Context: an optimization exercise on an open-source flow, tuned for small area, a short achievable clock period and few clock cycles per item. The choices shown serve that exercise and are no tape-out recipe. At most, simulation tests tie the RTL to the original design; equivalence was not proved. The series may have gaps, and a smaller design here may also do less where the tests do not look. No functional check of the RTL was part of runs 1, 2 and 5 to 9.

## flow/design.v in outline (module list and top-level ports)
// module FFT: 654 lines
module FFT(clk, rst_n, in_valid, din_r, din_i, out_valid, dout_r, dout_i);
  // ...
==> flow/run.sh <==
#!/bin/bash
# synth_recipe.tcl (not shown) runs the flow's synth.tcl, then flattens the netlist and writes it again
# the make line also repeats each setting of config.mk as NAME=value (left out here)
make -C /OpenROAD-flow-scripts/flow DESIGN_CONFIG=/design/flow/config.mk WORK_HOME=/design/flow/orfs CLKGATE_MAP_FILE= SYNTH_SCRIPT=/design/flow/synth_recipe.tcl finish
==> flow/config.mk <==
export PLATFORM = sky130hd
export DESIGN_NAME = FFT
export DESIGN_NICKNAME = FFT
export VERILOG_FILES = /design/flow/design.v
export SDC_FILE = /design/flow/constraint.sdc
export NUM_CORES = 4
export LEC_CHECK = 0
export CAP_MARGIN = 20
export CORE_MARGIN = 2
export CORE_UTILIZATION = 40
export PLACE_DENSITY = 0.6
export SETUP_SLACK_MARGIN = 5
export SLEW_MARGIN = 20
==> flow/constraint.sdc <==
create_clock -name core_clock -period 12.0 [get_ports {clk}]
set_input_delay 2.4000 -clock core_clock [delete_from_list [all_inputs] [get_ports {clk}]]
set_output_delay 2.4000 -clock core_clock [all_outputs]
set_load 0.01 [all_outputs]
run_1/m1.png
Bar = 200 um. Supply wires on this layer in grey.
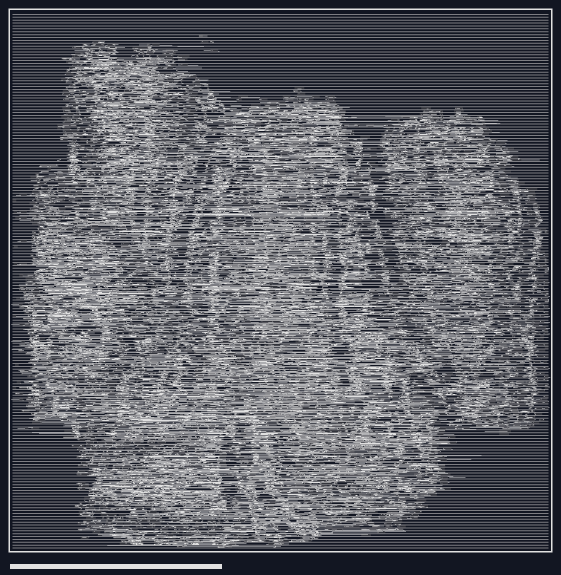
nets with wire on the layer	11,066
share of all routed wire	43%

run_1/m2.png
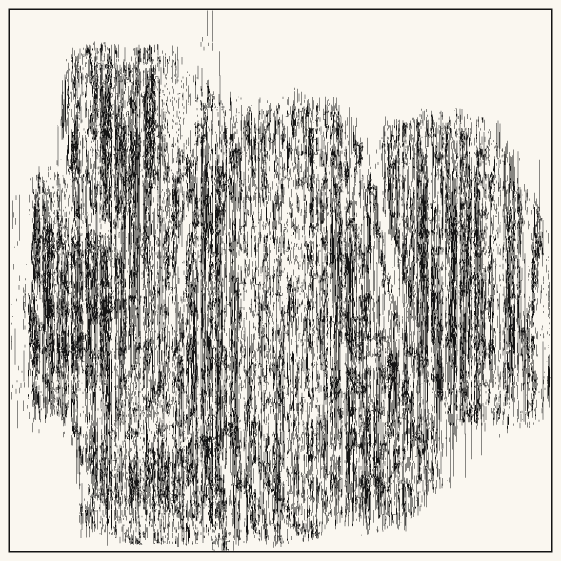
share of all routed wire	46%
wire length on this layer	142 mm
longest straight run	191 um
nets with wire on the layer	9,757

run_1/m3.png
Bar = 200 um.
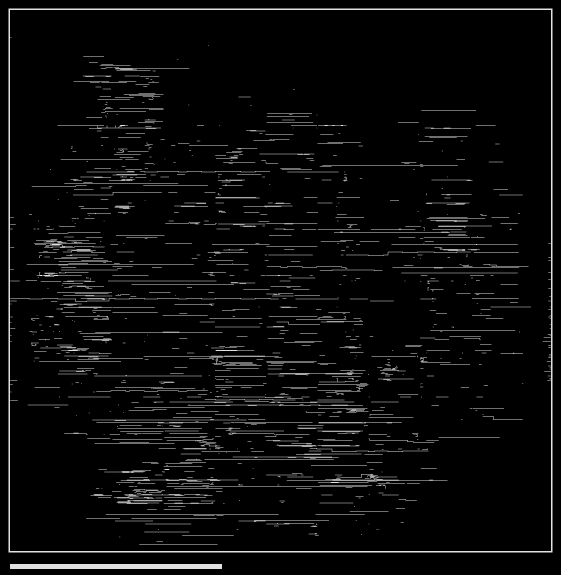
nets with wire on the layer	825
longest straight run	174 um
main direction	horizontal
share of all routed wire	6.4%
final WL: 312,000 um
via count: 71,700
grt met3 use: 0.0355

==> metrics.yaml, run 1 <==
yosys:
  synth_top_area_share: 0.346
  synth.top_cells.by_count: "1,771 x dfxtp_1, 1,392 x inv_1, 933 x fa_1"
  synth_top_area_cell: "dfxtp_1"
worst_setup_path:
  end_kind: "flop"
  arrival_ns: 6.06
finish:
  buffers_excl_clock: 137
  nets: 11600
  ff_latch_area_um2: 35700
  inv_count: 1395
  final_cell_count_no_fill: 13500
  final_cell_mix: "1,747 x dfxtp_1, 1,391 x inv_1, 933 x fa_1"
  nMultiInputCombCells: 6442
run_status:
  status: "timing/DRC/antenna clean"
flow_run:
  maxCapViolations: 0
timing:
  setup_viol: 0
  clock_skew_ns: 0.0512
  finalWorstSetupSlack_ns: 6.67
placed_design:
  port_buffers: 59
  placed_area_um2: 106000
  post-place-ws_ns: 6.71
route:
  via_per_inst: 5.32
clock_tree:
  cts_root_buffer: "clkbuf_16"
  cts_hold_buf: 0
grt:
  grt_overflow: 0
  use_met2: 0.382
  grt_max_degree: 155
floorplan:
  io_pins: 60
  rows: 185
-- run 1: per-layer routing --
metal | share of wire | vias to the layer above | wire length [um]
met3 | 0.064 | 472 | 20100
met5 | 0.00021 | - | 66
met1 | 0.43 | 35800 | 136000
met2 | 0.46 | 2502 | 142000
li1 | - | 32900 | -
met4 | 0.046 | 10 | 14400
-- run 1: kinds of logic after synthesis --
| family | count (synthesis) |
|---|---|
| AO/OA/AOI/OAI | 1919 |
| buffers and inverters | 1855 |
| flip-flops | 1780 |
| AND/OR/NAND/NOR | 1665 |
| adder cells (fa/ha/maj) | 1656 |
| XOR/XNOR | 1038 |
| multiplexers | 164 |
-- run 1: critical path, cell delays in order, from the launching register on --
cell and delay [ns]:
dfxtp_4 0.70, buf_4 0.68, buf_4 0.72, a221oi_1 0.25, xnor2_1 0.18, ha_1 0.38, a21o_1 0.19, a21oi_1 0.23
o21bai_1 0.11, a21oi_1 0.24, o21bai_1 0.09, a21oi_1 0.28, o21ai_0 0.17, or4_1 0.44, a2111o_1 0.38, o311ai_0 0.10
run_1/congestion_map.png
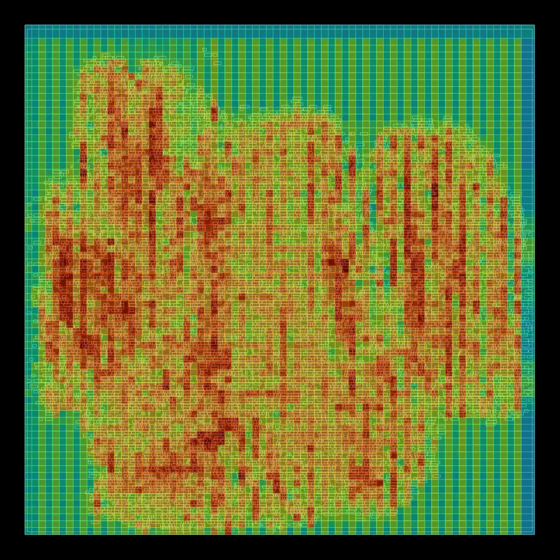

## Run 2: what changed since run 1
==> flow/flow/run.sh (new file) <==
#!/bin/bash
set -euo pipefail
export SETUP_SLACK_MARGIN=8
bash standard.sh finish > flow_make.log 2>&1
==> flow/standard.sh (new file) <==
#!/bin/bash
# synth_recipe.tcl (not shown) runs the flow's synth.tcl, then flattens the netlist and writes it again
# the make line also repeats each setting of config.mk as NAME=value (left out here)
make -C /OpenROAD-flow-scripts/flow DESIGN_CONFIG=/design/flow/config.mk WORK_HOME=/design/flow/orfs CLKGATE_MAP_FILE= SYNTH_SCRIPT=/design/flow/synth_recipe.tcl "${@:-finish}"
--- a/flow/config.mk
+++ b/flow/config.mk
@@ -10,4 +10,3 @@
 export CORE_UTILIZATION = 40
 export PLACE_DENSITY = 0.6
-export SETUP_SLACK_MARGIN = 5
 export SLEW_MARGIN = 20
removed: flow/run.sh
run_2/congestion_map.png
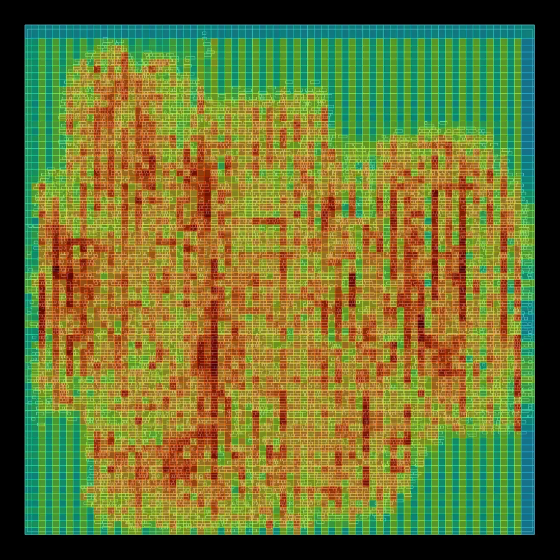
grt peak-use layer: met2
wire length per cell: 23.9 um
Global Route met1 Usage: 0.333
Total GRT Usage: 0.248
M2 GR Usage: 0.400

run_2/m4.png
Supply wires on this layer in grey.
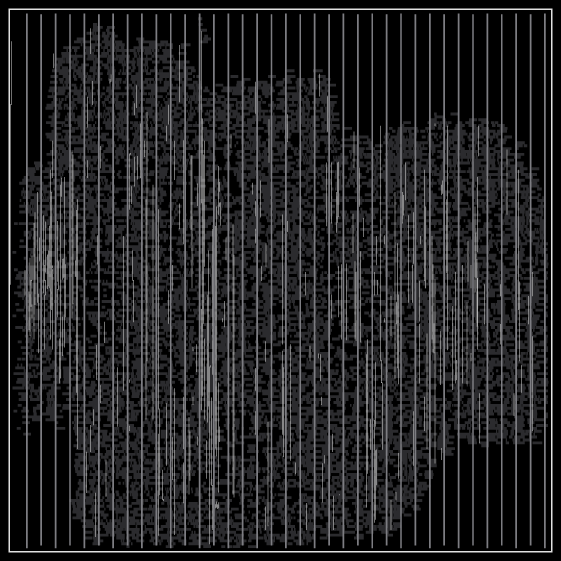
share of all routed wire	4.5%
longest straight run	262 um
nets with wire on the layer	166
wire length on this layer	14,800 um

==> run 2 against run 1 <==
Highest routed layer unchanged. Fmax grew 25%. Clock skew increased by 0.038 ns. Register-to-register slack better by 1.1 ns.
==> metrics.yaml, run 2 <==
finish:
  final_cell_mix: "1,675 x dfxtp_1, 1,302 x inv_1, 881 x fa_1"
  final_cell_count_no_fill: 13700
  nets: 11800
  ff_latch_area_um2: 35900
timing:
  clock_skew_ns: 0.0890
  setup_viol: 0
worst_setup_path:
  cpMostUsedCell: "fa_1"
  cp_cell_sequence: "clkinvlp_4 > buf_6 > fa_1 > fa_2 > fa_1 > buf_6 > fa_2 > fa_1 > ha_1 > mux4_2"
  arrival_ns: 4.97
  end_kind: "flop"
  critPathBufInv: 3
  slowest_delay_ns: 0.57
  critPathSlowestCell: "fa_2"
  critical_path.top_delay_family: "adder cells"
clock_tree:
  cts_root_buffer: "clkbuf_16"
  cts_hold_buf: 0
yosys:
  synth_top_area_cell: "dfxtp_1"
  synth.top_cells.by_count: "1,771 x dfxtp_1, 1,392 x inv_1, 933 x fa_1"
  syn_area_per_cell_um2: 10.2
grt:
  grt_max_degree: 80
  met3_usage: 0.0365
placed_design:
  port_buffers: 59
floorplan:
  rows: 185
  io_pins: 60
run_status:
  status: "timing/DRC/antenna clean"
route:
  dr_wl_met3_um: 19800
  via_per_inst: 5.32
  routed.top_layer: "met5"
  met2_length_um: 151000
  wl_met1_um: 141000
flow_run:
  maxCapViolations: 0
run_2/m2.png
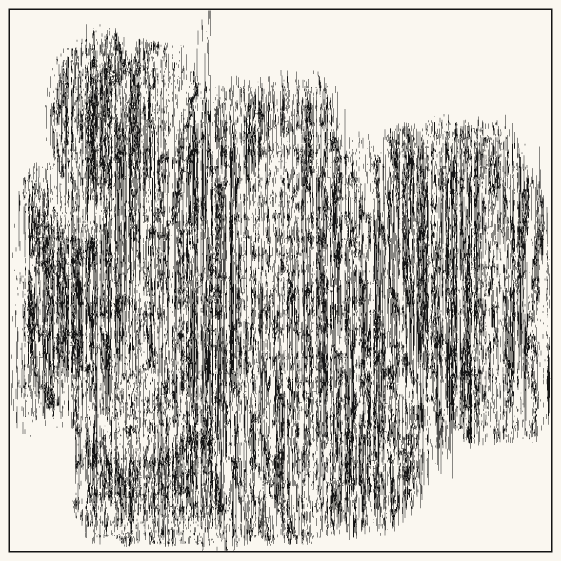
wire length on this layer	151 mm
share of all routed wire	46%
main direction	vertical
via count: 72,800
final WL: 327,000 um

-- run 2: cell counts after synthesis --
No cell type changed its count.
-- run 2: per-stage QoR --
stage / hold WS [ns] / util / worst slack, ns / cell area, um2
after floorplan: 0.310 / - / 7.82 / 103000
after global placement: 0.313 / 0.418 / 6.58 / 106000
after detailed placement: 0.313 / 0.418 / 6.89 / 106000
after CTS: 0.278 / 0.454 / 7.78 / 116000
after global routing: 0.286 / 0.460 / 7.70 / 117000
final: 0.275 / 0.460 / 7.74 / 117000
-- run 2: area by class of cell --
cell class                 count  share of cell area
antenna                       13            0.000278
clock buffer                 253              0.0466
clock inverter               109              0.0129
inverter                    1395              0.0456
multi-input combinational   6442               0.522
sequential                  1780               0.307
tap                         3366              0.0360
timing repair buffer         323              0.0291
-- run 2: cells by family after synthesis --
kind of cell,count (synthesis),share of synthesized area
AND/OR/NAND/NOR,1665,0.0734
flip-flops,1780,0.348
AO/OA/AOI/OAI,1919,0.129
XOR/XNOR,1038,0.0888
adder cells (fa/ha/maj),1656,0.271
buffers and inverters,1855,0.0685
multiplexers,164,0.0215
run_2/critical_path.png
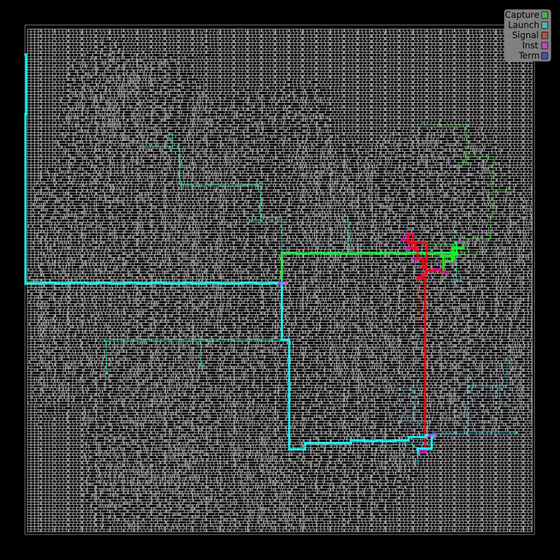

## Run 3: what changed since run 2
--- a/flow/design.v
+++ b/flow/design.v
@@ -19,5 +19,5 @@
     if (in_valid) run <= 1'b1;
     if ((run || in_valid) && P != 7'd127) P <= P + 7'd1;
-    if (P == 7'd37) ov <= 1'b1;
+    if (P == 7'd36) ov <= 1'b1;
   end
 end
@@ -283,5 +283,5 @@
   D4r <= a4r - xr; D4i <= a4i - xi;
 end
-wire signed [15:0] tw4_xr = $signed(D4r), tw4_xi = $signed(D4i);
+wire signed [15:0] tw4_xr = D4r, tw4_xi = D4i;
 wire signed [15:0] tw4_xr_sh0 = tw4_xr >>> 0;
 wire signed [15:0] tw4_xr_sh1 = tw4_xr >>> 1;
@@ -348,5 +348,5 @@
 reg signed [13:0] D3tr, D3ti;
 always @(posedge clk) begin D3tr <= r0r[7] - S4r; D3ti <= r0i[7] - S4i; end
-wire signed [15:0] tw3t_xr = $signed(D3tr), tw3t_xi = $signed(D3ti);
+wire signed [15:0] tw3t_xr = D3tr, tw3t_xi = D3ti;
 wire signed [15:0] tw3t_xr_sh0 = tw3t_xr >>> 0;
 wire signed [15:0] tw3t_xr_sh1 = tw3t_xr >>> 1;
@@ -412,5 +412,5 @@
 reg [15:0] D3br, D3bi;
 always @(posedge clk) begin D3br <= b2r + ~C4rs + ~C4rc + 16'd2; D3bi <= b2i + ~C4is + ~C4ic + 16'd2; end
-wire signed [15:0] tw3b_xr = $signed(D3br), tw3b_xi = $signed(D3bi);
+wire signed [15:0] tw3b_xr = D3br, tw3b_xi = D3bi;
 wire signed [15:0] tw3b_xr_sh0 = tw3b_xr >>> 0;
 wire signed [15:0] tw3b_xr_sh1 = tw3b_xr >>> 1;
@@ -533,18 +533,18 @@
   addsub = a + (b ^ {16{sub}}) + {15'd0, sub};
 endfunction
-reg [15:0] U0r, U0i, U2r, U2i, E1r, E1i, E3r, E3i;
+reg [15:0] U0r, U0i, U2r, U2i, E1r, E1i, E3r, E3i, Z0r, Z0i;
 reg d2, d3, d3b, d4;
 always @(posedge clk) begin
-  U0r <= addsub(w0r, w4r, c2_0); U0i <= addsub(w0i, w4i, c2_0);
-  U2r <= addsub(c2_2 ? w2i : w2r, c2_2 ? w6i : w6r, c2_2);
-  U2i <= c2_2 ? w6r - w2r : w2i + w6i;
+  Z0r <= w0r + (w4r ^ {16{c2_0}}) + ((c2_2 ? w2i : w2r) ^ {16{c3}}) + ((c2_2 ? ~w6i : w6r) ^ {16{c3}}) + {14'd0, (c2_0 | c3), 1'b0};
+  Z0i <= w0i + (w4i ^ {16{c2_0}}) + ((c2_2 ? w6r : w2i) ^ {16{c3}}) + ((c2_2 ? ~w2r : w6i) ^ {16{c3}}) + {14'd0, (c2_0 | c3), 1'b0};
   E1r <= addsub(w1r, w5r, c2_1); E1i <= addsub(w1i, w5i, c2_1);
   E3r <= addsub(w3r, w7r, c2_3); E3i <= addsub(w3i, w7i, c2_3);
   d2 <= c2_0; d3 <= c3; d3b <= c3; d4 <= c4;
 end
-wire signed [15:0] E1r_sh2 = $signed(E1r) >>> 2;
-wire signed [15:0] E1r_sh4 = $signed(E1r) >>> 4;
-wire signed [15:0] E1r_sh6 = $signed(E1r) >>> 6;
-wire signed [15:0] E1r_sh8 = $signed(E1r) >>> 8;
+wire signed [15:0] E1r_sg = E1r;
+wire signed [15:0] E1r_sh2 = E1r_sg >>> 2;
+wire signed [15:0] E1r_sh4 = E1r_sg >>> 4;
+wire signed [15:0] E1r_sh6 = E1r_sg >>> 6;
+wire signed [15:0] E1r_sh8 = E1r_sg >>> 8;
 wire [15:0] fas133 = E1r ^ ~(E1r_sh2) ^ ~(E1r_sh4);
 wire [15:0] fac134 = {((E1r) & (~(E1r_sh2)) | (E1r) & (~(E1r_sh4)) | (~(E1r_sh2)) & (~(E1r_sh4))), 1'b0};
@@ -555,8 +555,9 @@
 wire [15:0] fas139 = fas137 ^ fac138 ^ fac136;
 wire [15:0] fac140 = {((fas137) & (fac138) | (fas137) & (fac136) | (fac138) & (fac136)), 1'b0};
-wire signed [15:0] E1i_sh2 = $signed(E1i) >>> 2;
-wire signed [15:0] E1i_sh4 = $signed(E1i) >>> 4;
-wire signed [15:0] E1i_sh6 = $signed(E1i) >>> 6;
-wire signed [15:0] E1i_sh8 = $signed(E1i) >>> 8;
+wire signed [15:0] E1i_sg = E1i;
+wire signed [15:0] E1i_sh2 = E1i_sg >>> 2;
+wire signed [15:0] E1i_sh4 = E1i_sg >>> 4;
+wire signed [15:0] E1i_sh6 = E1i_sg >>> 6;
+wire signed [15:0] E1i_sh8 = E1i_sg >>> 8;
 wire [15:0] fbs141 = E1i ^ ~(E1i_sh2) ^ ~(E1i_sh4);
 wire [15:0] fbc142 = {((E1i) & (~(E1i_sh2)) | (E1i) & (~(E1i_sh4)) | (~(E1i_sh2)) & (~(E1i_sh4))), 1'b0};
@@ -567,8 +568,9 @@
 wire [15:0] fbs147 = fbs145 ^ fbc146 ^ fbc144;
 wire [15:0] fbc148 = {((fbs145) & (fbc146) | (fbs145) & (fbc144) | (fbc146) & (fbc144)), 1'b0};
-wire signed [15:0] E3r_sh2 = $signed(E3r) >>> 2;
-wire signed [15:0] E3r_sh4 = $signed(E3r) >>> 4;
-wire signed [15:0] E3r_sh6 = $signed(E3r) >>> 6;
-wire signed [15:0] E3r_sh8 = $signed(E3r) >>> 8;
+wire signed [15:0] E3r_sg = E3r;
+wire signed [15:0] E3r_sh2 = E3r_sg >>> 2;
+wire signed [15:0] E3r_sh4 = E3r_sg >>> 4;
+wire signed [15:0] E3r_sh6 = E3r_sg >>> 6;
+wire signed [15:0] E3r_sh8 = E3r_sg >>> 8;
 wire [15:0] fcs149 = E3r ^ ~(E3r_sh2) ^ ~(E3r_sh4);
 wire [15:0] fcc150 = {((E3r) & (~(E3r_sh2)) | (E3r) & (~(E3r_sh4)) | (~(E3r_sh2)) & (~(E3r_sh4))), 1'b0};
@@ -579,8 +581,9 @@
 wire [15:0] fcs155 = fcs153 ^ fcc154 ^ fcc152;
 wire [15:0] fcc156 = {((fcs153) & (fcc154) | (fcs153) & (fcc152) | (fcc154) & (fcc152)), 1'b0};
-wire signed [15:0] E3i_sh2 = $signed(E3i) >>> 2;
-wire signed [15:0] E3i_sh4 = $signed(E3i) >>> 4;
-wire signed [15:0] E3i_sh6 = $signed(E3i) >>> 6;
-wire signed [15:0] E3i_sh8 = $signed(E3i) >>> 8;
+wire signed [15:0] E3i_sg = E3i;
+wire signed [15:0] E3i_sh2 = E3i_sg >>> 2;
+wire signed [15:0] E3i_sh4 = E3i_sg >>> 4;
+wire signed [15:0] E3i_sh6 = E3i_sg >>> 6;
+wire signed [15:0] E3i_sh8 = E3i_sg >>> 8;
 wire [15:0] fds157 = E3i ^ ~(E3i_sh2) ^ ~(E3i_sh4);
 wire [15:0] fdc158 = {((E3i) & (~(E3i_sh2)) | (E3i) & (~(E3i_sh4)) | (~(E3i_sh2)) & (~(E3i_sh4))), 1'b0};
@@ -591,5 +594,5 @@
 wire [15:0] fds163 = fds161 ^ fdc162 ^ fdc160;
 wire [15:0] fdc164 = {((fds161) & (fdc162) | (fds161) & (fdc160) | (fdc162) & (fdc160)), 1'b0};
-wire signed [15:0] E3r_sh1 = $signed(E3r) >>> 1;
+wire signed [15:0] E3r_sh1 = E3r_sg >>> 1;
 wire [15:0] fes165 = ~(E3r_sh1) ^ ~(E3r_sh2) ^ (E3r_sh4);
 wire [15:0] fec166 = {((~(E3r_sh1)) & (~(E3r_sh2)) | (~(E3r_sh1)) & ((E3r_sh4)) | (~(E3r_sh2)) & ((E3r_sh4))), 1'b0};
@@ -628,25 +631,18 @@
 reg [15:0] Ars, Arc, Brs, Brc, Ais, Aic, Bis, Bic;
 reg [15:0] Y0r, Y0i;
-reg e3, e4;
+reg [2:0] KX;
+wire [15:0] M4 = {16{d4}};
 always @(posedge clk) begin
-  Ars <= d3 ? U1is : U1rs; Arc <= d3 ? U1ic : U1rc;
-  Brs <= d3 ? ~U3is : U3rs; Brc <= d3 ? ~U3ic : U3rc;
-  Ais <= d3b ? U3rs : U1is; Aic <= d3b ? U3rc : U1ic;
-  Bis <= d3b ? ~U1rs : U3is; Bic <= d3b ? ~U1rc : U3ic;
-  Y0r <= addsub(U0r, U2r, d3); Y0i <= addsub(U0i, U2i, d3b);
-  e3 <= d3; e4 <= d4;
-end
-wire [15:0] y1r = Ars + Arc + Brs + Brc + {14'd0, e3, 1'b0};
-wire [15:0] y1i = Ais + Aic + Bis + Bic + {14'd0, e3, 1'b0};
-reg [15:0] Y0dr, Y0di, Y1r, Y1i;
-reg g4;
-always @(posedge clk) begin
-  Y0dr <= Y0r; Y0di <= Y0i;
-  Y1r <= y1r ^ {16{e4}}; Y1i <= y1i ^ {16{e4}};
-  g4 <= e4;
+  Ars <= (d3 ? U1is : U1rs) ^ M4; Arc <= (d3 ? U1ic : U1rc) ^ M4;
+  Brs <= (d3 ? ~U3is : U3rs) ^ M4; Brc <= (d3 ? ~U3ic : U3rc) ^ M4;
+  Ais <= (d3b ? U3rs : U1is) ^ M4; Aic <= (d3b ? U3rc : U1ic) ^ M4;
+  Bis <= (d3b ? ~U1rs : U3is) ^ M4; Bic <= (d3b ? ~U1rc : U3ic) ^ M4;
+  Y0r <= Z0r; Y0i <= Z0i;
+  KX <= d4 ? (d3 ? 3'd2 : 3'd4) : (d3 ? 3'd2 : 3'd0);
 end
 reg [15:0] Xr, Xi;
 always @(posedge clk) begin
-  Xr <= Y0dr + Y1r + {15'd0, g4}; Xi <= Y0di + Y1i + {15'd0, g4};
+  Xr <= Y0r + Ars + Arc + Brs + Brc + {13'd0, KX};
+  Xi <= Y0i + Ais + Aic + Bis + Bic + {13'd0, KX};
 end
 assign dout_r = Xr;
--- a/flow/config.mk
+++ b/flow/config.mk
@@ -8,5 +8,5 @@
 export CAP_MARGIN = 20
 export CORE_MARGIN = 2
-export CORE_UTILIZATION = 40
-export PLACE_DENSITY = 0.6
+export CORE_UTILIZATION = 60
+export PLACE_DENSITY = 0.7
 export SLEW_MARGIN = 20
run_3/critical_path.png
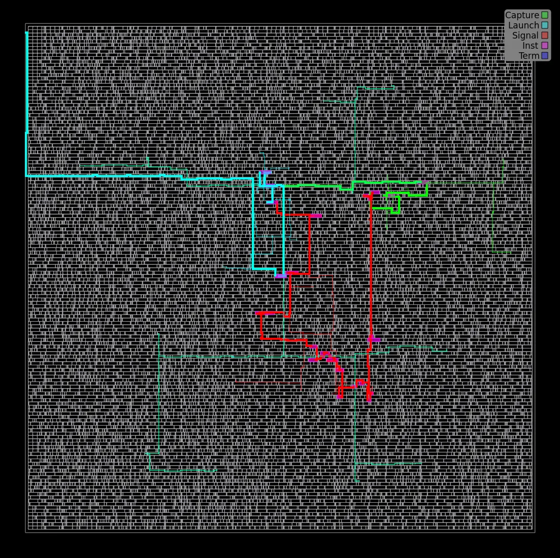
non-filler cells, final: 12,400
Layout Utilization: 0.691
Setup TNS Final: 0 ns
final worst setup slack: 7.36 ns

run_3/m2.png
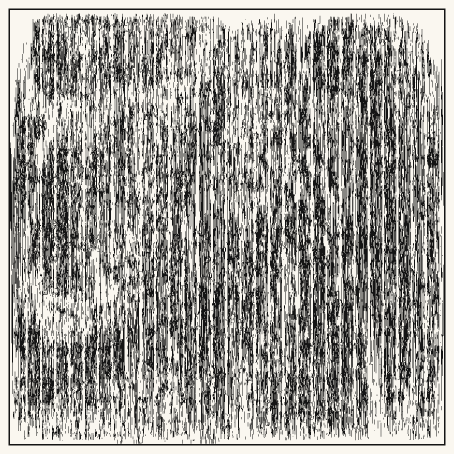
wire length on this layer	155 mm
nets with wire on the layer	10,047
longest straight run	178 um
share of all routed wire	46%

run_3/m4.png
Supply wires on this layer in grey.
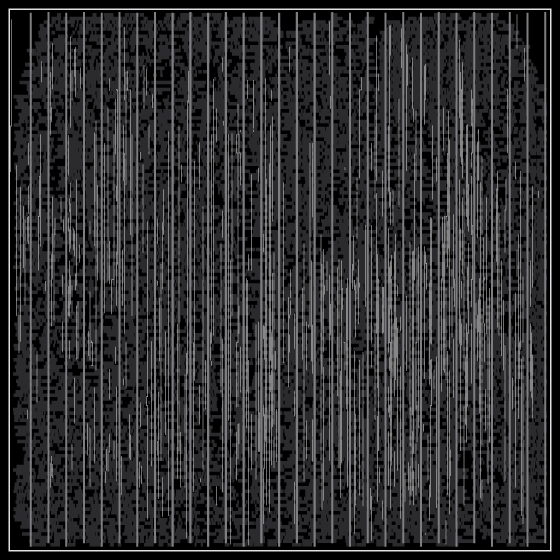
main direction	vertical
longest straight run	294 um

==> run 3 against run 2 <==
Still clean on timing, DRC and antenna. Setup slack worse by 0.39 ns. Synthesized cell count is 0.67% lower. Critical endpoint is now Z0r[14]$_DFF_P_.
==> metrics.yaml, run 3 <==
run_status:
  status: "timing/DRC/antenna clean"
finish:
  buffers_excl_clock: 396
  multi_input_area_share: 0.533
  clkbuf_count: 239
  inv_count: 1665
  diodes: 3
  nMultiInputCombCells: 6176
  dominant_cells: "multi-input gates"
  nets: 11800
  buffer_area_frac: 0.0384
  seq_share: 0.296
route:
  met2_length_um: 155000
  wl_per_cell_um: 27.0
  num_vias: 73600
  wl_met1_um: 127000
  routed.top_layer: "met5"
  dr_wl_met3_um: 29900
  wl_um: 337000
worst_setup_path:
  cpMostUsedCell: "o21ai_2"
  critical_path.top_delay_family: "compound AO/OA/AOI/OAI gates"
  cp_cell_sequence: "buf_16 > buf_16 > a22o_1 > a221oi_4 > xnor2_2 > fa_1 > inv_1 > fa_1 > inv_1 > ha_4 > nor2b_2 > o21ai_2 > a21boi_2 > o21ai_2 > a21boi_2 > o21ai_2 > a21oi_2 > o41ai_4 > buf_4 > or4b_1 > o211ai_1"
  worst-path-stages: 21
  arrival_ns: 5.38
  critPathBufInv: 5
  slowest_delay_ns: 0.51
  end_kind: "flop"
yosys:
  synth_top_area_cell: "dfxtp_1"
  synth.top_cells.by_count: "1,676 x dfxtp_1, 1,662 x inv_1, 1,018 x fa_1"
  yosys.area_share.simple: 0.0658
  synth_fa_ha_area_frac: 0.284
  synth_top_family_by_area: "adder cells"
  syn_area_per_cell_um2: 10.0
  synth.mux.area_fraction: 0.0148
  synth_compound_area_frac: 0.124
grt:
  use_met1: 0.485
  grt.busiest_layer: "met2"
  use_met2: 0.627
  met3_usage: 0.0854
  grt_use_total: 0.391
timing:
  clock_skew_ns: 0.0841
  setup_viol: 0
placed_design:
  port_buffers: 59
clock_tree:
  cts_root_buffer: "clkbuf_16"
floorplan:
  num_tap_cells: 2204
  io_pins: 60
Testbench counts for the RTL of run 3, summed over its fixed seeds: cycles 26,496, frames 384.
[run 3: cell count changes in the layout (fill, tap and decap cells not counted), sizes merged, moves of 25 or more]
cell    delta
a21o      -43
a21oi     -85
buf       +60
clkinv    -25
dfxtp     -95
fa        +85
ha        -68
inv      +285
mux4      -31
nor2      -68
nor3      -32
o21ai     +42
xnor2     +32
[run 3: per-stage QoR]
| step | utilization | instance area [um2] | setup WS (ns) | hold slack, ns |
|---|---|---|---|---|
| after floorplan | - | 101000 | 7.31 | 0.310 |
| after global placement | 0.617 | 103000 | 5.49 | 0.312 |
| after detailed placement | 0.617 | 103000 | 5.47 | 0.312 |
| after CTS | 0.678 | 113000 | 7.34 | 0.318 |
| after global routing | 0.691 | 115000 | 7.21 | 0.319 |
| final | 0.691 | 115000 | 7.36 | 0.318 |
[run 3: repair_timing]
action	CTS	global route
resized for setup	590	353
setup endpoints to repair	350	208
buffers inserted	170	67
pin swaps	220	270
cloned	22	9
run_3/m3.png
Bar = 100 um.
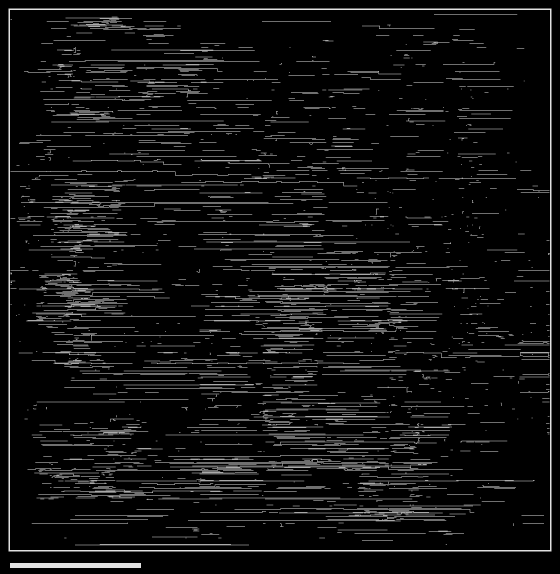

## Run 4: what changed since run 3
--- a/flow/config.mk
+++ b/flow/config.mk
@@ -8,5 +8,5 @@
 export CAP_MARGIN = 20
 export CORE_MARGIN = 2
-export CORE_UTILIZATION = 60
-export PLACE_DENSITY = 0.7
+export CORE_UTILIZATION = 40
+export PLACE_DENSITY = 0.6
 export SLEW_MARGIN = 20
run_4/m3.png
Bar = 200 um.
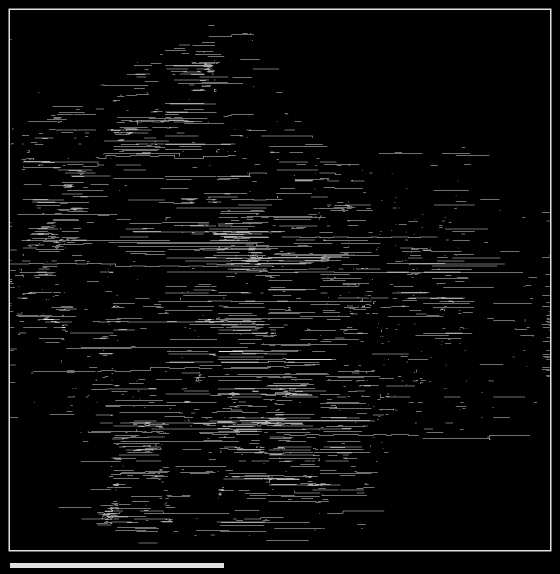
wire length on this layer	24.5 mm
main direction	horizontal
share of all routed wire	7.1%
longest straight run	181 um
final WL: 344,000 um
grt met3 use: 0.0409
via count: 72,900

run_4/critical_path.png
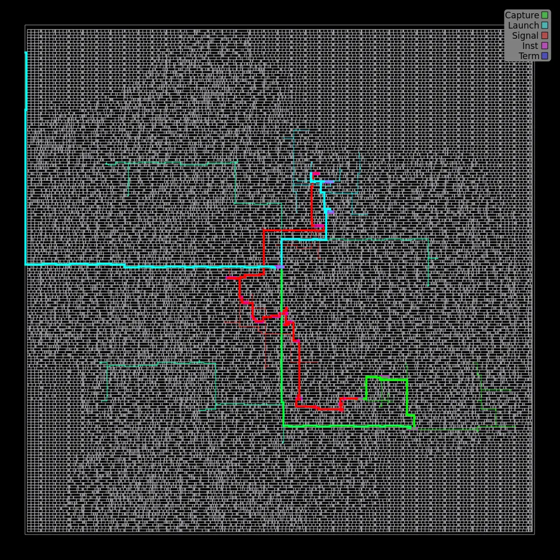
non-filler cells, final: 13,700
Layout Utilization: 0.473
final worst setup slack: 7.50 ns
minimum clock period: 4.50 ns

==> run 4 against run 3 <==
Still clean on timing, DRC and antenna. Setup slack improved by 0.14 ns. Routed wire length grew 2.1%. Fmax up 3.2%. Hold slack got worse by 0.021 ns. Synthesized cell count stayed put. Core utilization is 22 points lower. Sequential share of layout area fell by 0.66 points. Critical path depth is the same. Clock-buffer cell count shrank 2. Critical endpoint is now Z0i[13]$_DFF_P_. Highest routed layer unchanged.
==> metrics.yaml, run 4 <==
worst_setup_path:
  worst-path-stages: 21
  end_kind: "flop"
  critical_path.top_delay_family: "compound AO/OA/AOI/OAI gates"
  critPathBufInv: 5
  arrival_ns: 5.27
  slowest_delay_ns: 0.51
grt:
  grt_overflow: 0
  use_met1: 0.338
  grt.busiest_layer: "met2"
  grt_use_total: 0.262
  use_met2: 0.418
  grt_max_degree: 93
  grt_antenna_before_repair: 32
route:
  drt_iter0_drc: 6969
  wl_met1_um: 140000
  via_per_inst: 5.34
  routed.top_layer: "met5"
  met2_length_um: 158000
  wl_per_cell_um: 25.2
  dr_wl_met3_um: 24500
timing:
  holdWs_ns: 0.297
  clock_skew_ns: 0.0736
  finalSetupTns_ns: 0
  setup_viol: 0
clock_tree:
  cts_hold_buf: 0
  clockBufferDepth: 3
  htree_levels: 4
  cts_root_buffer: "clkbuf_16"
  cts_tree: "yes"
flow_run:
  maxCapViolations: 0
yosys:
  seq_area_frac_synth: 0.336
  syn_area_per_cell_um2: 10.0
  synth_top_area_share: 0.334
  synth.top_cells.by_count: "1,676 x dfxtp_1, 1,662 x inv_1, 1,018 x fa_1"
  synthDistinctLibCells: 82
  synth_top_area_cell: "dfxtp_1"
floorplan:
  rows: 183
  io_pins: 60
  die_h_um: 505
finish:
  nets: 11800
  final_cell_mix: "1,575 x dfxtp_1, 1,508 x inv_1, 937 x fa_1"
  mostFrequentLayoutCell: "dfxtp_1"
  final_cell_area_um2: 118000
placed_design:
  port_buffers: 59
  placed_area_um2: 104000
  post-place-ws_ns: 5.72
run_status:
  status: "timing/DRC/antenna clean"
run_4/m4.png
Supply wires on this layer in grey.
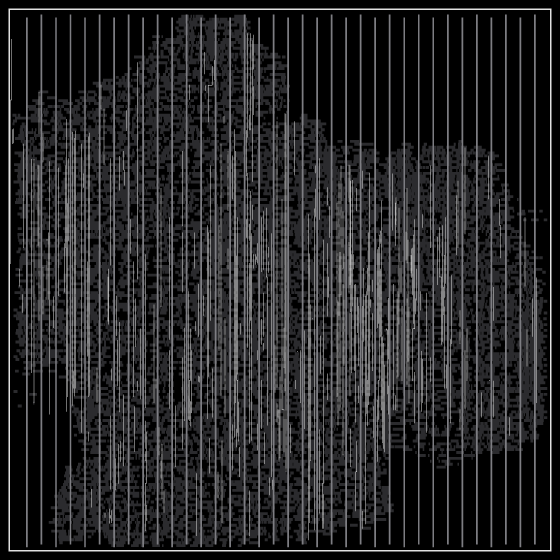
share of all routed wire	6.3%
main direction	vertical

## run 4: final cells by class
class | count | area [um2] | area share
flip-flops and latches | 1685 | 34100 | 0.289
clock inverters | 96 | 1330 | 0.0113
clock buffers | 237 | 5040 | 0.0428
inverters | 1665 | 6400 | 0.0543
well taps | 3330 | 4170 | 0.0354
multi-input cells | 6176 | 62000 | 0.526
diodes | 30 | 75.1 | 0.000637
repair buffers | 434 | 4750 | 0.0403
## run 4: logic make-up after synthesis
| family | after synthesis | share of synthesized area |
|---|---|---|
| multiplexers | 132 | 0.0148 |
| adder cells (fa/ha/maj) | 1672 | 0.284 |
| AO/OA/AOI/OAI | 1806 | 0.124 |
| buffers and inverters | 2148 | 0.0805 |
| AND/OR/NAND/NOR | 1488 | 0.0658 |
| XOR/XNOR | 1078 | 0.0940 |
| flip-flops | 1685 | 0.336 |
## run 4: what timing repair did
action | 4_1_cts | 5_1_grt
endpoints found under the setup margin | 364 | 202
setup buffers | 199 | 81
resized for setup | 610 | 463
gates cloned | 24 | 6
pin swaps | 201 | 272
run_4/m2.png
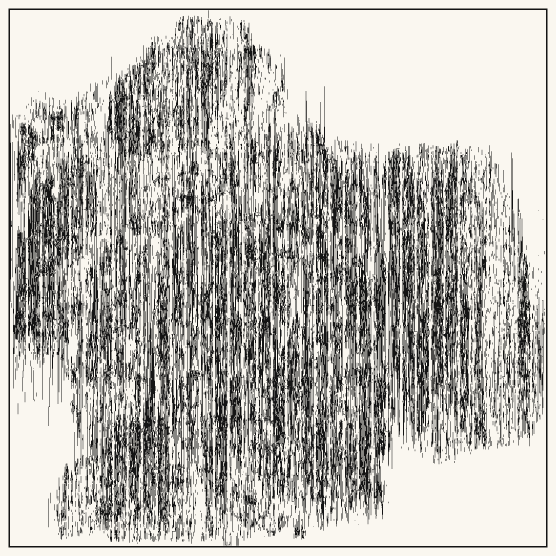

## Run 5: what changed since run 4
--- a/flow/design.v
+++ b/flow/design.v
@@ -19,5 +19,5 @@
     if (in_valid) run <= 1'b1;
     if ((run || in_valid) && P != 7'd127) P <= P + 7'd1;
-    if (P == 7'd36) ov <= 1'b1;
+    if (P == 7'd35) ov <= 1'b1;
   end
 end
@@ -25,14 +25,14 @@
 reg f0_dl, f0_ld, f1_ld, f1_pre, f2_dl, f2_ld, f3_ld, f3_pre;
 always @(posedge clk) begin
-  f0_dl <= (Pn >= 7'd18) && (Pn <= 7'd25);
-  f0_ld <= (Pn >= 7'd26) && (Pn <= 7'd33);
-  f1_ld <= (Pn >= 7'd28) && (Pn <= 7'd35);
-  f1_pre <= (Pn < 7'd28);
-  f2_dl <= (Pn >= 7'd19) && (Pn <= 7'd26);
-  f2_ld <= (Pn >= 7'd27) && (Pn <= 7'd34);
-  f3_ld <= (Pn >= 7'd29) && (Pn <= 7'd36);
-  f3_pre <= (Pn < 7'd29);
+  f0_dl <= (Pn >= 7'd17) && (Pn <= 7'd24);
+  f0_ld <= (Pn >= 7'd25) && (Pn <= 7'd32);
+  f1_ld <= (Pn >= 7'd27) && (Pn <= 7'd34);
+  f1_pre <= (Pn < 7'd27);
+  f2_dl <= (Pn >= 7'd18) && (Pn <= 7'd25);
+  f2_ld <= (Pn >= 7'd26) && (Pn <= 7'd33);
+  f3_ld <= (Pn >= 7'd28) && (Pn <= 7'd35);
+  f3_pre <= (Pn < 7'd28);
 end
-wire [3:0] tw4_n = Pn - 7'd18;
+wire [3:0] tw4_n = Pn - 7'd17;
 reg tw4_r0_s0; always @(posedge clk) tw4_r0_s0 <= tw4_n == 4'd0 || tw4_n == 4'd1 || tw4_n == 4'd2 || tw4_n == 4'd3 || tw4_n == 4'd4 || tw4_n == 4'd12 || tw4_n == 4'd13 || tw4_n == 4'd14 || tw4_n == 4'd15;
 reg tw4_r0_s1; always @(posedge clk) tw4_r0_s1 <= tw4_n == 4'd5 || tw4_n == 4'd6 || tw4_n == 4'd10 || tw4_n == 4'd11;
@@ -131,5 +131,5 @@
   default: tw4_i_k <= 3'd0;
 endcase
-wire [2:0] tw3t_n = Pn - 7'd27;
+wire [2:0] tw3t_n = Pn - 7'd26;
 reg tw3t_r0_s0; always @(posedge clk) tw3t_r0_s0 <= tw3t_n == 3'd0 || tw3t_n == 3'd1 || tw3t_n == 3'd2 || tw3t_n == 3'd6 || tw3t_n == 3'd7;
 reg tw3t_r0_s1; always @(posedge clk) tw3t_r0_s1 <= tw3t_n == 3'd3 || tw3t_n == 3'd5;
@@ -201,5 +201,5 @@
   default: tw3t_i_k <= 3'd0;
 endcase
-wire [2:0] tw3b_n = Pn - 7'd28;
+wire [2:0] tw3b_n = Pn - 7'd27;
 reg tw3b_r0_s0; always @(posedge clk) tw3b_r0_s0 <= tw3b_n == 3'd0 || tw3b_n == 3'd1 || tw3b_n == 3'd2 || tw3b_n == 3'd6 || tw3b_n == 3'd7;
 reg tw3b_r0_s1; always @(posedge clk) tw3b_r0_s1 <= tw3b_n == 3'd3 || tw3b_n == 3'd5;
@@ -271,6 +271,5 @@
   default: tw3b_i_k <= 3'd0;
 endcase
-reg signed [11:0] xr, xi;
-always @(posedge clk) begin xr <= din_r; xi <= din_i; end
+wire signed [11:0] xr = din_r, xi = din_i;   
 reg signed [13:0] r0r [0:7], r0i [0:7];
 reg signed [15:0] r1r [0:7], r1i [0:7];
@@ -488,5 +487,5 @@
   r3i[0] <= f3_ld ? t3b_i : f3_pre ? r1i[7] : r3i[7];
 end
-wire [6:0] kn0 = Pn + 7'd94;
+wire [6:0] kn0 = Pn + 7'd95;
 reg [3:0] qsel0; reg c2_0;
 always @(posedge clk) begin
@@ -494,5 +493,5 @@
   c2_0 <= kn0[2];
 end
-wire [6:0] kn1 = Pn + 7'd102;
+wire [6:0] kn1 = Pn + 7'd103;
 reg [3:0] qsel1; reg c2_1;
 always @(posedge clk) begin
@@ -500,5 +499,5 @@
   c2_1 <= kn1[2];
 end
-wire [6:0] kn2 = Pn + 7'd110;
+wire [6:0] kn2 = Pn + 7'd111;
 reg [3:0] qsel2; reg c2_2;
 always @(posedge clk) begin
@@ -506,5 +505,5 @@
   c2_2 <= kn2[2];
 end
-wire [6:0] kn3 = Pn + 7'd118;
+wire [6:0] kn3 = Pn + 7'd119;
 reg [3:0] qsel3; reg c2_3;
 always @(posedge clk) begin
run_5/m2.png
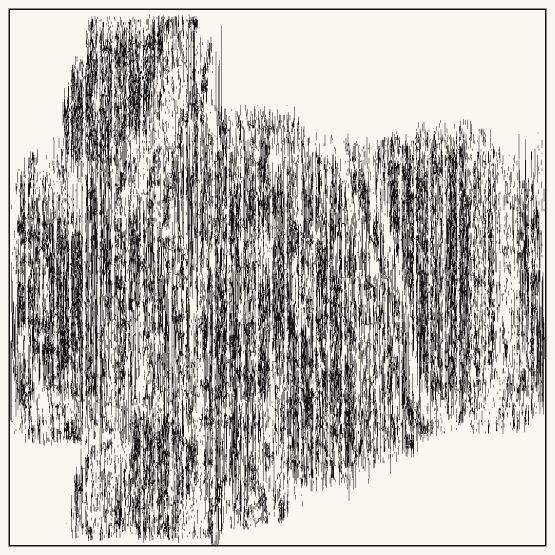
wire length on this layer	149 mm
longest straight run	181 um
nets with wire on the layer	10,077
main direction	vertical

run_5/congestion_map.png
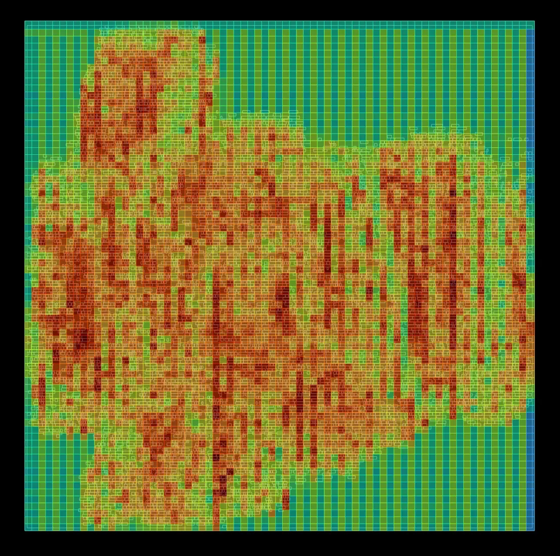
Global Route met1 Usage: 0.339
M2 GR Usage: 0.400
wire length per cell: 24.4 um
grt met3 use: 0.0435

==> run 5 against run 4 <==
Sequential share of layout area down 0.64 points. Via count grew 0.65%. Fmax is 2.0% lower. Setup slack worse by 0.092 ns. Critical path depth decreased by 1. Clock-buffer cell count decreased by 11. Routed wire length shrank 2.9%. Critical endpoint is now Z0r[14]$_DFF_P_. Highest routed layer unchanged.
==> metrics.yaml, run 5 <==
finish:
  nets: 11900
  final_cell_count_no_fill: 13700
  final_cell_mix: "1,561 x dfxtp_1, 1,426 x inv_1, 900 x fa_1"
grt:
  grt.busiest_layer: "met2"
  grt_antenna_before_repair: 34
  grt_overflow: 0
  grt_max_degree: 75
route:
  wl_met1_um: 138000
  met2_length_um: 149000
  dr_wl_met3_um: 26300
  drt_iter0_drc: 7197
yosys:
  syn_area_per_cell_um2: 10.0
  synth_fa_ha_area_frac: 0.286
  synthDistinctLibCells: 77
  synth_top_area_share: 0.329
  synth.mux.area_fraction: 0.0162
  synth_compound_area_frac: 0.122
  seq_area_frac_synth: 0.332
  synthXorXnorAreaFrac: 0.0964
  synth_top_family_by_area: "adder cells"
clock_tree:
  htree_levels: 4
  cts_setup_buffers: 204
  cts_hold_buf: 0
  clockBufferDepth: 3
  cts_resized: 645
  cts_tree: "yes"
floorplan:
  rows: 183
  die_h_um: 505
  io_pins: 60
placed_design:
  port_buffers: 59
timing:
  finalSetupTns_ns: 0
  setup_viol: 0
  clock_skew_ns: 0.0393
  holdWs_ns: 0.326
run_status:
  status: "timing/DRC/antenna clean"
run_5/m3.png
Bar = 200 um.
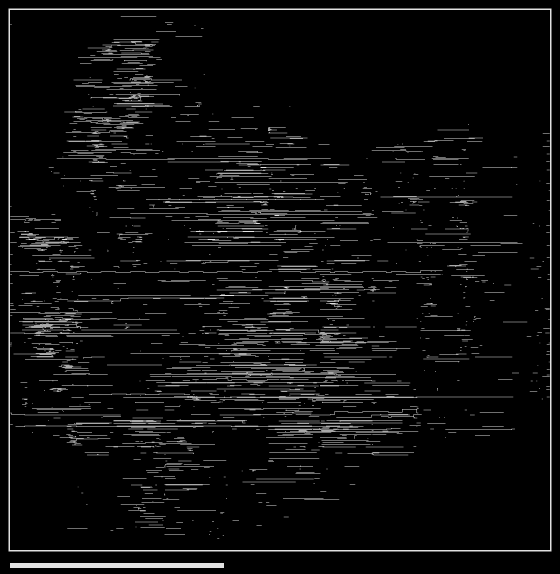
nets with wire on the layer	1,010
wire length on this layer	26.3 mm
longest straight run	168 um
main direction	horizontal
share of all routed wire	7.9%
via count: 73,400
final WL: 334,000 um

-- run 5: cell types whose count changed in the layout (fill, tap and decap cells not counted), sizes merged, moves of 23 or more --
cell,before,now
buf,356,406
dfxtp,1676,1652
inv,1661,1604
nand2,740,771
o21ai,398,342
xnor2,738,761
-- run 5: worst max-delay path: stages (launching register included) --
cell,delay [ns]
dfxtp_4,0.41
buf_12,0.15
buf_12,0.14
buf_8,0.14
a22oi_2,0.16
nand2_2,0.10
o21ai_2,0.16
xnor2_1,0.16
fa_1,0.47
fa_1,0.55
inv_1,0.09
fa_2,0.40
nor2b_2,0.13
o21ai_2,0.09
a21boi_2,0.19
o21ai_2,0.13
a211oi_4,0.32
nor3_2,0.09
o41ai_2,0.34
a21oi_1,0.13
xnor2_1,0.14
-- run 5: layout make-up --
type,count,area (um2)
Multi-Input combinational cell,6274,63400
Fill cell,22700,130000
Clock buffer,226,4920
Antenna cell,12,30.0
Inverter,1608,6190
Sequential cell,1661,33600
Timing Repair Buffer,480,5020
Tap cell,3330,4170
Clock inverter,99,1470
run_5/m4.png
Supply wires on this layer in grey.
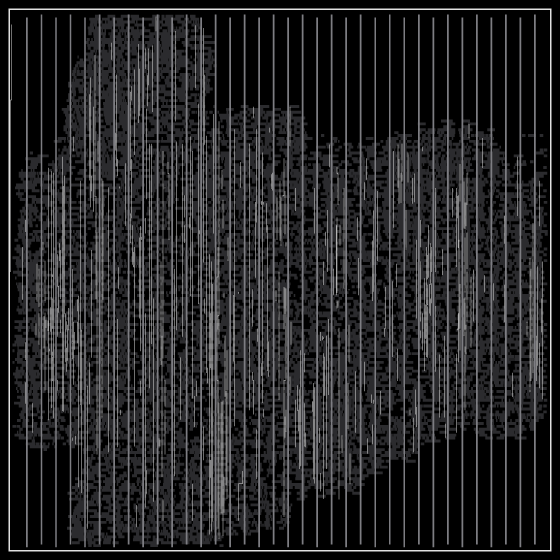

## Run 6: what changed since run 5
--- a/flow/design.v
+++ b/flow/design.v
@@ -19,5 +19,5 @@
     if (in_valid) run <= 1'b1;
     if ((run || in_valid) && P != 7'd127) P <= P + 7'd1;
-    if (P == 7'd35) ov <= 1'b1;
+    if (P == 7'd36) ov <= 1'b1;
   end
 end
@@ -535,6 +535,7 @@
 reg d2, d3, d3b, d4;
 always @(posedge clk) begin
-  Z0r <= w0r + (w4r ^ {16{c2_0}}) + ((c2_2 ? w2i : w2r) ^ {16{c3}}) + ((c2_2 ? ~w6i : w6r) ^ {16{c3}}) + {14'd0, (c2_0 | c3), 1'b0};
-  Z0i <= w0i + (w4i ^ {16{c2_0}}) + ((c2_2 ? w6r : w2i) ^ {16{c3}}) + ((c2_2 ? ~w2r : w6i) ^ {16{c3}}) + {14'd0, (c2_0 | c3), 1'b0};
+  U0r <= addsub(w0r, w4r, c2_0); U0i <= addsub(w0i, w4i, c2_0);
+  U2r <= addsub(c2_2 ? w2i : w2r, c2_2 ? w6i : w6r, c2_2);
+  U2i <= c2_2 ? w6r - w2r : w2i + w6i;
   E1r <= addsub(w1r, w5r, c2_1); E1i <= addsub(w1i, w5i, c2_1);
   E3r <= addsub(w3r, w7r, c2_3); E3i <= addsub(w3i, w7i, c2_3);
@@ -628,22 +629,29 @@
 wire [15:0] U3rs = d2 ? ucs187 : E3r; wire [15:0] U3rc = d2 ? ucc188 : 16'd0;
 wire [15:0] U3is = d2 ? uds193 : E3i; wire [15:0] U3ic = d2 ? udc194 : 16'd0;
-reg [15:0] Ars, Arc, Brs, Brc, Ais, Aic, Bis, Bic;
-reg [15:0] Y0r, Y0i;
-reg [2:0] KX;
-wire [15:0] M4 = {16{d4}};
-always @(posedge clk) begin
-  Ars <= (d3 ? U1is : U1rs) ^ M4; Arc <= (d3 ? U1ic : U1rc) ^ M4;
-  Brs <= (d3 ? ~U3is : U3rs) ^ M4; Brc <= (d3 ? ~U3ic : U3rc) ^ M4;
-  Ais <= (d3b ? U3rs : U1is) ^ M4; Aic <= (d3b ? U3rc : U1ic) ^ M4;
-  Bis <= (d3b ? ~U1rs : U3is) ^ M4; Bic <= (d3b ? ~U1rc : U3ic) ^ M4;
-  Y0r <= Z0r; Y0i <= Z0i;
-  KX <= d4 ? (d3 ? 3'd2 : 3'd4) : (d3 ? 3'd2 : 3'd0);
-end
-reg [15:0] Xr, Xi;
-always @(posedge clk) begin
-  Xr <= Y0r + Ars + Arc + Brs + Brc + {13'd0, KX};
-  Xi <= Y0i + Ais + Aic + Bis + Bic + {13'd0, KX};
-end
-assign dout_r = Xr;
-assign dout_i = Xi;
-endmodule
+    reg [15:0] Ars, Arc, Brs, Brc, Ais, Aic, Bis, Bic;
+    reg [15:0] Y0r, Y0i;
+    reg e3, e4;
+    always @(posedge clk) begin
+      Ars <= d3 ? U1is : U1rs; Arc <= d3 ? U1ic : U1rc;
+      Brs <= d3 ? ~U3is : U3rs; Brc <= d3 ? ~U3ic : U3rc;
+      Ais <= d3b ? U3rs : U1is; Aic <= d3b ? U3rc : U1ic;
+      Bis <= d3b ? ~U1rs : U3is; Bic <= d3b ? ~U1rc : U3ic;
+      Y0r <= addsub(U0r, U2r, d3); Y0i <= addsub(U0i, U2i, d3b);
+      e3 <= d3; e4 <= d4;
+    end
+    wire [15:0] y1r = Ars + Arc + Brs + Brc + {14'd0, e3, 1'b0};
+    wire [15:0] y1i = Ais + Aic + Bis + Bic + {14'd0, e3, 1'b0};
+    reg [15:0] Y0dr, Y0di, Y1r, Y1i;
+    reg g4;
+    always @(posedge clk) begin
+      Y0dr <= Y0r; Y0di <= Y0i;
+      Y1r <= y1r ^ {16{e4}}; Y1i <= y1i ^ {16{e4}};
+      g4 <= e4;
+    end
+    reg [15:0] Xr, Xi;
+    always @(posedge clk) begin
+      Xr <= Y0dr + Y1r + {15'd0, g4}; Xi <= Y0di + Y1i + {15'd0, g4};
+    end
+    assign dout_r = Xr;
+    assign dout_i = Xi;
+    endmodule
run_6/m4.png
Supply wires on this layer in grey.
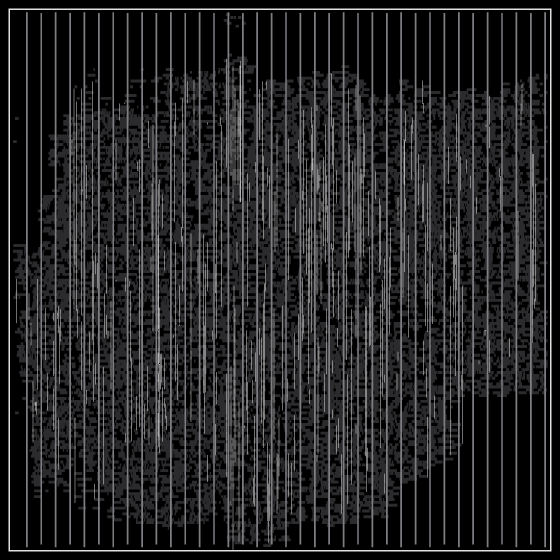
main direction	vertical
share of all routed wire	5.1%
wire length on this layer	16,600 um
longest straight run	243 um
nets with wire on the layer	210

run_6/m1.png
Bar = 200 um. Supply wires on this layer in grey.
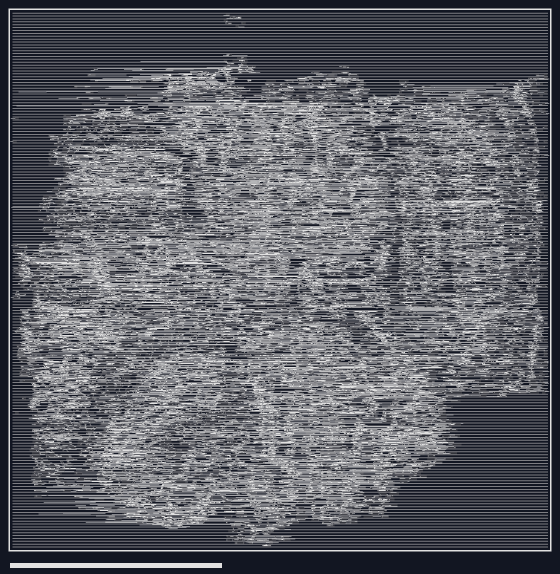
share of all routed wire	42%
longest straight run	159 um

==> run 6 against run 5 <==
Clock skew grew 0.012 ns. Register-to-register slack gained 0.47 ns. Flip-flop and latch count grew 95. Highest routed layer unchanged. Critical path type unchanged. Non-clock buffer count shrank 165. Still clean on timing, DRC and antenna. Die area grew 1.6%. Critical endpoint is now Ais[6]$_DFF_P_. Clock-buffer cell count grew 28.
==> metrics.yaml, run 6 <==
run_status:
  status: "timing/DRC/antenna clean"
worst_setup_path:
  cpMostUsedCell: "fa_1"
  critPathSlowestCell: "fa_1"
  r2r_slack_ns: 7.88
  end_kind: "flop"
  worst-path-stages: 15
  critPathBufInv: 6
  critical_path.top_delay_family: "adder cells"
  cp_cell_sequence: "clkinvlp_4 > buf_12 > fa_1 > inv_1 > fa_1 > inv_2 > fa_1 > buf_6 > xor2_1 > xnor2_1 > fa_1 > inv_1 > ha_1 > and2_4 > o31a_1"
route:
  drt_iter0_drc: 6790
  via_per_inst: 5.34
  dr_wl_met3_um: 21600
  wl_um: 329000
  routed.top_layer: "met5"
  wl_met1_um: 137000
  met2_length_um: 153000
  wl_per_cell_um: 23.8
floorplan:
  io_pins: 60
  rows: 185
grt:
  grt_use_total: 0.248
  grt_max_degree: 101
  grt_overflow: 0
  grt_antenna_before_repair: 41
  grt_pass1_wl_um: 479000
yosys:
  syn_area_per_cell_um2: 9.94
  seq_area_frac_synth: 0.345
  synth_top_area_cell: "dfxtp_1"
  synth_top_family_by_area: "adder cells"
  synth.mux.area_fraction: 0.0132
  synth_fa_ha_area_frac: 0.271
  yosys.area_share.simple: 0.0715
  synth_top_area_share: 0.343
  synth_compound_area_frac: 0.132
clock_tree:
  clockBufferDepth: 3
  htree_levels: 4
  cts_tree: "yes"
  cts_hold_buf: 0
  cts_root_buffer: "clkbuf_16"
finish:
  mostFrequentLayoutCell: "dfxtp_1"
  nets: 12000
  multi_input_area_um2: 60600
  final_cell_mix: "1,654 x dfxtp_1, 1,476 x inv_1, 871 x fa_1"
  ff_latch_area_um2: 35400
  fillCellCount: 23700
  final_core_util: 0.456
placed_design:
  port_buffers: 59
  placed_area_um2: 106000
  post-place-ws_ns: 6.51
flow_run:
  maxCapViolations: 0
timing:
  post-route-min-period_ns: 4.12
  holdWs_ns: 0.323
  finalSetupTns_ns: 0
  clock_skew_ns: 0.0512
  finalCritPeriodShare: 0.344
  finalWorstSetupSlack_ns: 7.88
  setup_viol: 0
run_6/m2.png
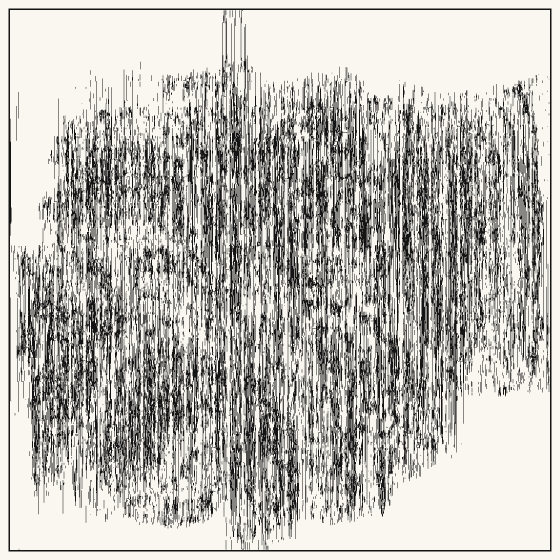
nets with wire on the layer	10,229
wire length on this layer	153 mm
main direction	vertical

run 6: cell types whose count changed in the layout (fill, tap and decap cells not counted), moves of 41 or more:
cell,previous run,this run
buf_4,292,196
a21oi_1,247,390
ha_4,75,22
inv_1,1426,1476
nand2_2,50,4
nor2_1,257,429
ha_1,578,717
fa_2,118,43
dfxtp_1,1561,1654
inv_2,140,39
o21bai_1,36,77
run 6: layout make-up:
class / instances / share of cell area
Multi-Input combinational cell: 6504 / 0.523
Inverter: 1542 / 0.0509
Clock buffer: 254 / 0.0452
Antenna cell: 11 / 0.000238
Sequential cell: 1756 / 0.306
Timing Repair Buffer: 315 / 0.0277
Clock inverter: 78 / 0.00993
Tap cell: 3366 / 0.0364
run 6: per-layer routing:
layer,vias to the layer above,global-route usage
met3,648,0.0379
li1,33600,-
met4,16,0.106
met1,36800,0.322
met2,2647,0.409
met5,-,0
run 6: what timing repair did:
action,CTS,global route
resized for setup,325,214
endpoints found under the setup margin,326,166
pin swaps,83,111
setup buffers,105,53
gates cloned,7,7
run_6/m3.png
Bar = 200 um.
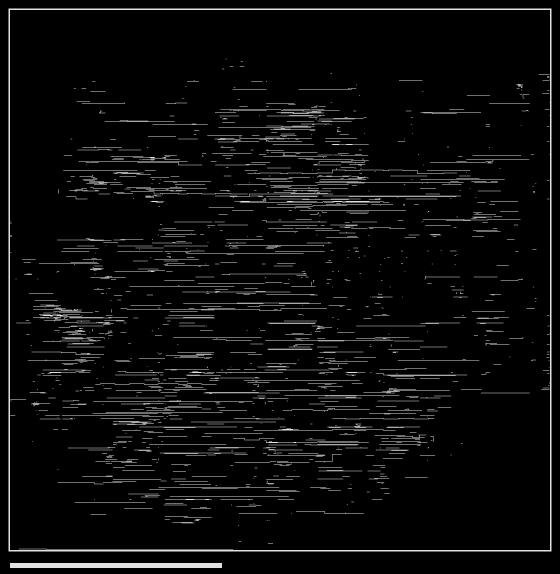

## Run 7: what changed since run 6
==> flow/flow/run.sh (replaced) <==
#!/bin/bash
set -euo pipefail
export SETUP_SLACK_MARGIN=9
bash standard.sh finish > flow_make.log 2>&1
run_7/m3.png
Bar = 200 um.
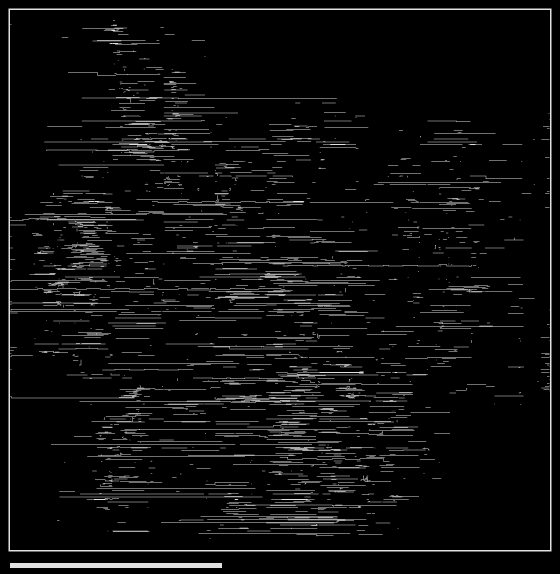
nets with wire on the layer	982
share of all routed wire	7.7%
via count: 76,900
final WL: 342,000 um

run_7/m1.png
Bar = 200 um. Supply wires on this layer in grey.
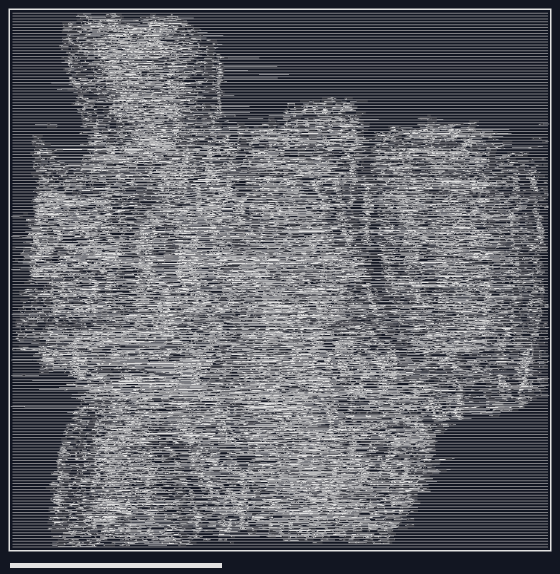
nets with wire on the layer	11,902
longest straight run	137 um

==> run 7 against run 6 <==
Still clean. Synthesized cell count is the same. Critical path depth shrank 1. Routed wire length grew 4.2%. Via count grew 4.3%. First-iteration DRC count grew 2.7%. Flip-flop and latch count is the same. Non-clock buffer count grew 568. Register-to-register slack gained 0.14 ns. Sequential share of layout area shrank 3.4 points. Final area grew 13%. Critical endpoint is now Ais[5]$_DFF_P_. Highest routed layer unchanged.
==> metrics.yaml, run 7 <==
route:
  drt_iter0_drc: 6976
  via_per_inst: 5.34
  wl_per_cell_um: 23.8
yosys:
  yosys.area_share.simple: 0.0715
  synth_fa_ha_area_frac: 0.271
  synth.mux.area_fraction: 0.0132
  synthDistinctLibCells: 77
  synth_top_area_cell: "dfxtp_1"
  synth.top_cells.by_count: "1,747 x dfxtp_1, 1,537 x inv_1, 914 x fa_1"
  seq_area_frac_synth: 0.345
  synth_top_area_share: 0.343
  synthXorXnorAreaFrac: 0.0930
  synth_compound_area_frac: 0.132
  yosys_register_bits: 1756
grt:
  grt_use_total: 0.256
  grt_pass1_wl_um: 497000
  grt_antenna_before_repair: 21
  grt_max_degree: 90
  grt_overflow: 0
run_status:
  status: "timing/DRC/antenna clean"
timing:
  holdWs_ns: 0.321
  clock_skew_ns: 0.0672
  finalCritPeriodShare: 0.332
  finalSetupTns_ns: 0
  setup_viol: 0
clock_tree:
  htree_levels: 4
  cts_tree: "yes"
  clockBufferDepth: 3
  cts_root_buffer: "clkbuf_16"
finish:
  fillCellCount: 21800
  final_cell_mix: "1,549 x dfxtp_1, 1,251 x inv_1, 631 x fa_1"
  mostFrequentLayoutCell: "dfxtp_1"
  final_cell_area_um2: 131000
  drive_gt1_frac: 0.287
  nets: 12600
worst_setup_path:
  cp_cell_sequence: "buf_12 > fa_1 > inv_1 > fa_1 > inv_1 > fa_1 > buf_6 > xor2_2 > xnor2_2 > fa_1 > inv_2 > ha_4 > and2_4 > o31a_1"
  critPathSlowestCell: "fa_1"
  end_kind: "flop"
  arrival_ns: 4.72
  cpMostUsedCell: "fa_1"
  r2r_slack_ns: 8.01
  slowest_delay_ns: 0.56
worst_hold_path:
  whs_path_depth: 0
floorplan:
  io_pins: 60
  rows: 185
  die_h_um: 509
flow_run:
  maxCapViolations: 0
placed_design:
  post-place-ws_ns: 6.83
  placed_area_um2: 109000
run_7/critical_path.png
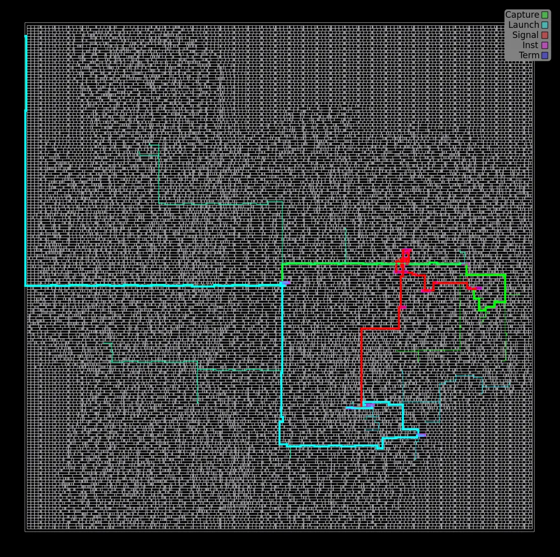
minimum clock period: 3.99 ns
Layout Utilization: 0.516
non-filler cells, final: 14,400
final worst setup slack: 8.01 ns

run 7: area by class of cell:
cell class	count	area, um2	share of cell area
repair buffers	883	9650	0.0737
clock inverters	88	1250	0.00951
inverters	1542	6030	0.0460
well taps	3366	4210	0.0322
diodes	9	22.5	0.000172
clock buffers	258	5400	0.0412
multi-input cells	6504	68800	0.525
flip-flops and latches	1756	35700	0.272
run 7: worst max-delay path: cells and delay by family (launching register included):
kind                       cells  cell delay (ns)
AOI/OAI and AO/OA              1             0.27
xor gates and xnor gates       2             0.34
adders and majority gates      5             2.26
buffers and inverters          5             0.45
DFF                            1             0.39
and+or+nand+nor                1             0.17
run 7: timing repair:
action	4_1_cts	5_1_grt
pin swaps	734	582
setup endpoints to repair	604	545
setup buffers	492	209
gates resized for setup	1499	722
endpoints found under the hold margin	0	0
gates cloned	44	7
run 7: metal layers:
layer	routed length (um)	vias up	GRT usage
li1	-	34800	-
met1	144000	38500	0.342
met2	154000	2944	0.405
met3	26200	655	0.0449
met4	18400	10	0.115
met5	67	-	0
run_7/congestion_map.png
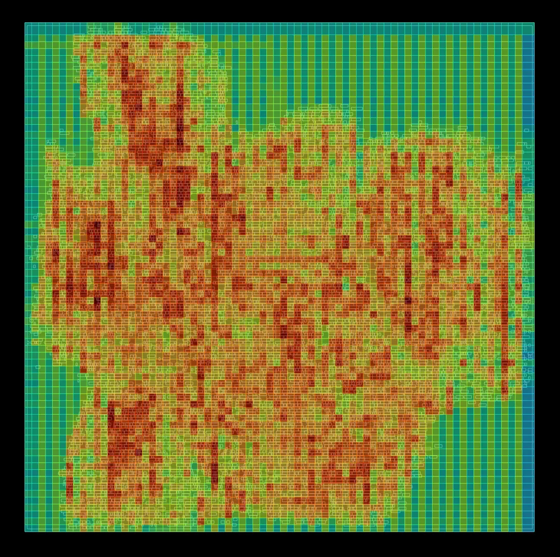

## Run 8: what changed since run 7
--- a/flow/design.v
+++ b/flow/design.v
@@ -611,25 +611,20 @@
 wire [15:0] ubs179 = ubs177 ^ ubc178 ^ ~fac140;
 wire [15:0] ubc180 = {((ubs177) & (ubc178) | (ubs177) & (~fac140) | (ubc178) & (~fac140)), 1'b0};
-wire [15:0] ubs181 = ubs179 ^ ubc180 ^ 16'd2;
-wire [15:0] ubc182 = {((ubs179) & (ubc180) | (ubs179) & (16'd2) | (ubc180) & (16'd2)), 1'b0};
-wire [15:0] ucs183 = fds163 ^ fdc164 ^ ~fcs155;
-wire [15:0] ucc184 = {((fds163) & (fdc164) | (fds163) & (~fcs155) | (fdc164) & (~fcs155)), 1'b0};
-wire [15:0] ucs185 = ucs183 ^ ucc184 ^ ~fcc156;
-wire [15:0] ucc186 = {((ucs183) & (ucc184) | (ucs183) & (~fcc156) | (ucc184) & (~fcc156)), 1'b0};
-wire [15:0] ucs187 = ucs185 ^ ucc186 ^ 16'd2;
-wire [15:0] ucc188 = {((ucs185) & (ucc186) | (ucs185) & (16'd2) | (ucc186) & (16'd2)), 1'b0};
-wire [15:0] uds189 = fes171 ^ fec172 ^ ~fds163;
-wire [15:0] udc190 = {((fes171) & (fec172) | (fes171) & (~fds163) | (fec172) & (~fds163)), 1'b0};
-wire [15:0] uds191 = uds189 ^ udc190 ^ ~fdc164;
-wire [15:0] udc192 = {((uds189) & (udc190) | (uds189) & (~fdc164) | (udc190) & (~fdc164)), 1'b0};
-wire [15:0] uds193 = uds191 ^ udc192 ^ 16'd2;
-wire [15:0] udc194 = {((uds191) & (udc192) | (uds191) & (16'd2) | (udc192) & (16'd2)), 1'b0};
+wire [15:0] ucs181 = fds163 ^ fdc164 ^ ~fcs155;
+wire [15:0] ucc182 = {((fds163) & (fdc164) | (fds163) & (~fcs155) | (fdc164) & (~fcs155)), 1'b0};
+wire [15:0] ucs183 = ucs181 ^ ucc182 ^ ~fcc156;
+wire [15:0] ucc184 = {((ucs181) & (ucc182) | (ucs181) & (~fcc156) | (ucc182) & (~fcc156)), 1'b0};
+wire [15:0] uds185 = fes171 ^ fec172 ^ ~fds163;
+wire [15:0] udc186 = {((fes171) & (fec172) | (fes171) & (~fds163) | (fec172) & (~fds163)), 1'b0};
+wire [15:0] uds187 = uds185 ^ udc186 ^ ~fdc164;
+wire [15:0] udc188 = {((uds185) & (udc186) | (uds185) & (~fdc164) | (udc186) & (~fdc164)), 1'b0};
 wire [15:0] U1rs = d2 ? uas175 : E1r; wire [15:0] U1rc = d2 ? uac176 : 16'd0;
-wire [15:0] U1is = d2 ? ubs181 : E1i; wire [15:0] U1ic = d2 ? ubc182 : 16'd0;
-wire [15:0] U3rs = d2 ? ucs187 : E3r; wire [15:0] U3rc = d2 ? ucc188 : 16'd0;
-wire [15:0] U3is = d2 ? uds193 : E3i; wire [15:0] U3ic = d2 ? udc194 : 16'd0;
+wire [15:0] U1is = d2 ? ubs179 : E1i; wire [15:0] U1ic = d2 ? ubc180 : 16'd0;
+wire [15:0] U3rs = d2 ? ucs183 : E3r; wire [15:0] U3rc = d2 ? ucc184 : 16'd0;
+wire [15:0] U3is = d2 ? uds187 : E3i; wire [15:0] U3ic = d2 ? udc188 : 16'd0;
     reg [15:0] Ars, Arc, Brs, Brc, Ais, Aic, Bis, Bic;
     reg [15:0] Y0r, Y0i;
     reg e3, e4;
+    reg [2:0] KYr, KYi;
     always @(posedge clk) begin
       Ars <= d3 ? U1is : U1rs; Arc <= d3 ? U1ic : U1rc;
@@ -639,7 +634,8 @@
       Y0r <= addsub(U0r, U2r, d3); Y0i <= addsub(U0i, U2i, d3b);
       e3 <= d3; e4 <= d4;
+      KYr <= d3 ? 3'd2 : (d2 ? 3'd2 : 3'd0); KYi <= d3b ? (d2 ? 3'd4 : 3'd2) : (d2 ? 3'd4 : 3'd0);
     end
-    wire [15:0] y1r = Ars + Arc + Brs + Brc + {14'd0, e3, 1'b0};
-    wire [15:0] y1i = Ais + Aic + Bis + Bic + {14'd0, e3, 1'b0};
+    wire [15:0] y1r = Ars + Arc + Brs + Brc + {13'd0, KYr};
+    wire [15:0] y1i = Ais + Aic + Bis + Bic + {13'd0, KYi};
     reg [15:0] Y0dr, Y0di, Y1r, Y1i;
     reg g4;
==> flow/flow/run.sh (replaced) <==
#!/bin/bash
set -euo pipefail
export SETUP_SLACK_MARGIN=8
bash standard.sh finish > flow_make.log 2>&1
run_8/congestion_map.png
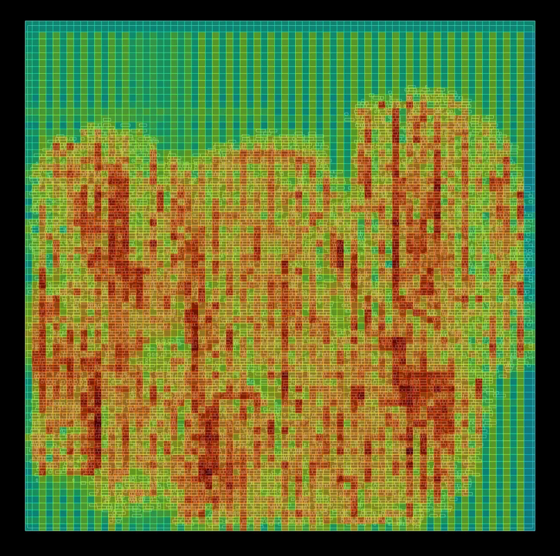
Total GRT Usage: 0.245
Layout Utilization: 0.453
Global Route met1 Usage: 0.332
M2 GR Usage: 0.385
grt met3 use: 0.0461

run_8/m1.png
Bar = 200 um. Supply wires on this layer in grey.
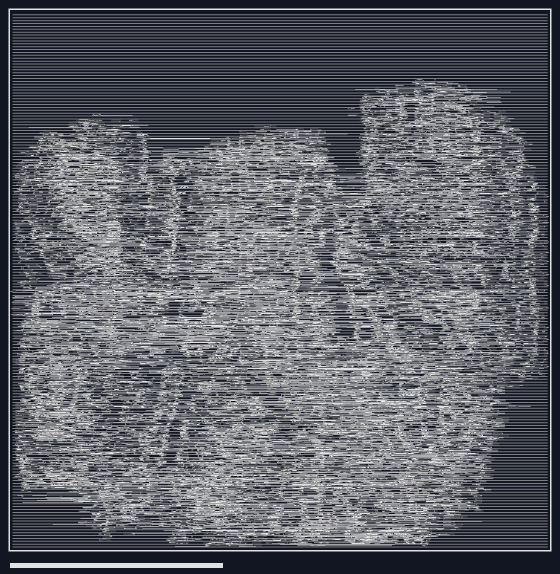
nets with wire on the layer	11,199
share of all routed wire	43%
main direction	horizontal
longest straight run	129 um
wire length on this layer	139 mm
final WL: 321,000 um
via count: 72,700

run_8/m3.png
Bar = 200 um.
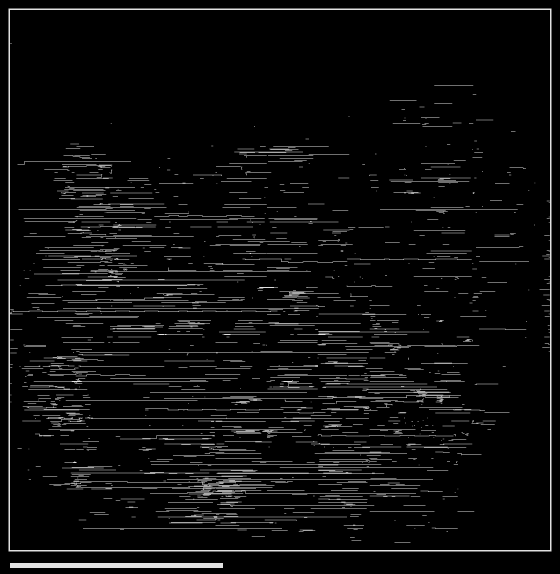
longest straight run	272 um
main direction	horizontal

==> run 8 against run 7 <==
Global-route usage decreased by 1.2 points. Hold slack got worse by 0.029 ns. Largest cell class unchanged. Highest routed layer unchanged. Clock-buffer cell count decreased by 6. Synthesized cell count decreased by 0.90%. Area after synthesis decreased by 0.46%. Critical path depth increased by 6.
==> metrics.yaml, run 8 <==
grt:
  grt_pass1_wl_um: 473000
  grt_overflow: 0
  grt_max_degree: 94
  grt_antenna_before_repair: 50
  grt.busiest_layer: "met2"
floorplan:
  die_h_um: 508
  io_pins: 60
  rows: 184
worst_setup_path:
  arrival_ns: 4.88
  critical_path.top_delay_family: "adder cells"
  r2r_slack_ns: 7.88
  critPathBufInv: 5
  cpMostUsedCell: "a21o_1"
  worst-path-stages: 20
  critPathSlowestCell: "fa_1"
  slowest_delay_ns: 0.54
  worstRegToRegCells: 20
  cp_cell_sequence: "inv_2 > fa_1 > inv_1 > fa_1 > inv_1 > fa_2 > inv_2 > ha_4 > inv_2 > fa_2 > nor2b_2 > o21ai_1 > nand2b_1 > a21o_1 > a21o_1 > a21o_1 > a21o_1 > a31oi_4 > a21oi_2 > xnor2_2"
  end_kind: "flop"
finish:
  multi_input_area_um2: 59800
  final_cell_mix: "1,682 x dfxtp_1, 1,444 x inv_1, 918 x fa_1"
  drive_gt1_frac: 0.0813
  ff_latch_area_um2: 35500
  final_cell_area_um2: 114000
  nets: 11800
  final_cell_count_no_fill: 13600
timing:
  holdWs_ns: 0.292
  finalSetupTns_ns: 0
  finalCritPeriodShare: 0.343
  post-route-min-period_ns: 4.12
  setup_viol: 0
  clock_skew_ns: 0.0680
clock_tree:
  cts_setup_buffers: 47
  clockBufferDepth: 3
  cts_resized: 202
  htree_levels: 4
  cts_root_buffer: "clkbuf_16"
  cts_tree: "yes"
  cts_hold_buf: 0
yosys:
  seq_area_frac_synth: 0.348
  synth_top_area_cell: "dfxtp_1"
  syn_area_per_cell_um2: 9.98
  synthDistinctLibCells: 77
  synth.top_cells.by_count: "1,754 x dfxtp_1, 1,474 x inv_1, 935 x fa_1"
  synth_top_area_share: 0.346
route:
  dr_wl_met3_um: 24800
  wl_met1_um: 139000
  via_per_inst: 5.33
  met2_length_um: 143000
  wl_per_cell_um: 23.5
  drt_iter0_drc: 7494
run_status:
  status: "timing/DRC/antenna clean"
placed_design:
  placed_area_um2: 105000
  port_buffers: 59
worst_hold_path:
  whs_path_depth: 0
flow_run:
  maxCapViolations: 0
-- run 8: metrics by stage --
step / util / setup WS (ns)
floorplan: - / 7.79
global placement: 0.418 / 6.42
detailed placement: 0.418 / 6.40
CTS: 0.448 / 7.84
global route: 0.453 / 7.77
finish: 0.453 / 7.88
-- run 8: area by class of cell --
type	instances	share of cell area
timing repair buffer	263	0.0247
clock inverter	76	0.00903
sequential	1763	0.311
inverter	1478	0.0493
clock buffer	252	0.0453
antenna	8	0.000175
tap	3348	0.0367
multi-input combinational	6460	0.524
-- run 8: cells by family after synthesis --
| logic type | Yosys count | share of synthesized area |
|---|---|---|
| flops | 1763 | 0.348 |
| xor+xnor | 1059 | 0.0914 |
| simple gates | 1677 | 0.0729 |
| buf+inv | 1947 | 0.0724 |
| mux | 98 | 0.00972 |
| compound gates | 1984 | 0.134 |
| fa+ha+maj | 1642 | 0.272 |
run_8/m2.png
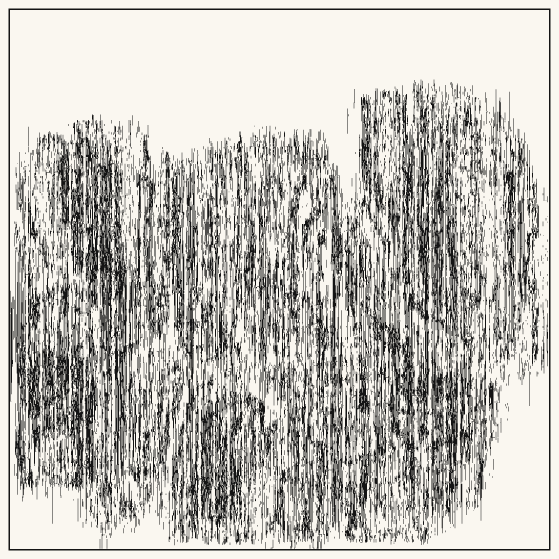

## Run 9: large edit since run 8, in outline
flow/design.v: 653 -> 661 lines; modules unchanged: 0
  FFT: edited, 653 -> 661 lines
run_9/m2.png
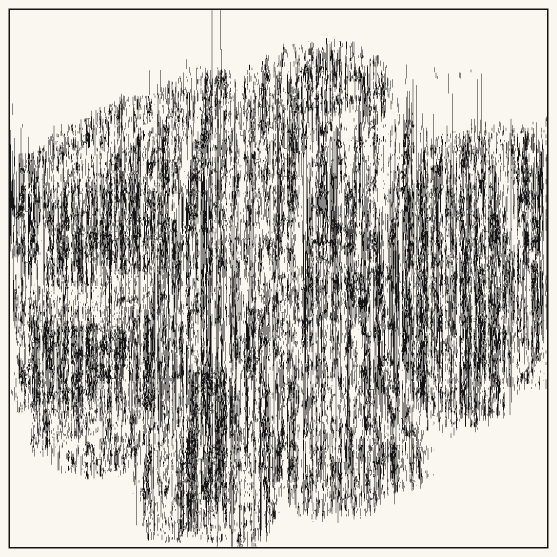
share of all routed wire	46%
main direction	vertical
longest straight run	221 um
final WL: 323,000 um
via count: 72,800

run_9/critical_path.png
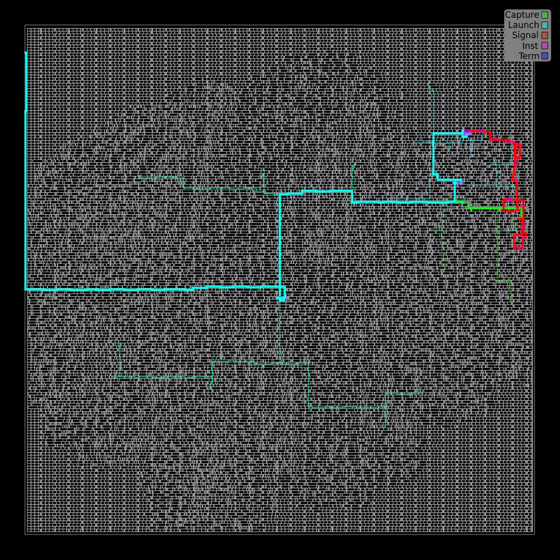
Layout Utilization: 0.460
final worst setup slack: 7.66 ns
minimum clock period: 4.34 ns

run_9/m1.png
Bar = 200 um. Supply wires on this layer in grey.
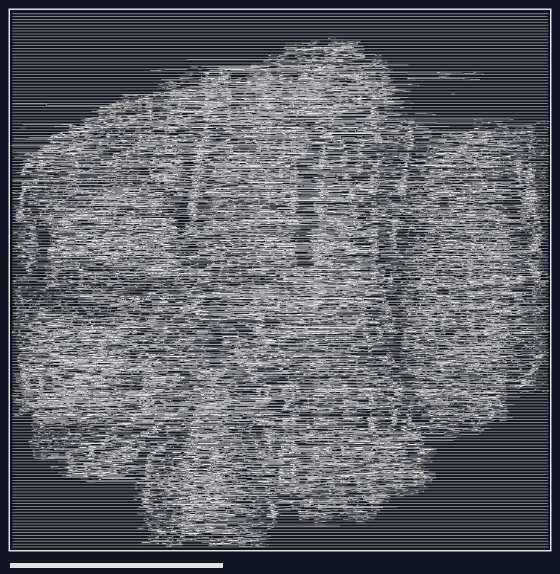
nets with wire on the layer	11,161
longest straight run	199 um
share of all routed wire	43%
wire length on this layer	138 mm
main direction	horizontal

==> run 9 against run 8 <==
Clock-buffer cell count down 3. Clock skew down 0.013 ns. Largest cell class unchanged. Flip-flop and latch count down 61. Setup slack worse by 0.22 ns.
==> metrics.yaml, run 9 <==
run_status:
  status: "timing/DRC/antenna clean"
timing:
  finalCritPeriodShare: 0.361
grt:
  grt_pass1_wl_um: 474000
  grt_overflow: 0
  grt_use_total: 0.246
  use_met2: 0.395
  grt_max_degree: 93
floorplan:
  rows: 184
flow_run:
  maxCapViolations: 0
placed_design:
  placed_area_um2: 105000
  port_buffers: 59
finish:
  diodes: 23
  buffer_area_frac: 0.0311
  final_cell_count_no_fill: 13700
  seq_cell_count: 1702
  nets: 11800
  inv_count: 1506
  dominant_cells: "multi-input gates"
  seq_share: 0.297
worst_setup_path:
  end_kind: "flop"
yosys:
  seq_area_frac_synth: 0.338
  syn_area_per_cell_um2: 9.99
  synth.top_cells.by_count: "1,693 x dfxtp_1, 1,502 x inv_1, 953 x fa_1"
  synthDistinctLibCells: 82
route:
  dr_wl_met3_um: 20100
  drt_iter0_drc: 6675
  met2_length_um: 149000
worst_hold_path:
  whs_path_depth: 0
## run 9: cell types whose count changed in the layout (fill, tap and decap cells not counted), moves of 23 or more
| cell | change |
|---|---|
| a211oi_1 | -25 |
| a21oi_1 | -38 |
| buf_4 | +68 |
| dfxtp_1 | -78 |
| fa_2 | +34 |
| ha_1 | -57 |
| mux2i_1 | +23 |
| nand2_1 | -34 |
| o21ai_0 | -47 |
| xnor2_1 | +39 |
| xor2_1 | +23 |
## run 9: timing repair
action	in CTS	in global routing
resized for setup	348	269
setup endpoints to repair	332	163
endpoints found under the hold margin	0	0
cloned	9	5
pin swaps	83	154
setup buffers	121	85
## run 9: logic make-up after synthesis
kind of cell,after synthesis,share of synthesized area
buffers and inverters,1976,0.0736
AOI/OAI and AO/OA,1882,0.128
DFF,1702,0.338
and+or+nand+nor,1651,0.0726
adders and majority gates,1628,0.272
xor gates and xnor gates,1135,0.0984
muxes,146,0.0171
run_9/m3.png
Bar = 200 um.
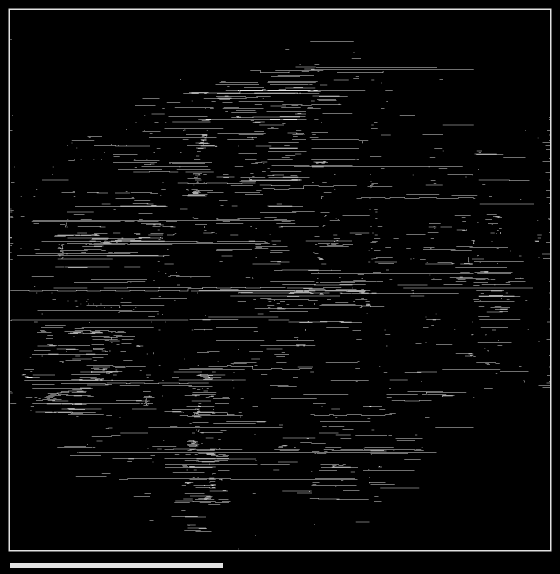

## Run 10: what changed since run 9
--- a/flow/design.v
+++ b/flow/design.v
@@ -19,5 +19,5 @@
     if (in_valid) run <= 1'b1;
     if ((run || in_valid) && P != 7'd127) P <= P + 7'd1;
-    if (P == 7'd35) ov <= 1'b1;
+    if (P == 7'd36) ov <= 1'b1;
   end
 end
@@ -627,35 +627,39 @@
 wire [15:0] U3rs = d2 ? ucs187 : E3r; wire [15:0] U3rc = d2 ? ucc188 : 16'd0;
 wire [15:0] U3is = d2 ? uds191 : E3i; wire [15:0] U3ic = d2 ? udc192 : 16'd0;
-reg [15:0] Ars, Arc, Brs, Brc, Ais, Aic, Bis, Bic;
-reg [15:0] Y0r, Y0i;
-reg [4:0] KXr, KXi;
-wire [15:0] M4 = {16{d4}};
-always @(posedge clk) begin
-  Ars <= (d3 ? U1is : U1rs) ^ M4; Arc <= (d3 ? U1ic : U1rc) ^ M4;
-  Brs <= (d3 ? ~U3is : U3rs) ^ M4; Brc <= (d3 ? ~U3ic : U3rc) ^ M4;
-  Ais <= (d3b ? U3rs : U1is) ^ M4; Aic <= (d3b ? U3rc : U1ic) ^ M4;
-  Bis <= (d3b ? ~U1rs : U3is) ^ M4; Bic <= (d3b ? ~U1rc : U3ic) ^ M4;
-  Y0r <= addsub(U0r, U2r, d3); Y0i <= addsub(U0i, U2i, d3b);
-  KXr <= ~(5'h1f << (d4 ? 3'd5 - {(d3 | d2), 1'b0} : {(d3 | d2), 1'b0})); KXi <= ~(5'h1f << (d4 ? 3'd5 - {(d3b | d2), 1'b0} - {d2, 1'b0} : {(d3b | d2), 1'b0} + {d2, 1'b0}));
-end
-wire [15:0] xrs193 = Y0r ^ Ars ^ {Arc[15:1], KXr[0]};
-wire [15:0] xrc194 = {((Y0r) & (Ars) | (Y0r) & ({Arc[15:1], KXr[0]}) | (Ars) & ({Arc[15:1], KXr[0]})), KXr[1]};
-wire [15:0] xrs195 = xrs193 ^ xrc194 ^ Brs;
-wire [15:0] xrc196 = {((xrs193) & (xrc194) | (xrs193) & (Brs) | (xrc194) & (Brs)), KXr[2]};
-wire [15:0] xrs197 = xrs195 ^ xrc196 ^ Brc;
-wire [15:0] xrc198 = {((xrs195) & (xrc196) | (xrs195) & (Brc) | (xrc196) & (Brc)), KXr[3]};
-wire [15:0] xis199 = Y0i ^ Ais ^ {Aic[15:1], KXi[0]};
-wire [15:0] xic200 = {((Y0i) & (Ais) | (Y0i) & ({Aic[15:1], KXi[0]}) | (Ais) & ({Aic[15:1], KXi[0]})), KXi[1]};
-wire [15:0] xis201 = xis199 ^ xic200 ^ Bis;
-wire [15:0] xic202 = {((xis199) & (xic200) | (xis199) & (Bis) | (xic200) & (Bis)), KXi[2]};
-wire [15:0] xis203 = xis201 ^ xic202 ^ Bic;
-wire [15:0] xic204 = {((xis201) & (xic202) | (xis201) & (Bic) | (xic202) & (Bic)), KXi[3]};
-wire [15:0] xsum_r = xrs197 + xrc198 + {15'd0, KXr[4]};
-wire [15:0] xsum_i = xis203 + xic204 + {15'd0, KXi[4]};
-reg [15:0] Xr, Xi;
-always @(posedge clk) begin
-  Xr <= xsum_r; Xi <= xsum_i;
-end
-assign dout_r = Xr;
-assign dout_i = Xi;
-endmodule
+    reg [15:0] Ars, Arc, Brs, Brc, Ais, Aic, Bis, Bic;
+    reg [15:0] Y0r, Y0i;
+    reg e3, e4;
+    reg [3:0] KYr, KYi;
+    always @(posedge clk) begin
+      Ars <= d3 ? U1is : U1rs; Arc <= d3 ? U1ic : U1rc;
+      Brs <= d3 ? ~U3is : U3rs; Brc <= d3 ? ~U3ic : U3rc;
+      Ais <= d3b ? U3rs : U1is; Aic <= d3b ? U3rc : U1ic;
+      Bis <= d3b ? ~U1rs : U3is; Bic <= d3b ? ~U1rc : U3ic;
+      Y0r <= addsub(U0r, U2r, d3); Y0i <= addsub(U0i, U2i, d3b);
+      e3 <= d3; e4 <= d4;
+      KYr <= {2{d3 | d2}}; KYi <= {d2, d2, d3b | d2, d3b | d2};
+    end
+    wire [15:0] y1rs193 = Ars ^ {Arc[15:1], KYr[0]} ^ Brs;
+wire [15:0] y1rc194 = {((Ars) & ({Arc[15:1], KYr[0]}) | (Ars) & (Brs) | ({Arc[15:1], KYr[0]}) & (Brs)), KYr[1]};
+wire [15:0] y1rs195 = y1rs193 ^ y1rc194 ^ Brc;
+wire [15:0] y1rc196 = {((y1rs193) & (y1rc194) | (y1rs193) & (Brc) | (y1rc194) & (Brc)), 1'b0};
+wire [15:0] y1is197 = Ais ^ {Aic[15:1], KYi[0]} ^ Bis;
+wire [15:0] y1ic198 = {((Ais) & ({Aic[15:1], KYi[0]}) | (Ais) & (Bis) | ({Aic[15:1], KYi[0]}) & (Bis)), KYi[1]};
+wire [15:0] y1is199 = y1is197 ^ y1ic198 ^ Bic;
+wire [15:0] y1ic200 = {((y1is197) & (y1ic198) | (y1is197) & (Bic) | (y1ic198) & (Bic)), KYi[2]};
+wire [15:0] y1r = y1rs195 + y1rc196;
+wire [15:0] y1i = y1is199 + y1ic200 + {15'd0, KYi[3]};
+    reg [15:0] Y0dr, Y0di, Y1r, Y1i;
+    reg g4;
+    always @(posedge clk) begin
+      Y0dr <= Y0r; Y0di <= Y0i;
+      Y1r <= y1r ^ {16{e4}}; Y1i <= y1i ^ {16{e4}};
+      g4 <= e4;
+    end
+    reg [15:0] Xr, Xi;
+    always @(posedge clk) begin
+      Xr <= Y0dr + Y1r + {15'd0, g4}; Xi <= Y0di + Y1i + {15'd0, g4};
+    end
+    assign dout_r = Xr;
+    assign dout_i = Xi;
+    endmodule
run_10/m3.png
Bar = 200 um.
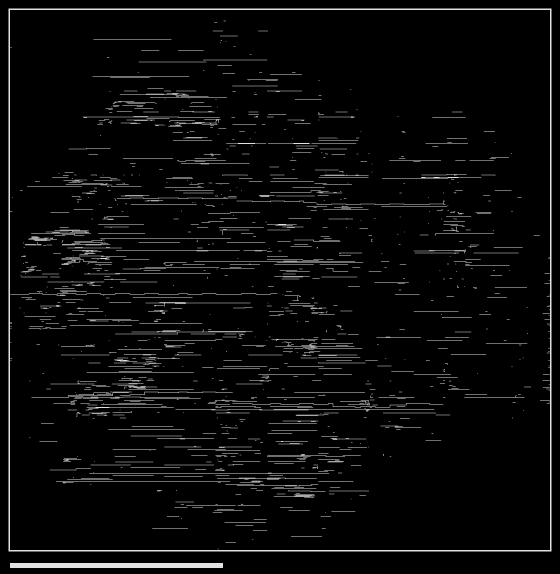
longest straight run	225 um
main direction	horizontal
wire length on this layer	18,100 um
nets with wire on the layer	781
share of all routed wire	5.6%
grt met3 use: 0.0346
via count: 72,400
final WL: 322,000 um

run_10/critical_path.png
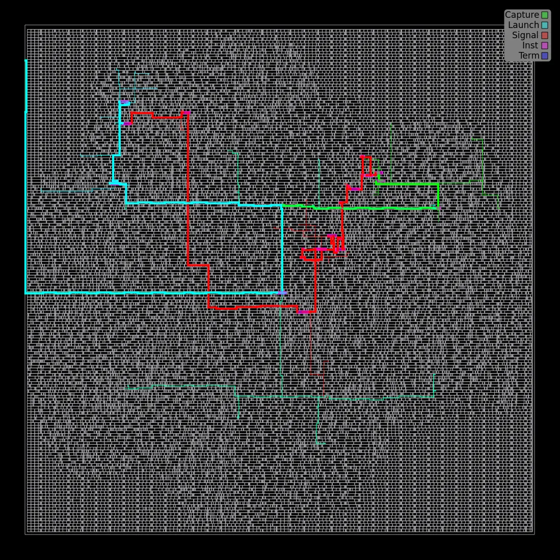
Layout Utilization: 0.455
final worst setup slack: 7.99 ns

==> run 10 against run 9 <==
Core utilization shrank 0.53 points. Clock skew grew 0.0027 ns. Sequential share of layout area increased by 1.3 points. Synthesized cell count up 0.55%. Final cell count about the same.
==> metrics.yaml, run 10 <==
run_status:
  status: "timing/DRC/antenna clean"
finish:
  buffer_area_frac: 0.0263
  drive_gt1_frac: 0.0866
  final_cell_count_no_fill: 13700
  multi_input_area_share: 0.523
  ff_latch_area_um2: 35500
  final_cell_area_um2: 115000
  multi_input_area_um2: 59900
  clkbuf_count: 235
  nets: 11900
  fillCellCount: 23700
  clkCellAreaFrac: 0.0542
  nMultiInputCombCells: 6465
  seq_cell_count: 1762
  buffers_excl_clock: 298
  inv_count: 1484
  diodes: 36
  final_cell_mix: "1,675 x dfxtp_1, 1,449 x inv_1, 927 x fa_1"
  seq_share: 0.310
grt:
  grt_antenna_before_repair: 26
  grt_use_total: 0.246
  grt_pass1_wl_um: 474000
  grt_max_degree: 91
worst_setup_path:
  arrival_ns: 4.68
  worstRegToRegCells: 16
  worst-path-stages: 16
  critPathBufInv: 3
  critical_path.top_delay_family: "compound AO/OA/AOI/OAI gates"
  cp_cell_sequence: "buf_12 > bufbuf_16 > bufbuf_16 > a22oi_2 > nand2_2 > ha_4 > and3_1 > a32o_2 > a311oi_4 > a21oi_2 > and2_4 > a311oi_4 > a21oi_2 > a41o_1 > o41a_1 > xnor2_1"
  critPathSlowestCell: "dfxtp_4"
  r2r_slack_ns: 7.99
  slowest_delay_ns: 0.39
yosys:
  synth.top_cells.by_count: "1,753 x dfxtp_1, 1,481 x inv_1, 936 x fa_1"
  seq_area_frac_synth: 0.348
  synthDistinctLibCells: 80
  syn_area_per_cell_um2: 9.97
timing:
  setup_viol: 0
  post-route-min-period_ns: 4.01
  clock_skew_ns: 0.0573
placed_design:
  port_buffers: 59
clock_tree:
  cts_tree: "yes"
  htree_levels: 4
route:
  wl_per_cell_um: 23.5
  via_per_inst: 5.28
  drt_iter0_drc: 6259
floorplan:
  num_tap_cells: 3348
  io_pins: 60
  rows: 184
  die_h_um: 508
worst_hold_path:
  whs_path_depth: 0
Testbench counts for the RTL of run 10, summed over its fixed seeds: cycles 26,496, frames 384.
run_10/m1.png
Bar = 200 um. Supply wires on this layer in grey.
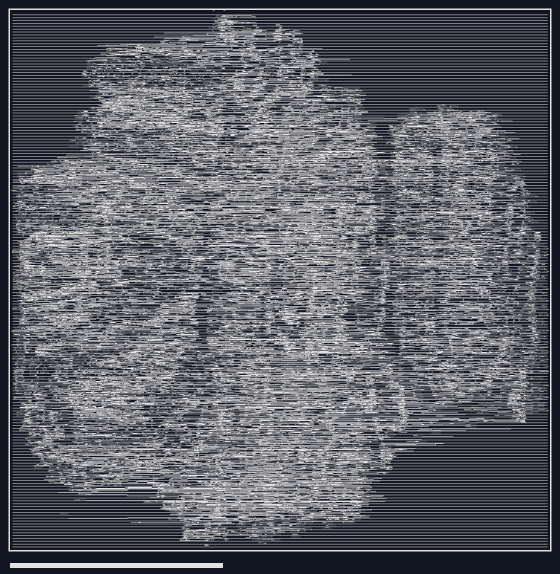
nets with wire on the layer	11,176
wire length on this layer	135 mm
longest straight run	137 um

run 10: cell types whose count changed after synthesis, sizes merged, moves of 23 or more:
| cell | before | now |
|---|---|---|
| o21ai | 338 | 384 |
| nor2 | 371 | 394 |
| xnor2 | 728 | 683 |
| xor2 | 407 | 366 |
| ha | 668 | 696 |
| dfxtp | 1693 | 1753 |
run 10: routing by layer:
layer  track usage  share of wire  up-vias
met4         0.118          0.055        8
li1              -              -    33300
met2         0.407           0.47     2382
met1         0.317           0.42    36100
met5             0        0.00016        -
met3        0.0346          0.056      597
run 10: cells by family (layout without fill, tap and decap cells):
logic type / after synthesis / count (layout) / share of synthesized area
XOR/XNOR: 1049 / 1049 / 0.0905
buffers and inverters: 1949 / 2110 / 0.0723
AND/OR/NAND/NOR: 1692 / 1692 / 0.0737
AO/OA/AOI/OAI: 1983 / 1983 / 0.134
other: 0 / 36 / 0
multiplexers: 109 / 109 / 0.0108
flip-flops: 1762 / 1762 / 0.348
adder cells (fa/ha/maj): 1632 / 1632 / 0.270
run 10: repair_timing:
action | CTS | global route
endpoints found under the hold margin | 0 | 0
endpoints found under the setup margin | 261 | 132
gates cloned | 13 | 0
gates resized for setup | 200 | 204
setup buffers | 61 | 76
pin swaps | 21 | 71
run_10/congestion_map.png
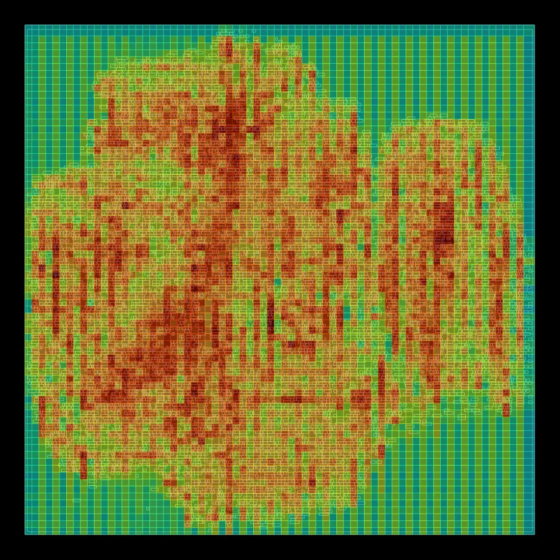

==> run 11: too many edits to list; what changed since run 10 <==
flow/design.v: 665 -> 753 lines; modules unchanged: 0
  FFT: edited, 665 -> 753 lines
--- a/flow/config.mk
+++ b/flow/config.mk
@@ -6,7 +6,7 @@
 export NUM_CORES = 4
 export LEC_CHECK = 0
-export CAP_MARGIN = 20
+export CAP_MARGIN = 0
 export CORE_MARGIN = 2
 export CORE_UTILIZATION = 40
 export PLACE_DENSITY = 0.6
-export SLEW_MARGIN = 20
+export SLEW_MARGIN = 0
run_11/congestion_map.png
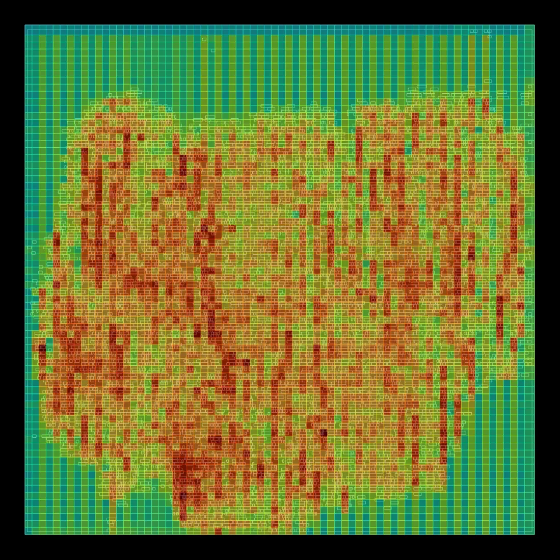
grt met3 use: 0.0419
Total GRT Usage: 0.244
Layout Utilization: 0.454
M2 GR Usage: 0.388
Global Route met1 Usage: 0.333

run_11/m2.png
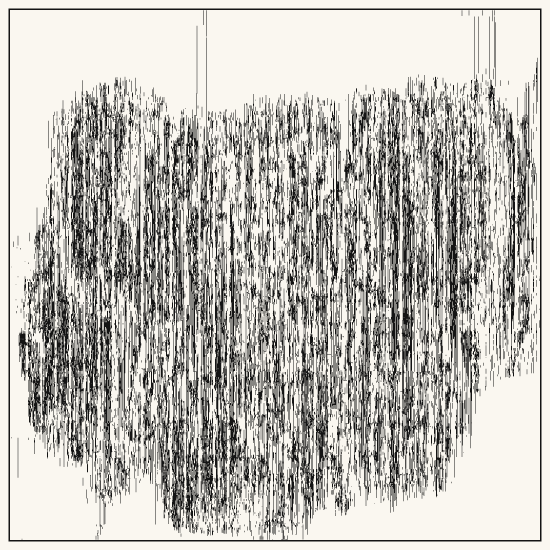
share of all routed wire	45%
main direction	vertical
longest straight run	233 um
wire length on this layer	140 mm

==> run 11 against run 10 <==
Clock-buffer cell count is 18 higher. Non-clock buffer count fell by 41. First-iteration DRC count rose by 5.3%. Synthesized cell count decreased by 3.7%.
==> metrics.yaml, run 11 <==
worst_setup_path:
  cp_cell_sequence: "buf_4 > buf_12 > bufbuf_16 > a22o_1 > a221oi_1 > xnor2_1 > ha_1 > inv_1 > o21ai_0 > a41o_1 > o41ai_4 > o21bai_2 > a21oi_2 > xnor2_2"
  worstRegToRegCells: 14
  critical_path.top_delay_family: "compound AO/OA/AOI/OAI gates"
  slowest_delay_ns: 0.71
  end_kind: "flop"
  r2r_slack_ns: 8.00
  critPathSlowestCell: "a221oi_1"
  worst-path-stages: 14
  arrival_ns: 4.69
timing:
  holdWs_ns: 0.325
  clock_skew_ns: 0.0435
  setup_viol: 0
  finalSetupTns_ns: 0
yosys:
  synth_top_area_share: 0.355
  synthDistinctLibCells: 76
  synth_top_area_cell: "dfxtp_1"
  yosys_register_bits: 1754
  seq_area_frac_synth: 0.358
  synth.top_cells.by_count: "1,745 x dfxtp_1, 1,251 x inv_1, 823 x fa_1"
  syn_area_per_cell_um2: 10.0
finish:
  mostFrequentLayoutCell: "dfxtp_1"
  final_cell_area_um2: 111000
  nets: 11400
  drive_gt1_frac: 0.0795
  final_cell_mix: "1,684 x dfxtp_1, 1,220 x inv_1, 811 x fa_1"
placed_design:
  port_buffers: 59
  post-place-ws_ns: 6.56
route:
  num_vias: 70600
  drt_iter0_drc: 6592
  via_per_inst: 5.37
  wl_um: 311000
clock_tree:
  clockBufferDepth: 3
  htree_levels: 4
  cts_resized: 170
  cts_hold_buf: 0
  cts_tree: "yes"
  cts_root_buffer: "clkbuf_16"
grt:
  grt_pass1_wl_um: 458000
  grt_max_degree: 178
  grt_overflow: 0
floorplan:
  io_pins: 60
  die_h_um: 500
  rows: 181
worst_hold_path:
  whs_path_depth: 0
run_status:
  status: "timing/DRC/antenna clean"
Testbench counts for the RTL of run 11, summed over its fixed seeds: cycles 26,496, frames 384.
run_11/critical_path.png
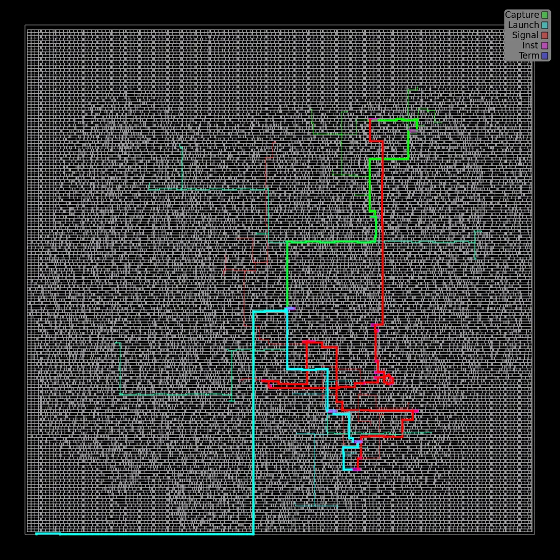
final worst setup slack: 8.00 ns
minimum clock period: 4.00 ns
non-filler cells, final: 13,100

==> run 11: cell types whose count changed after synthesis, moves of 17 or more <==
cell     previous run  this run
nand2_1           748       765
fa_1              936       823
inv_1            1481      1251
xnor2_1           683       654
a21oi_1           402       434
ha_1              696       728
nor2_1            394       350
a22oi_1           488       459
==> run 11: metal layers <==
metal / global-route usage / vias to the layer above / wire length, um
met5: 0 / - / 83
met4: 0.0904 / 12 / 12300
met3: 0.0419 / 543 / 23400
met2: 0.388 / 2658 / 140000
li1: - / 32300 / -
met1: 0.333 / 35000 / 136000
==> run 11: layout make-up <==
class | instances | area (um2) | share of cell area
Clock inverter | 81 | 1150 | 0.0104
Antenna cell | 5 | 12.5 | 0.000113
Clock buffer | 253 | 5240 | 0.0473
Multi-Input combinational cell | 6326 | 57400 | 0.519
Timing Repair Buffer | 257 | 2770 | 0.0250
Sequential cell | 1754 | 35300 | 0.319
Tap cell | 3202 | 4010 | 0.0362
Inverter | 1256 | 4800 | 0.0434
==> run 11: cell families after synthesis <==
family,synth area share
XOR/XNOR,0.0912
flip-flops,0.358
buffers and inverters,0.0658
adder cells (fa/ha/maj),0.260
AO/OA/AOI/OAI,0.140
AND/OR/NAND/NOR,0.0734
multiplexers,0.0114
run_11/m3.png
Bar = 100 um.
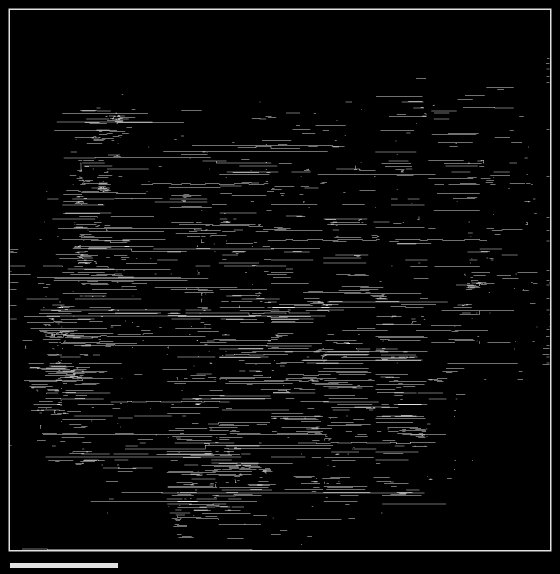

## Run 12: what changed since run 11
--- a/flow/config.mk
+++ b/flow/config.mk
@@ -6,7 +6,7 @@
 export NUM_CORES = 4
 export LEC_CHECK = 0
-export CAP_MARGIN = 0
+export CAP_MARGIN = 20
 export CORE_MARGIN = 2
 export CORE_UTILIZATION = 40
 export PLACE_DENSITY = 0.6
-export SLEW_MARGIN = 0
+export SLEW_MARGIN = 20
run_12/m3.png
Bar = 100 um.
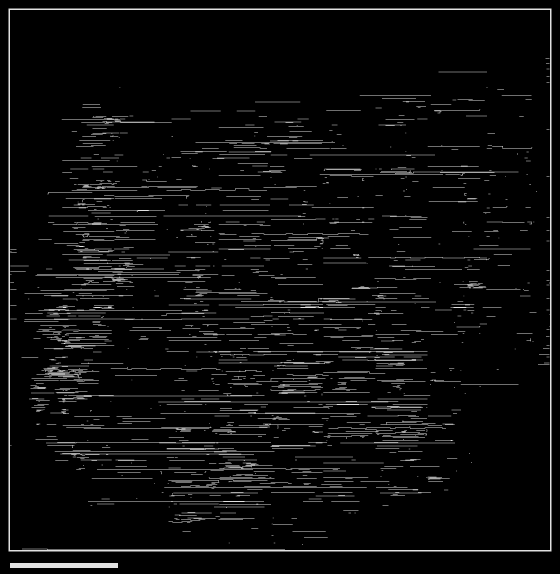
share of all routed wire	7.6%
wire length on this layer	23.6 mm
main direction	horizontal
longest straight run	220 um
nets with wire on the layer	839
final WL: 313,000 um
via count: 70,700
grt met3 use: 0.0391

run_12/congestion_map.png
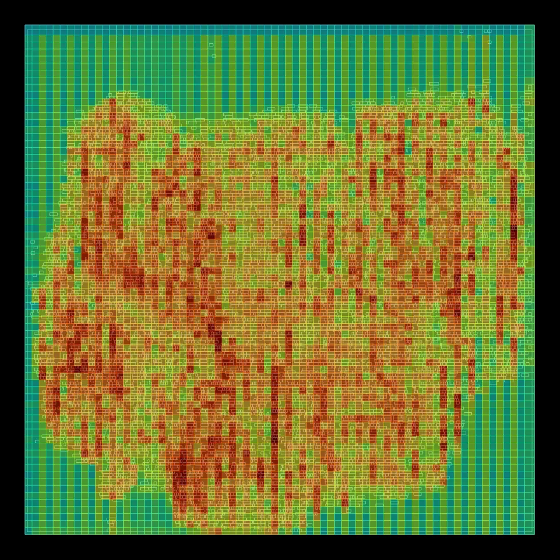
Total GRT Usage: 0.243
Global Route met1 Usage: 0.335
Layout Utilization: 0.455

run_12/critical_path.png
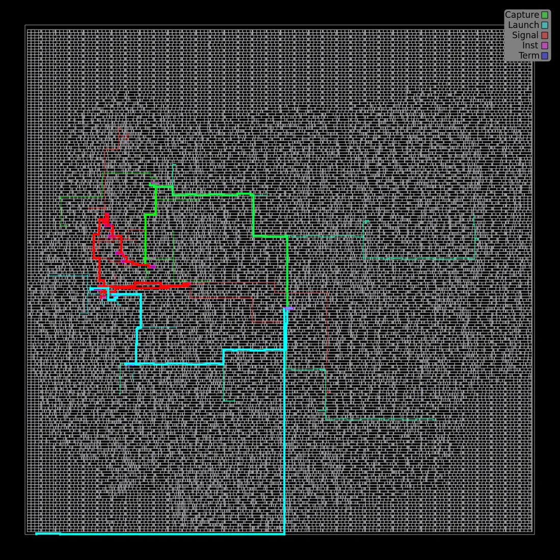
final worst setup slack: 7.99 ns
minimum clock period: 4.01 ns

==> run 12 against run 11 <==
Largest cell class unchanged. Critical endpoint is now C3brs[3]$_DFF_P_. Clock-buffer cell count is 18 lower. Critical path depth fell by 2.
==> metrics.yaml, run 12 <==
finish:
  diodes: 7
  fillCellCount: 22600
  multi_input_area_share: 0.517
  buffer_area_frac: 0.0259
  drive_gt1_frac: 0.0818
  final_cell_count_no_fill: 13100
  final_cell_mix: "1,684 x dfxtp_1, 1,221 x inv_1, 812 x fa_1"
  seq_cell_count: 1754
  mostFrequentLayoutCell: "dfxtp_1"
  inv_count: 1256
  buffers_excl_clock: 266
  dominant_cells: "multi-input gates"
worst_setup_path:
  end_kind: "flop"
  r2r_slack_ns: 7.99
  critical_path.top_delay_family: "adder cells"
run_status:
  status: "timing/DRC/antenna clean"
clock_tree:
  cts_tree: "yes"
  cts_hold_buf: 0
  cts_root_buffer: "clkbuf_16"
  cts_setup_buffers: 51
timing:
  clock_skew_ns: 0.0433
worst_hold_path:
  whs_path_depth: 0
placed_design:
  port_buffers: 59
route:
  wl_per_cell_um: 23.8
  drt_iter0_drc: 6812
flow_run:
  maxCapViolations: 0
floorplan:
  rows: 181
  num_tap_cells: 3202
yosys:
  yosys_register_bits: 1754
  synthDistinctLibCells: 76
  synthXorXnorAreaFrac: 0.0912
grt:
  grt_max_degree: 178
==> run 12: cell counts after synthesis <==
No cell type changed its count.
==> run 12: worst register-to-register path: cells and delay by family, from the launching register on <==
kind | cells | cell delay (ns)
adders and majority gates | 4 | 2.05
buffers and inverters | 5 | 0.71
AOI/OAI and AO/OA | 1 | 0.41
and+or+nand+nor | 1 | 0.13
xor gates and xnor gates | 1 | 0.18
DFF | 1 | 0.41
==> run 12: metal layers <==
layer / GRT usage / wire length [um] / vias up
met4: 0.0874 / 12300 / 8
li1: - / - / 32300
met3: 0.0391 / 23600 / 527
met2: 0.387 / 141000 / 2738
met5: 0 / 55 / -
met1: 0.335 / 136000 / 35100
==> run 12: cells by family after synthesis <==
family | Yosys count
AOI/OAI and AO/OA | 2003
xor gates and xnor gates | 1022
adders and majority gates | 1551
buffers and inverters | 1717
DFF | 1754
muxes | 111
and+or+nand+nor | 1639
run_12/m1.png
Bar = 100 um. Supply wires on this layer in grey.
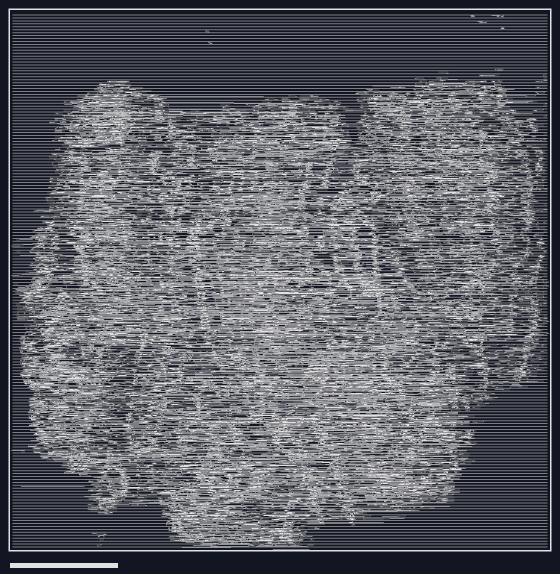

## Run 13: what changed since run 12
==> flow/flow/run.sh (replaced) <==
#!/bin/bash
# The standard layout (standard.sh), with repair_timing aiming for extra setup slack.
# The clock, the SDC and every other constraint are unchanged; only the optimisation target moves.
set -euo pipefail
export SETUP_SLACK_MARGIN=8
bash standard.sh synth > synth.log 2>&1
bash standard.sh finish > layout.log 2>&1
--- a/flow/config.mk
+++ b/flow/config.mk
@@ -8,5 +8,5 @@
 export CAP_MARGIN = 20
 export CORE_MARGIN = 2
-export CORE_UTILIZATION = 40
-export PLACE_DENSITY = 0.6
+export CORE_UTILIZATION = 50
+export PLACE_DENSITY = 0.65
 export SLEW_MARGIN = 20
run_13/m1.png
Bar = 100 um. Supply wires on this layer in grey.
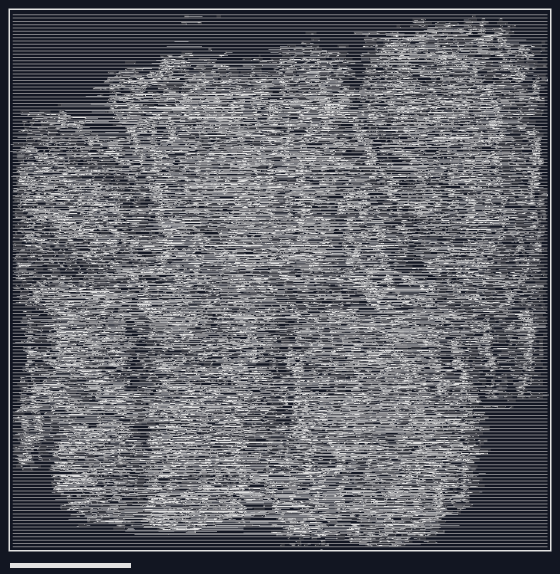
share of all routed wire	41%
wire length on this layer	128 mm
main direction	horizontal
final WL: 310,000 um
via count: 71,000
Global Route met1 Usage: 0.401

run_13/m2.png
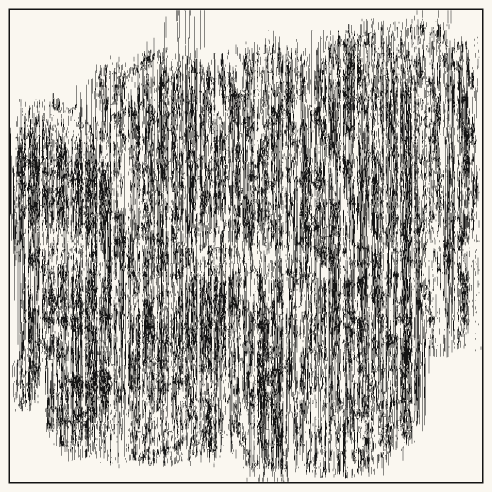
main direction	vertical
wire length on this layer	142 mm
longest straight run	182 um
nets with wire on the layer	9,573

run_13/m4.png
Supply wires on this layer in grey.
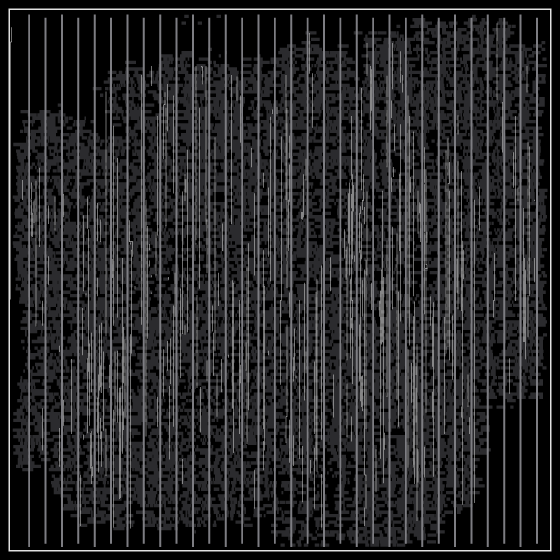
main direction	vertical
wire length on this layer	16,700 um
nets with wire on the layer	195

==> run 13 against run 12 <==
Via count increased by 0.38%. Clock-buffer cell count increased by 10. Sequential share of layout area increased by 0.46 points. Clock skew increased by 0.032 ns. First-iteration DRC count increased by 7.8%. Die area decreased by 20%. Register-to-register slack got worse by 0.05 ns. Critical path type unchanged.
==> metrics.yaml, run 13 <==
timing:
  finalWorstSetupSlack_ns: 7.94
route:
  drt_iter0_drc: 7342
  wl_per_cell_um: 24.7
worst_setup_path:
  critPathBufInv: 2
  r2r_slack_ns: 7.94
  worstRegToRegCells: 16
  worst-path-stages: 16
  critPathSlowestCell: "fa_2"
clock_tree:
  cts_tree: "yes"
  htree_levels: 4
  clockBufferDepth: 3
floorplan:
  die_h_um: 447
  rows: 162
worst_hold_path:
  whs_path_depth: 0
finish:
  final_cell_count_no_fill: 12500
  final_core_util: 0.560
  drive_gt1_frac: 0.0756
  final_cell_area_um2: 109000
yosys:
  syn_area_per_cell_um2: 10.0
  seq_area_frac_synth: 0.358
grt:
  grt_overflow: 0
  grt_max_degree: 87
  grt_use_total: 0.305
flow_run:
  maxCapViolations: 0
placed_design:
  post-place-ws_ns: 6.61
run_status:
  status: "timing/DRC/antenna clean"
run 13: cell counts after synthesis:
Identical to the previous run, type by type.
run 13: cell type report:
class,instances,area [um2],share of cell area
Clock buffer,245,5090,0.0465
Tap cell,2624,3280,0.0300
Sequential cell,1754,35300,0.323
Clock inverter,75,1080,0.00987
Multi-Input combinational cell,6326,57300,0.524
Inverter,1256,4780,0.0437
Timing Repair Buffer,233,2520,0.0231
Antenna cell,6,15.0,0.000137
run 13: repair_timing:
action	CTS	global route
setup endpoints to repair	279	101
hold buffers	0	0
buffers inserted	53	23
gates cloned	11	3
pin swaps	9	30
endpoints found under the hold margin	0	0
gates resized for setup	152	135
run 13: kinds of logic (layout without fill, tap and decap cells):
family	Yosys count	in the layout	share of synthesized area
compound gates	2003	2003	0.140
mux	111	111	0.0114
simple gates	1639	1639	0.0734
flops	1754	1754	0.358
xor+xnor	1022	1022	0.0912
fa+ha+maj	1551	1551	0.260
buf+inv	1717	1809	0.0658
other cells	0	6	0
run 13: layer usage:
layer  up-vias  track usage  wire length (um)
met1     35200        0.401            128000
li1      32300            -                 -
met4        20        0.137             16700
met2      2869        0.497            142000
met5         -            0               121
met3       608       0.0469             22600
run_13/congestion_map.png
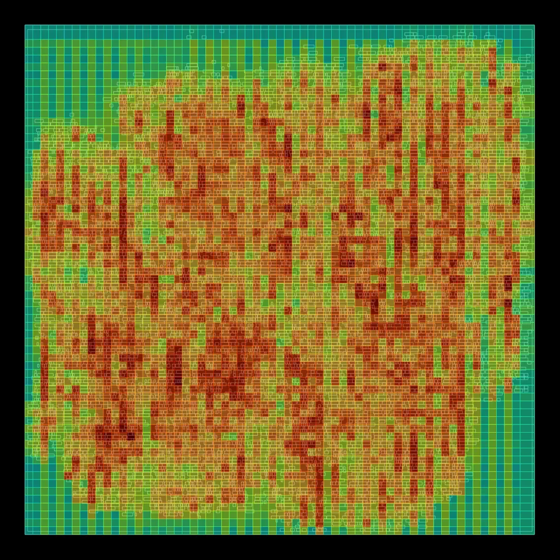

## Run 14: what changed since run 13
--- a/flow/flow/run.sh
+++ b/flow/flow/run.sh
@@ -3,5 +3,5 @@
 # The clock, the SDC and every other constraint are unchanged; only the optimisation target moves.
 set -euo pipefail
-export SETUP_SLACK_MARGIN=8
+export SETUP_SLACK_MARGIN=7.9
 bash standard.sh synth > synth.log 2>&1
 bash standard.sh finish > layout.log 2>&1
--- a/flow/config.mk
+++ b/flow/config.mk
@@ -8,5 +8,5 @@
 export CAP_MARGIN = 20
 export CORE_MARGIN = 2
-export CORE_UTILIZATION = 50
-export PLACE_DENSITY = 0.65
+export CORE_UTILIZATION = 40
+export PLACE_DENSITY = 0.6
 export SLEW_MARGIN = 20
run_14/congestion_map.png
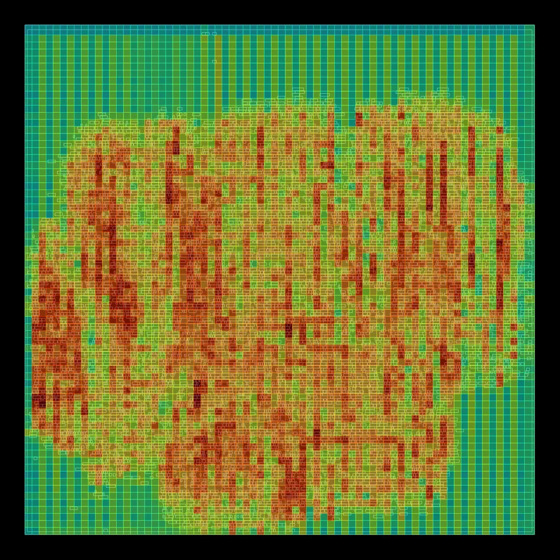
wire length per cell: 23.3 um
M2 GR Usage: 0.384
grt met3 use: 0.0394
Total GRT Usage: 0.238
Layout Utilization: 0.451

run_14/m2.png
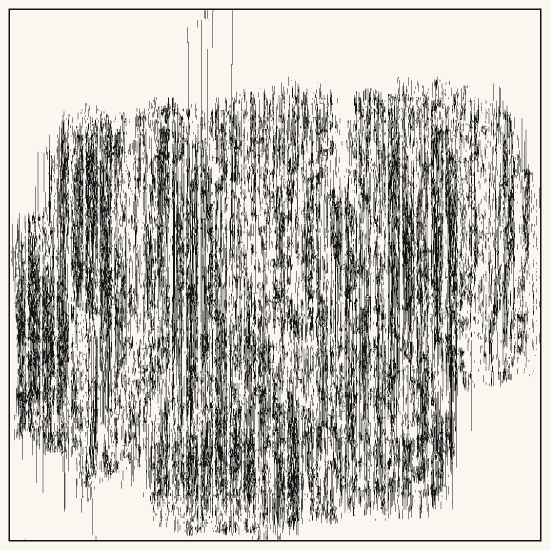
main direction	vertical
nets with wire on the layer	9,398
share of all routed wire	46%
wire length on this layer	140 mm
longest straight run	282 um

==> run 14 against run 13 <==
Core utilization decreased by 11 points. Still clean on timing, DRC and antenna. Non-clock buffer count decreased by 19. First-iteration DRC count decreased by 8.3%.
==> metrics.yaml, run 14 <==
timing:
  post-route-min-period_ns: 4.07
  holdWs_ns: 0.317
  finalCritPeriodShare: 0.339
  setup_viol: 0
  clock_skew_ns: 0.0546
clock_tree:
  cts_hold_buf: 0
  cts_tree: "yes"
  cts_root_buffer: "clkbuf_16"
route:
  drt_iter0_drc: 6736
worst_setup_path:
  cpMostUsedCell: "a21oi_1"
  slowest_delay_ns: 0.58
  critPathSlowestCell: "a211oi_1"
  worstRegToRegCells: 15
grt:
  grt_overflow: 0
  grt_pass1_wl_um: 449000
placed_design:
  port_buffers: 59
run_status:
  status: "timing/DRC/antenna clean"
floorplan:
  die_h_um: 500
yosys:
  synthDistinctLibCells: 76
  synth_top_area_share: 0.355
  yosys_register_bits: 1754
finish:
  nets: 11300
worst_hold_path:
  whs_path_depth: 0
run_14/m1.png
Bar = 100 um. Supply wires on this layer in grey.
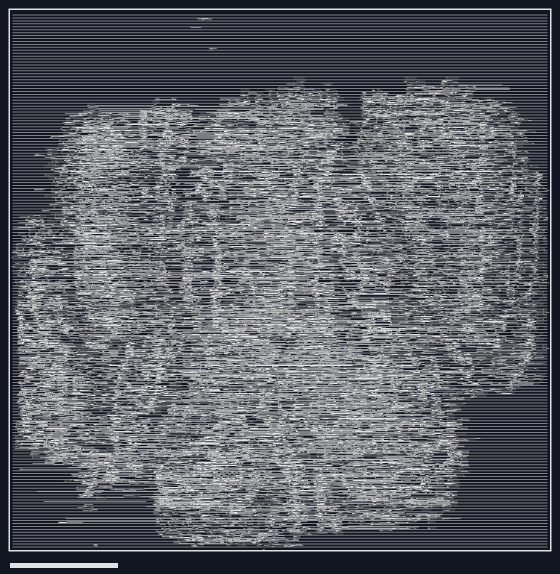
main direction	horizontal
nets with wire on the layer	10,656

-- run 14: layer usage --
metal,wire [um],part of all wire,track usage
met2,140000,0.46,0.384
met1,132000,0.43,0.321
met5,70,0.00023,0
met4,12200,0.040,0.0877
met3,21400,0.070,0.0394
-- run 14: repair_timing --
item                       in CTS  in global routing
setup endpoints to repair     200                 91
resized for setup             117                122
buffers inserted               45                 25
pin swaps                       6                 20
cloned                          4                  5
-- run 14: kinds of logic after synthesis --
logic type	after synthesis	synth area share
multiplexers	111	0.0114
AO/OA/AOI/OAI	2003	0.140
buffers and inverters	1717	0.0658
XOR/XNOR	1022	0.0912
flip-flops	1754	0.358
AND/OR/NAND/NOR	1639	0.0734
adder cells (fa/ha/maj)	1551	0.260
-- run 14: layout make-up --
type	count	area [um2]	area share
inverters	1256	4780	0.0434
flip-flops and latches	1754	35300	0.320
diodes	10	25.0	0.000227
well taps	3202	4010	0.0364
clock inverters	90	1520	0.0138
clock buffers	245	5120	0.0466
multi-input cells	6326	57100	0.519
repair buffers	214	2250	0.0204

==> re-timing with driven ports <==
No port has a modelled driver above. Below, the same layouts with a new extraction and two added sets of constraints.
Step 1, drivers: a clkbuf_16 drives clk and a buf_2 each remaining input, both assumed.
Step 2 times the ports against the registers' clock, not the clock port: input delays grow and output delays shrink by t, the midpoint of the rising clock arrivals with the driver on.
Slacks: no drivers / after step 1 / after step 2; pairs: no drivers / after step 1.
run	t, ns	setup WS [ns]	worst setup path at the end
run 1	0.918	6.673 / 6.673 / 6.673	register to register
run 2	0.950	7.743 / 7.743 / 7.743	register to register
run 3	0.921	7.357 / 7.357 / 7.357	register to register
run 4	0.934	7.498 / 7.498 / 7.498	register to register
run 5	0.928	7.407 / 7.407 / 7.078	input to register
run 6	0.919	7.877 / 7.877 / 7.259	input to register
run 7	0.931	8.014 / 8.014 / 7.345	input to register
run 8	0.921	7.881 / 7.881 / 7.215	input to register
run 9	0.924	7.662 / 7.662 / 7.122	input to register
run 10	0.922	7.990 / 7.990 / 7.185	input to register
run 11	0.910	8.001 / 7.995 / 7.182	input to register
run 12	0.915	7.992 / 7.992 / 7.320	input to register
run 13	0.914	7.938 / 7.938 / 7.279	input to register
run 14	0.899	7.928 / 7.875 / 7.098	input to register
After both steps setup and hold are still met in every run listed. For run 14, which loses most, drivers alone change the setup slack by -0.053 ns; drivers and shift together by -0.830 ns.
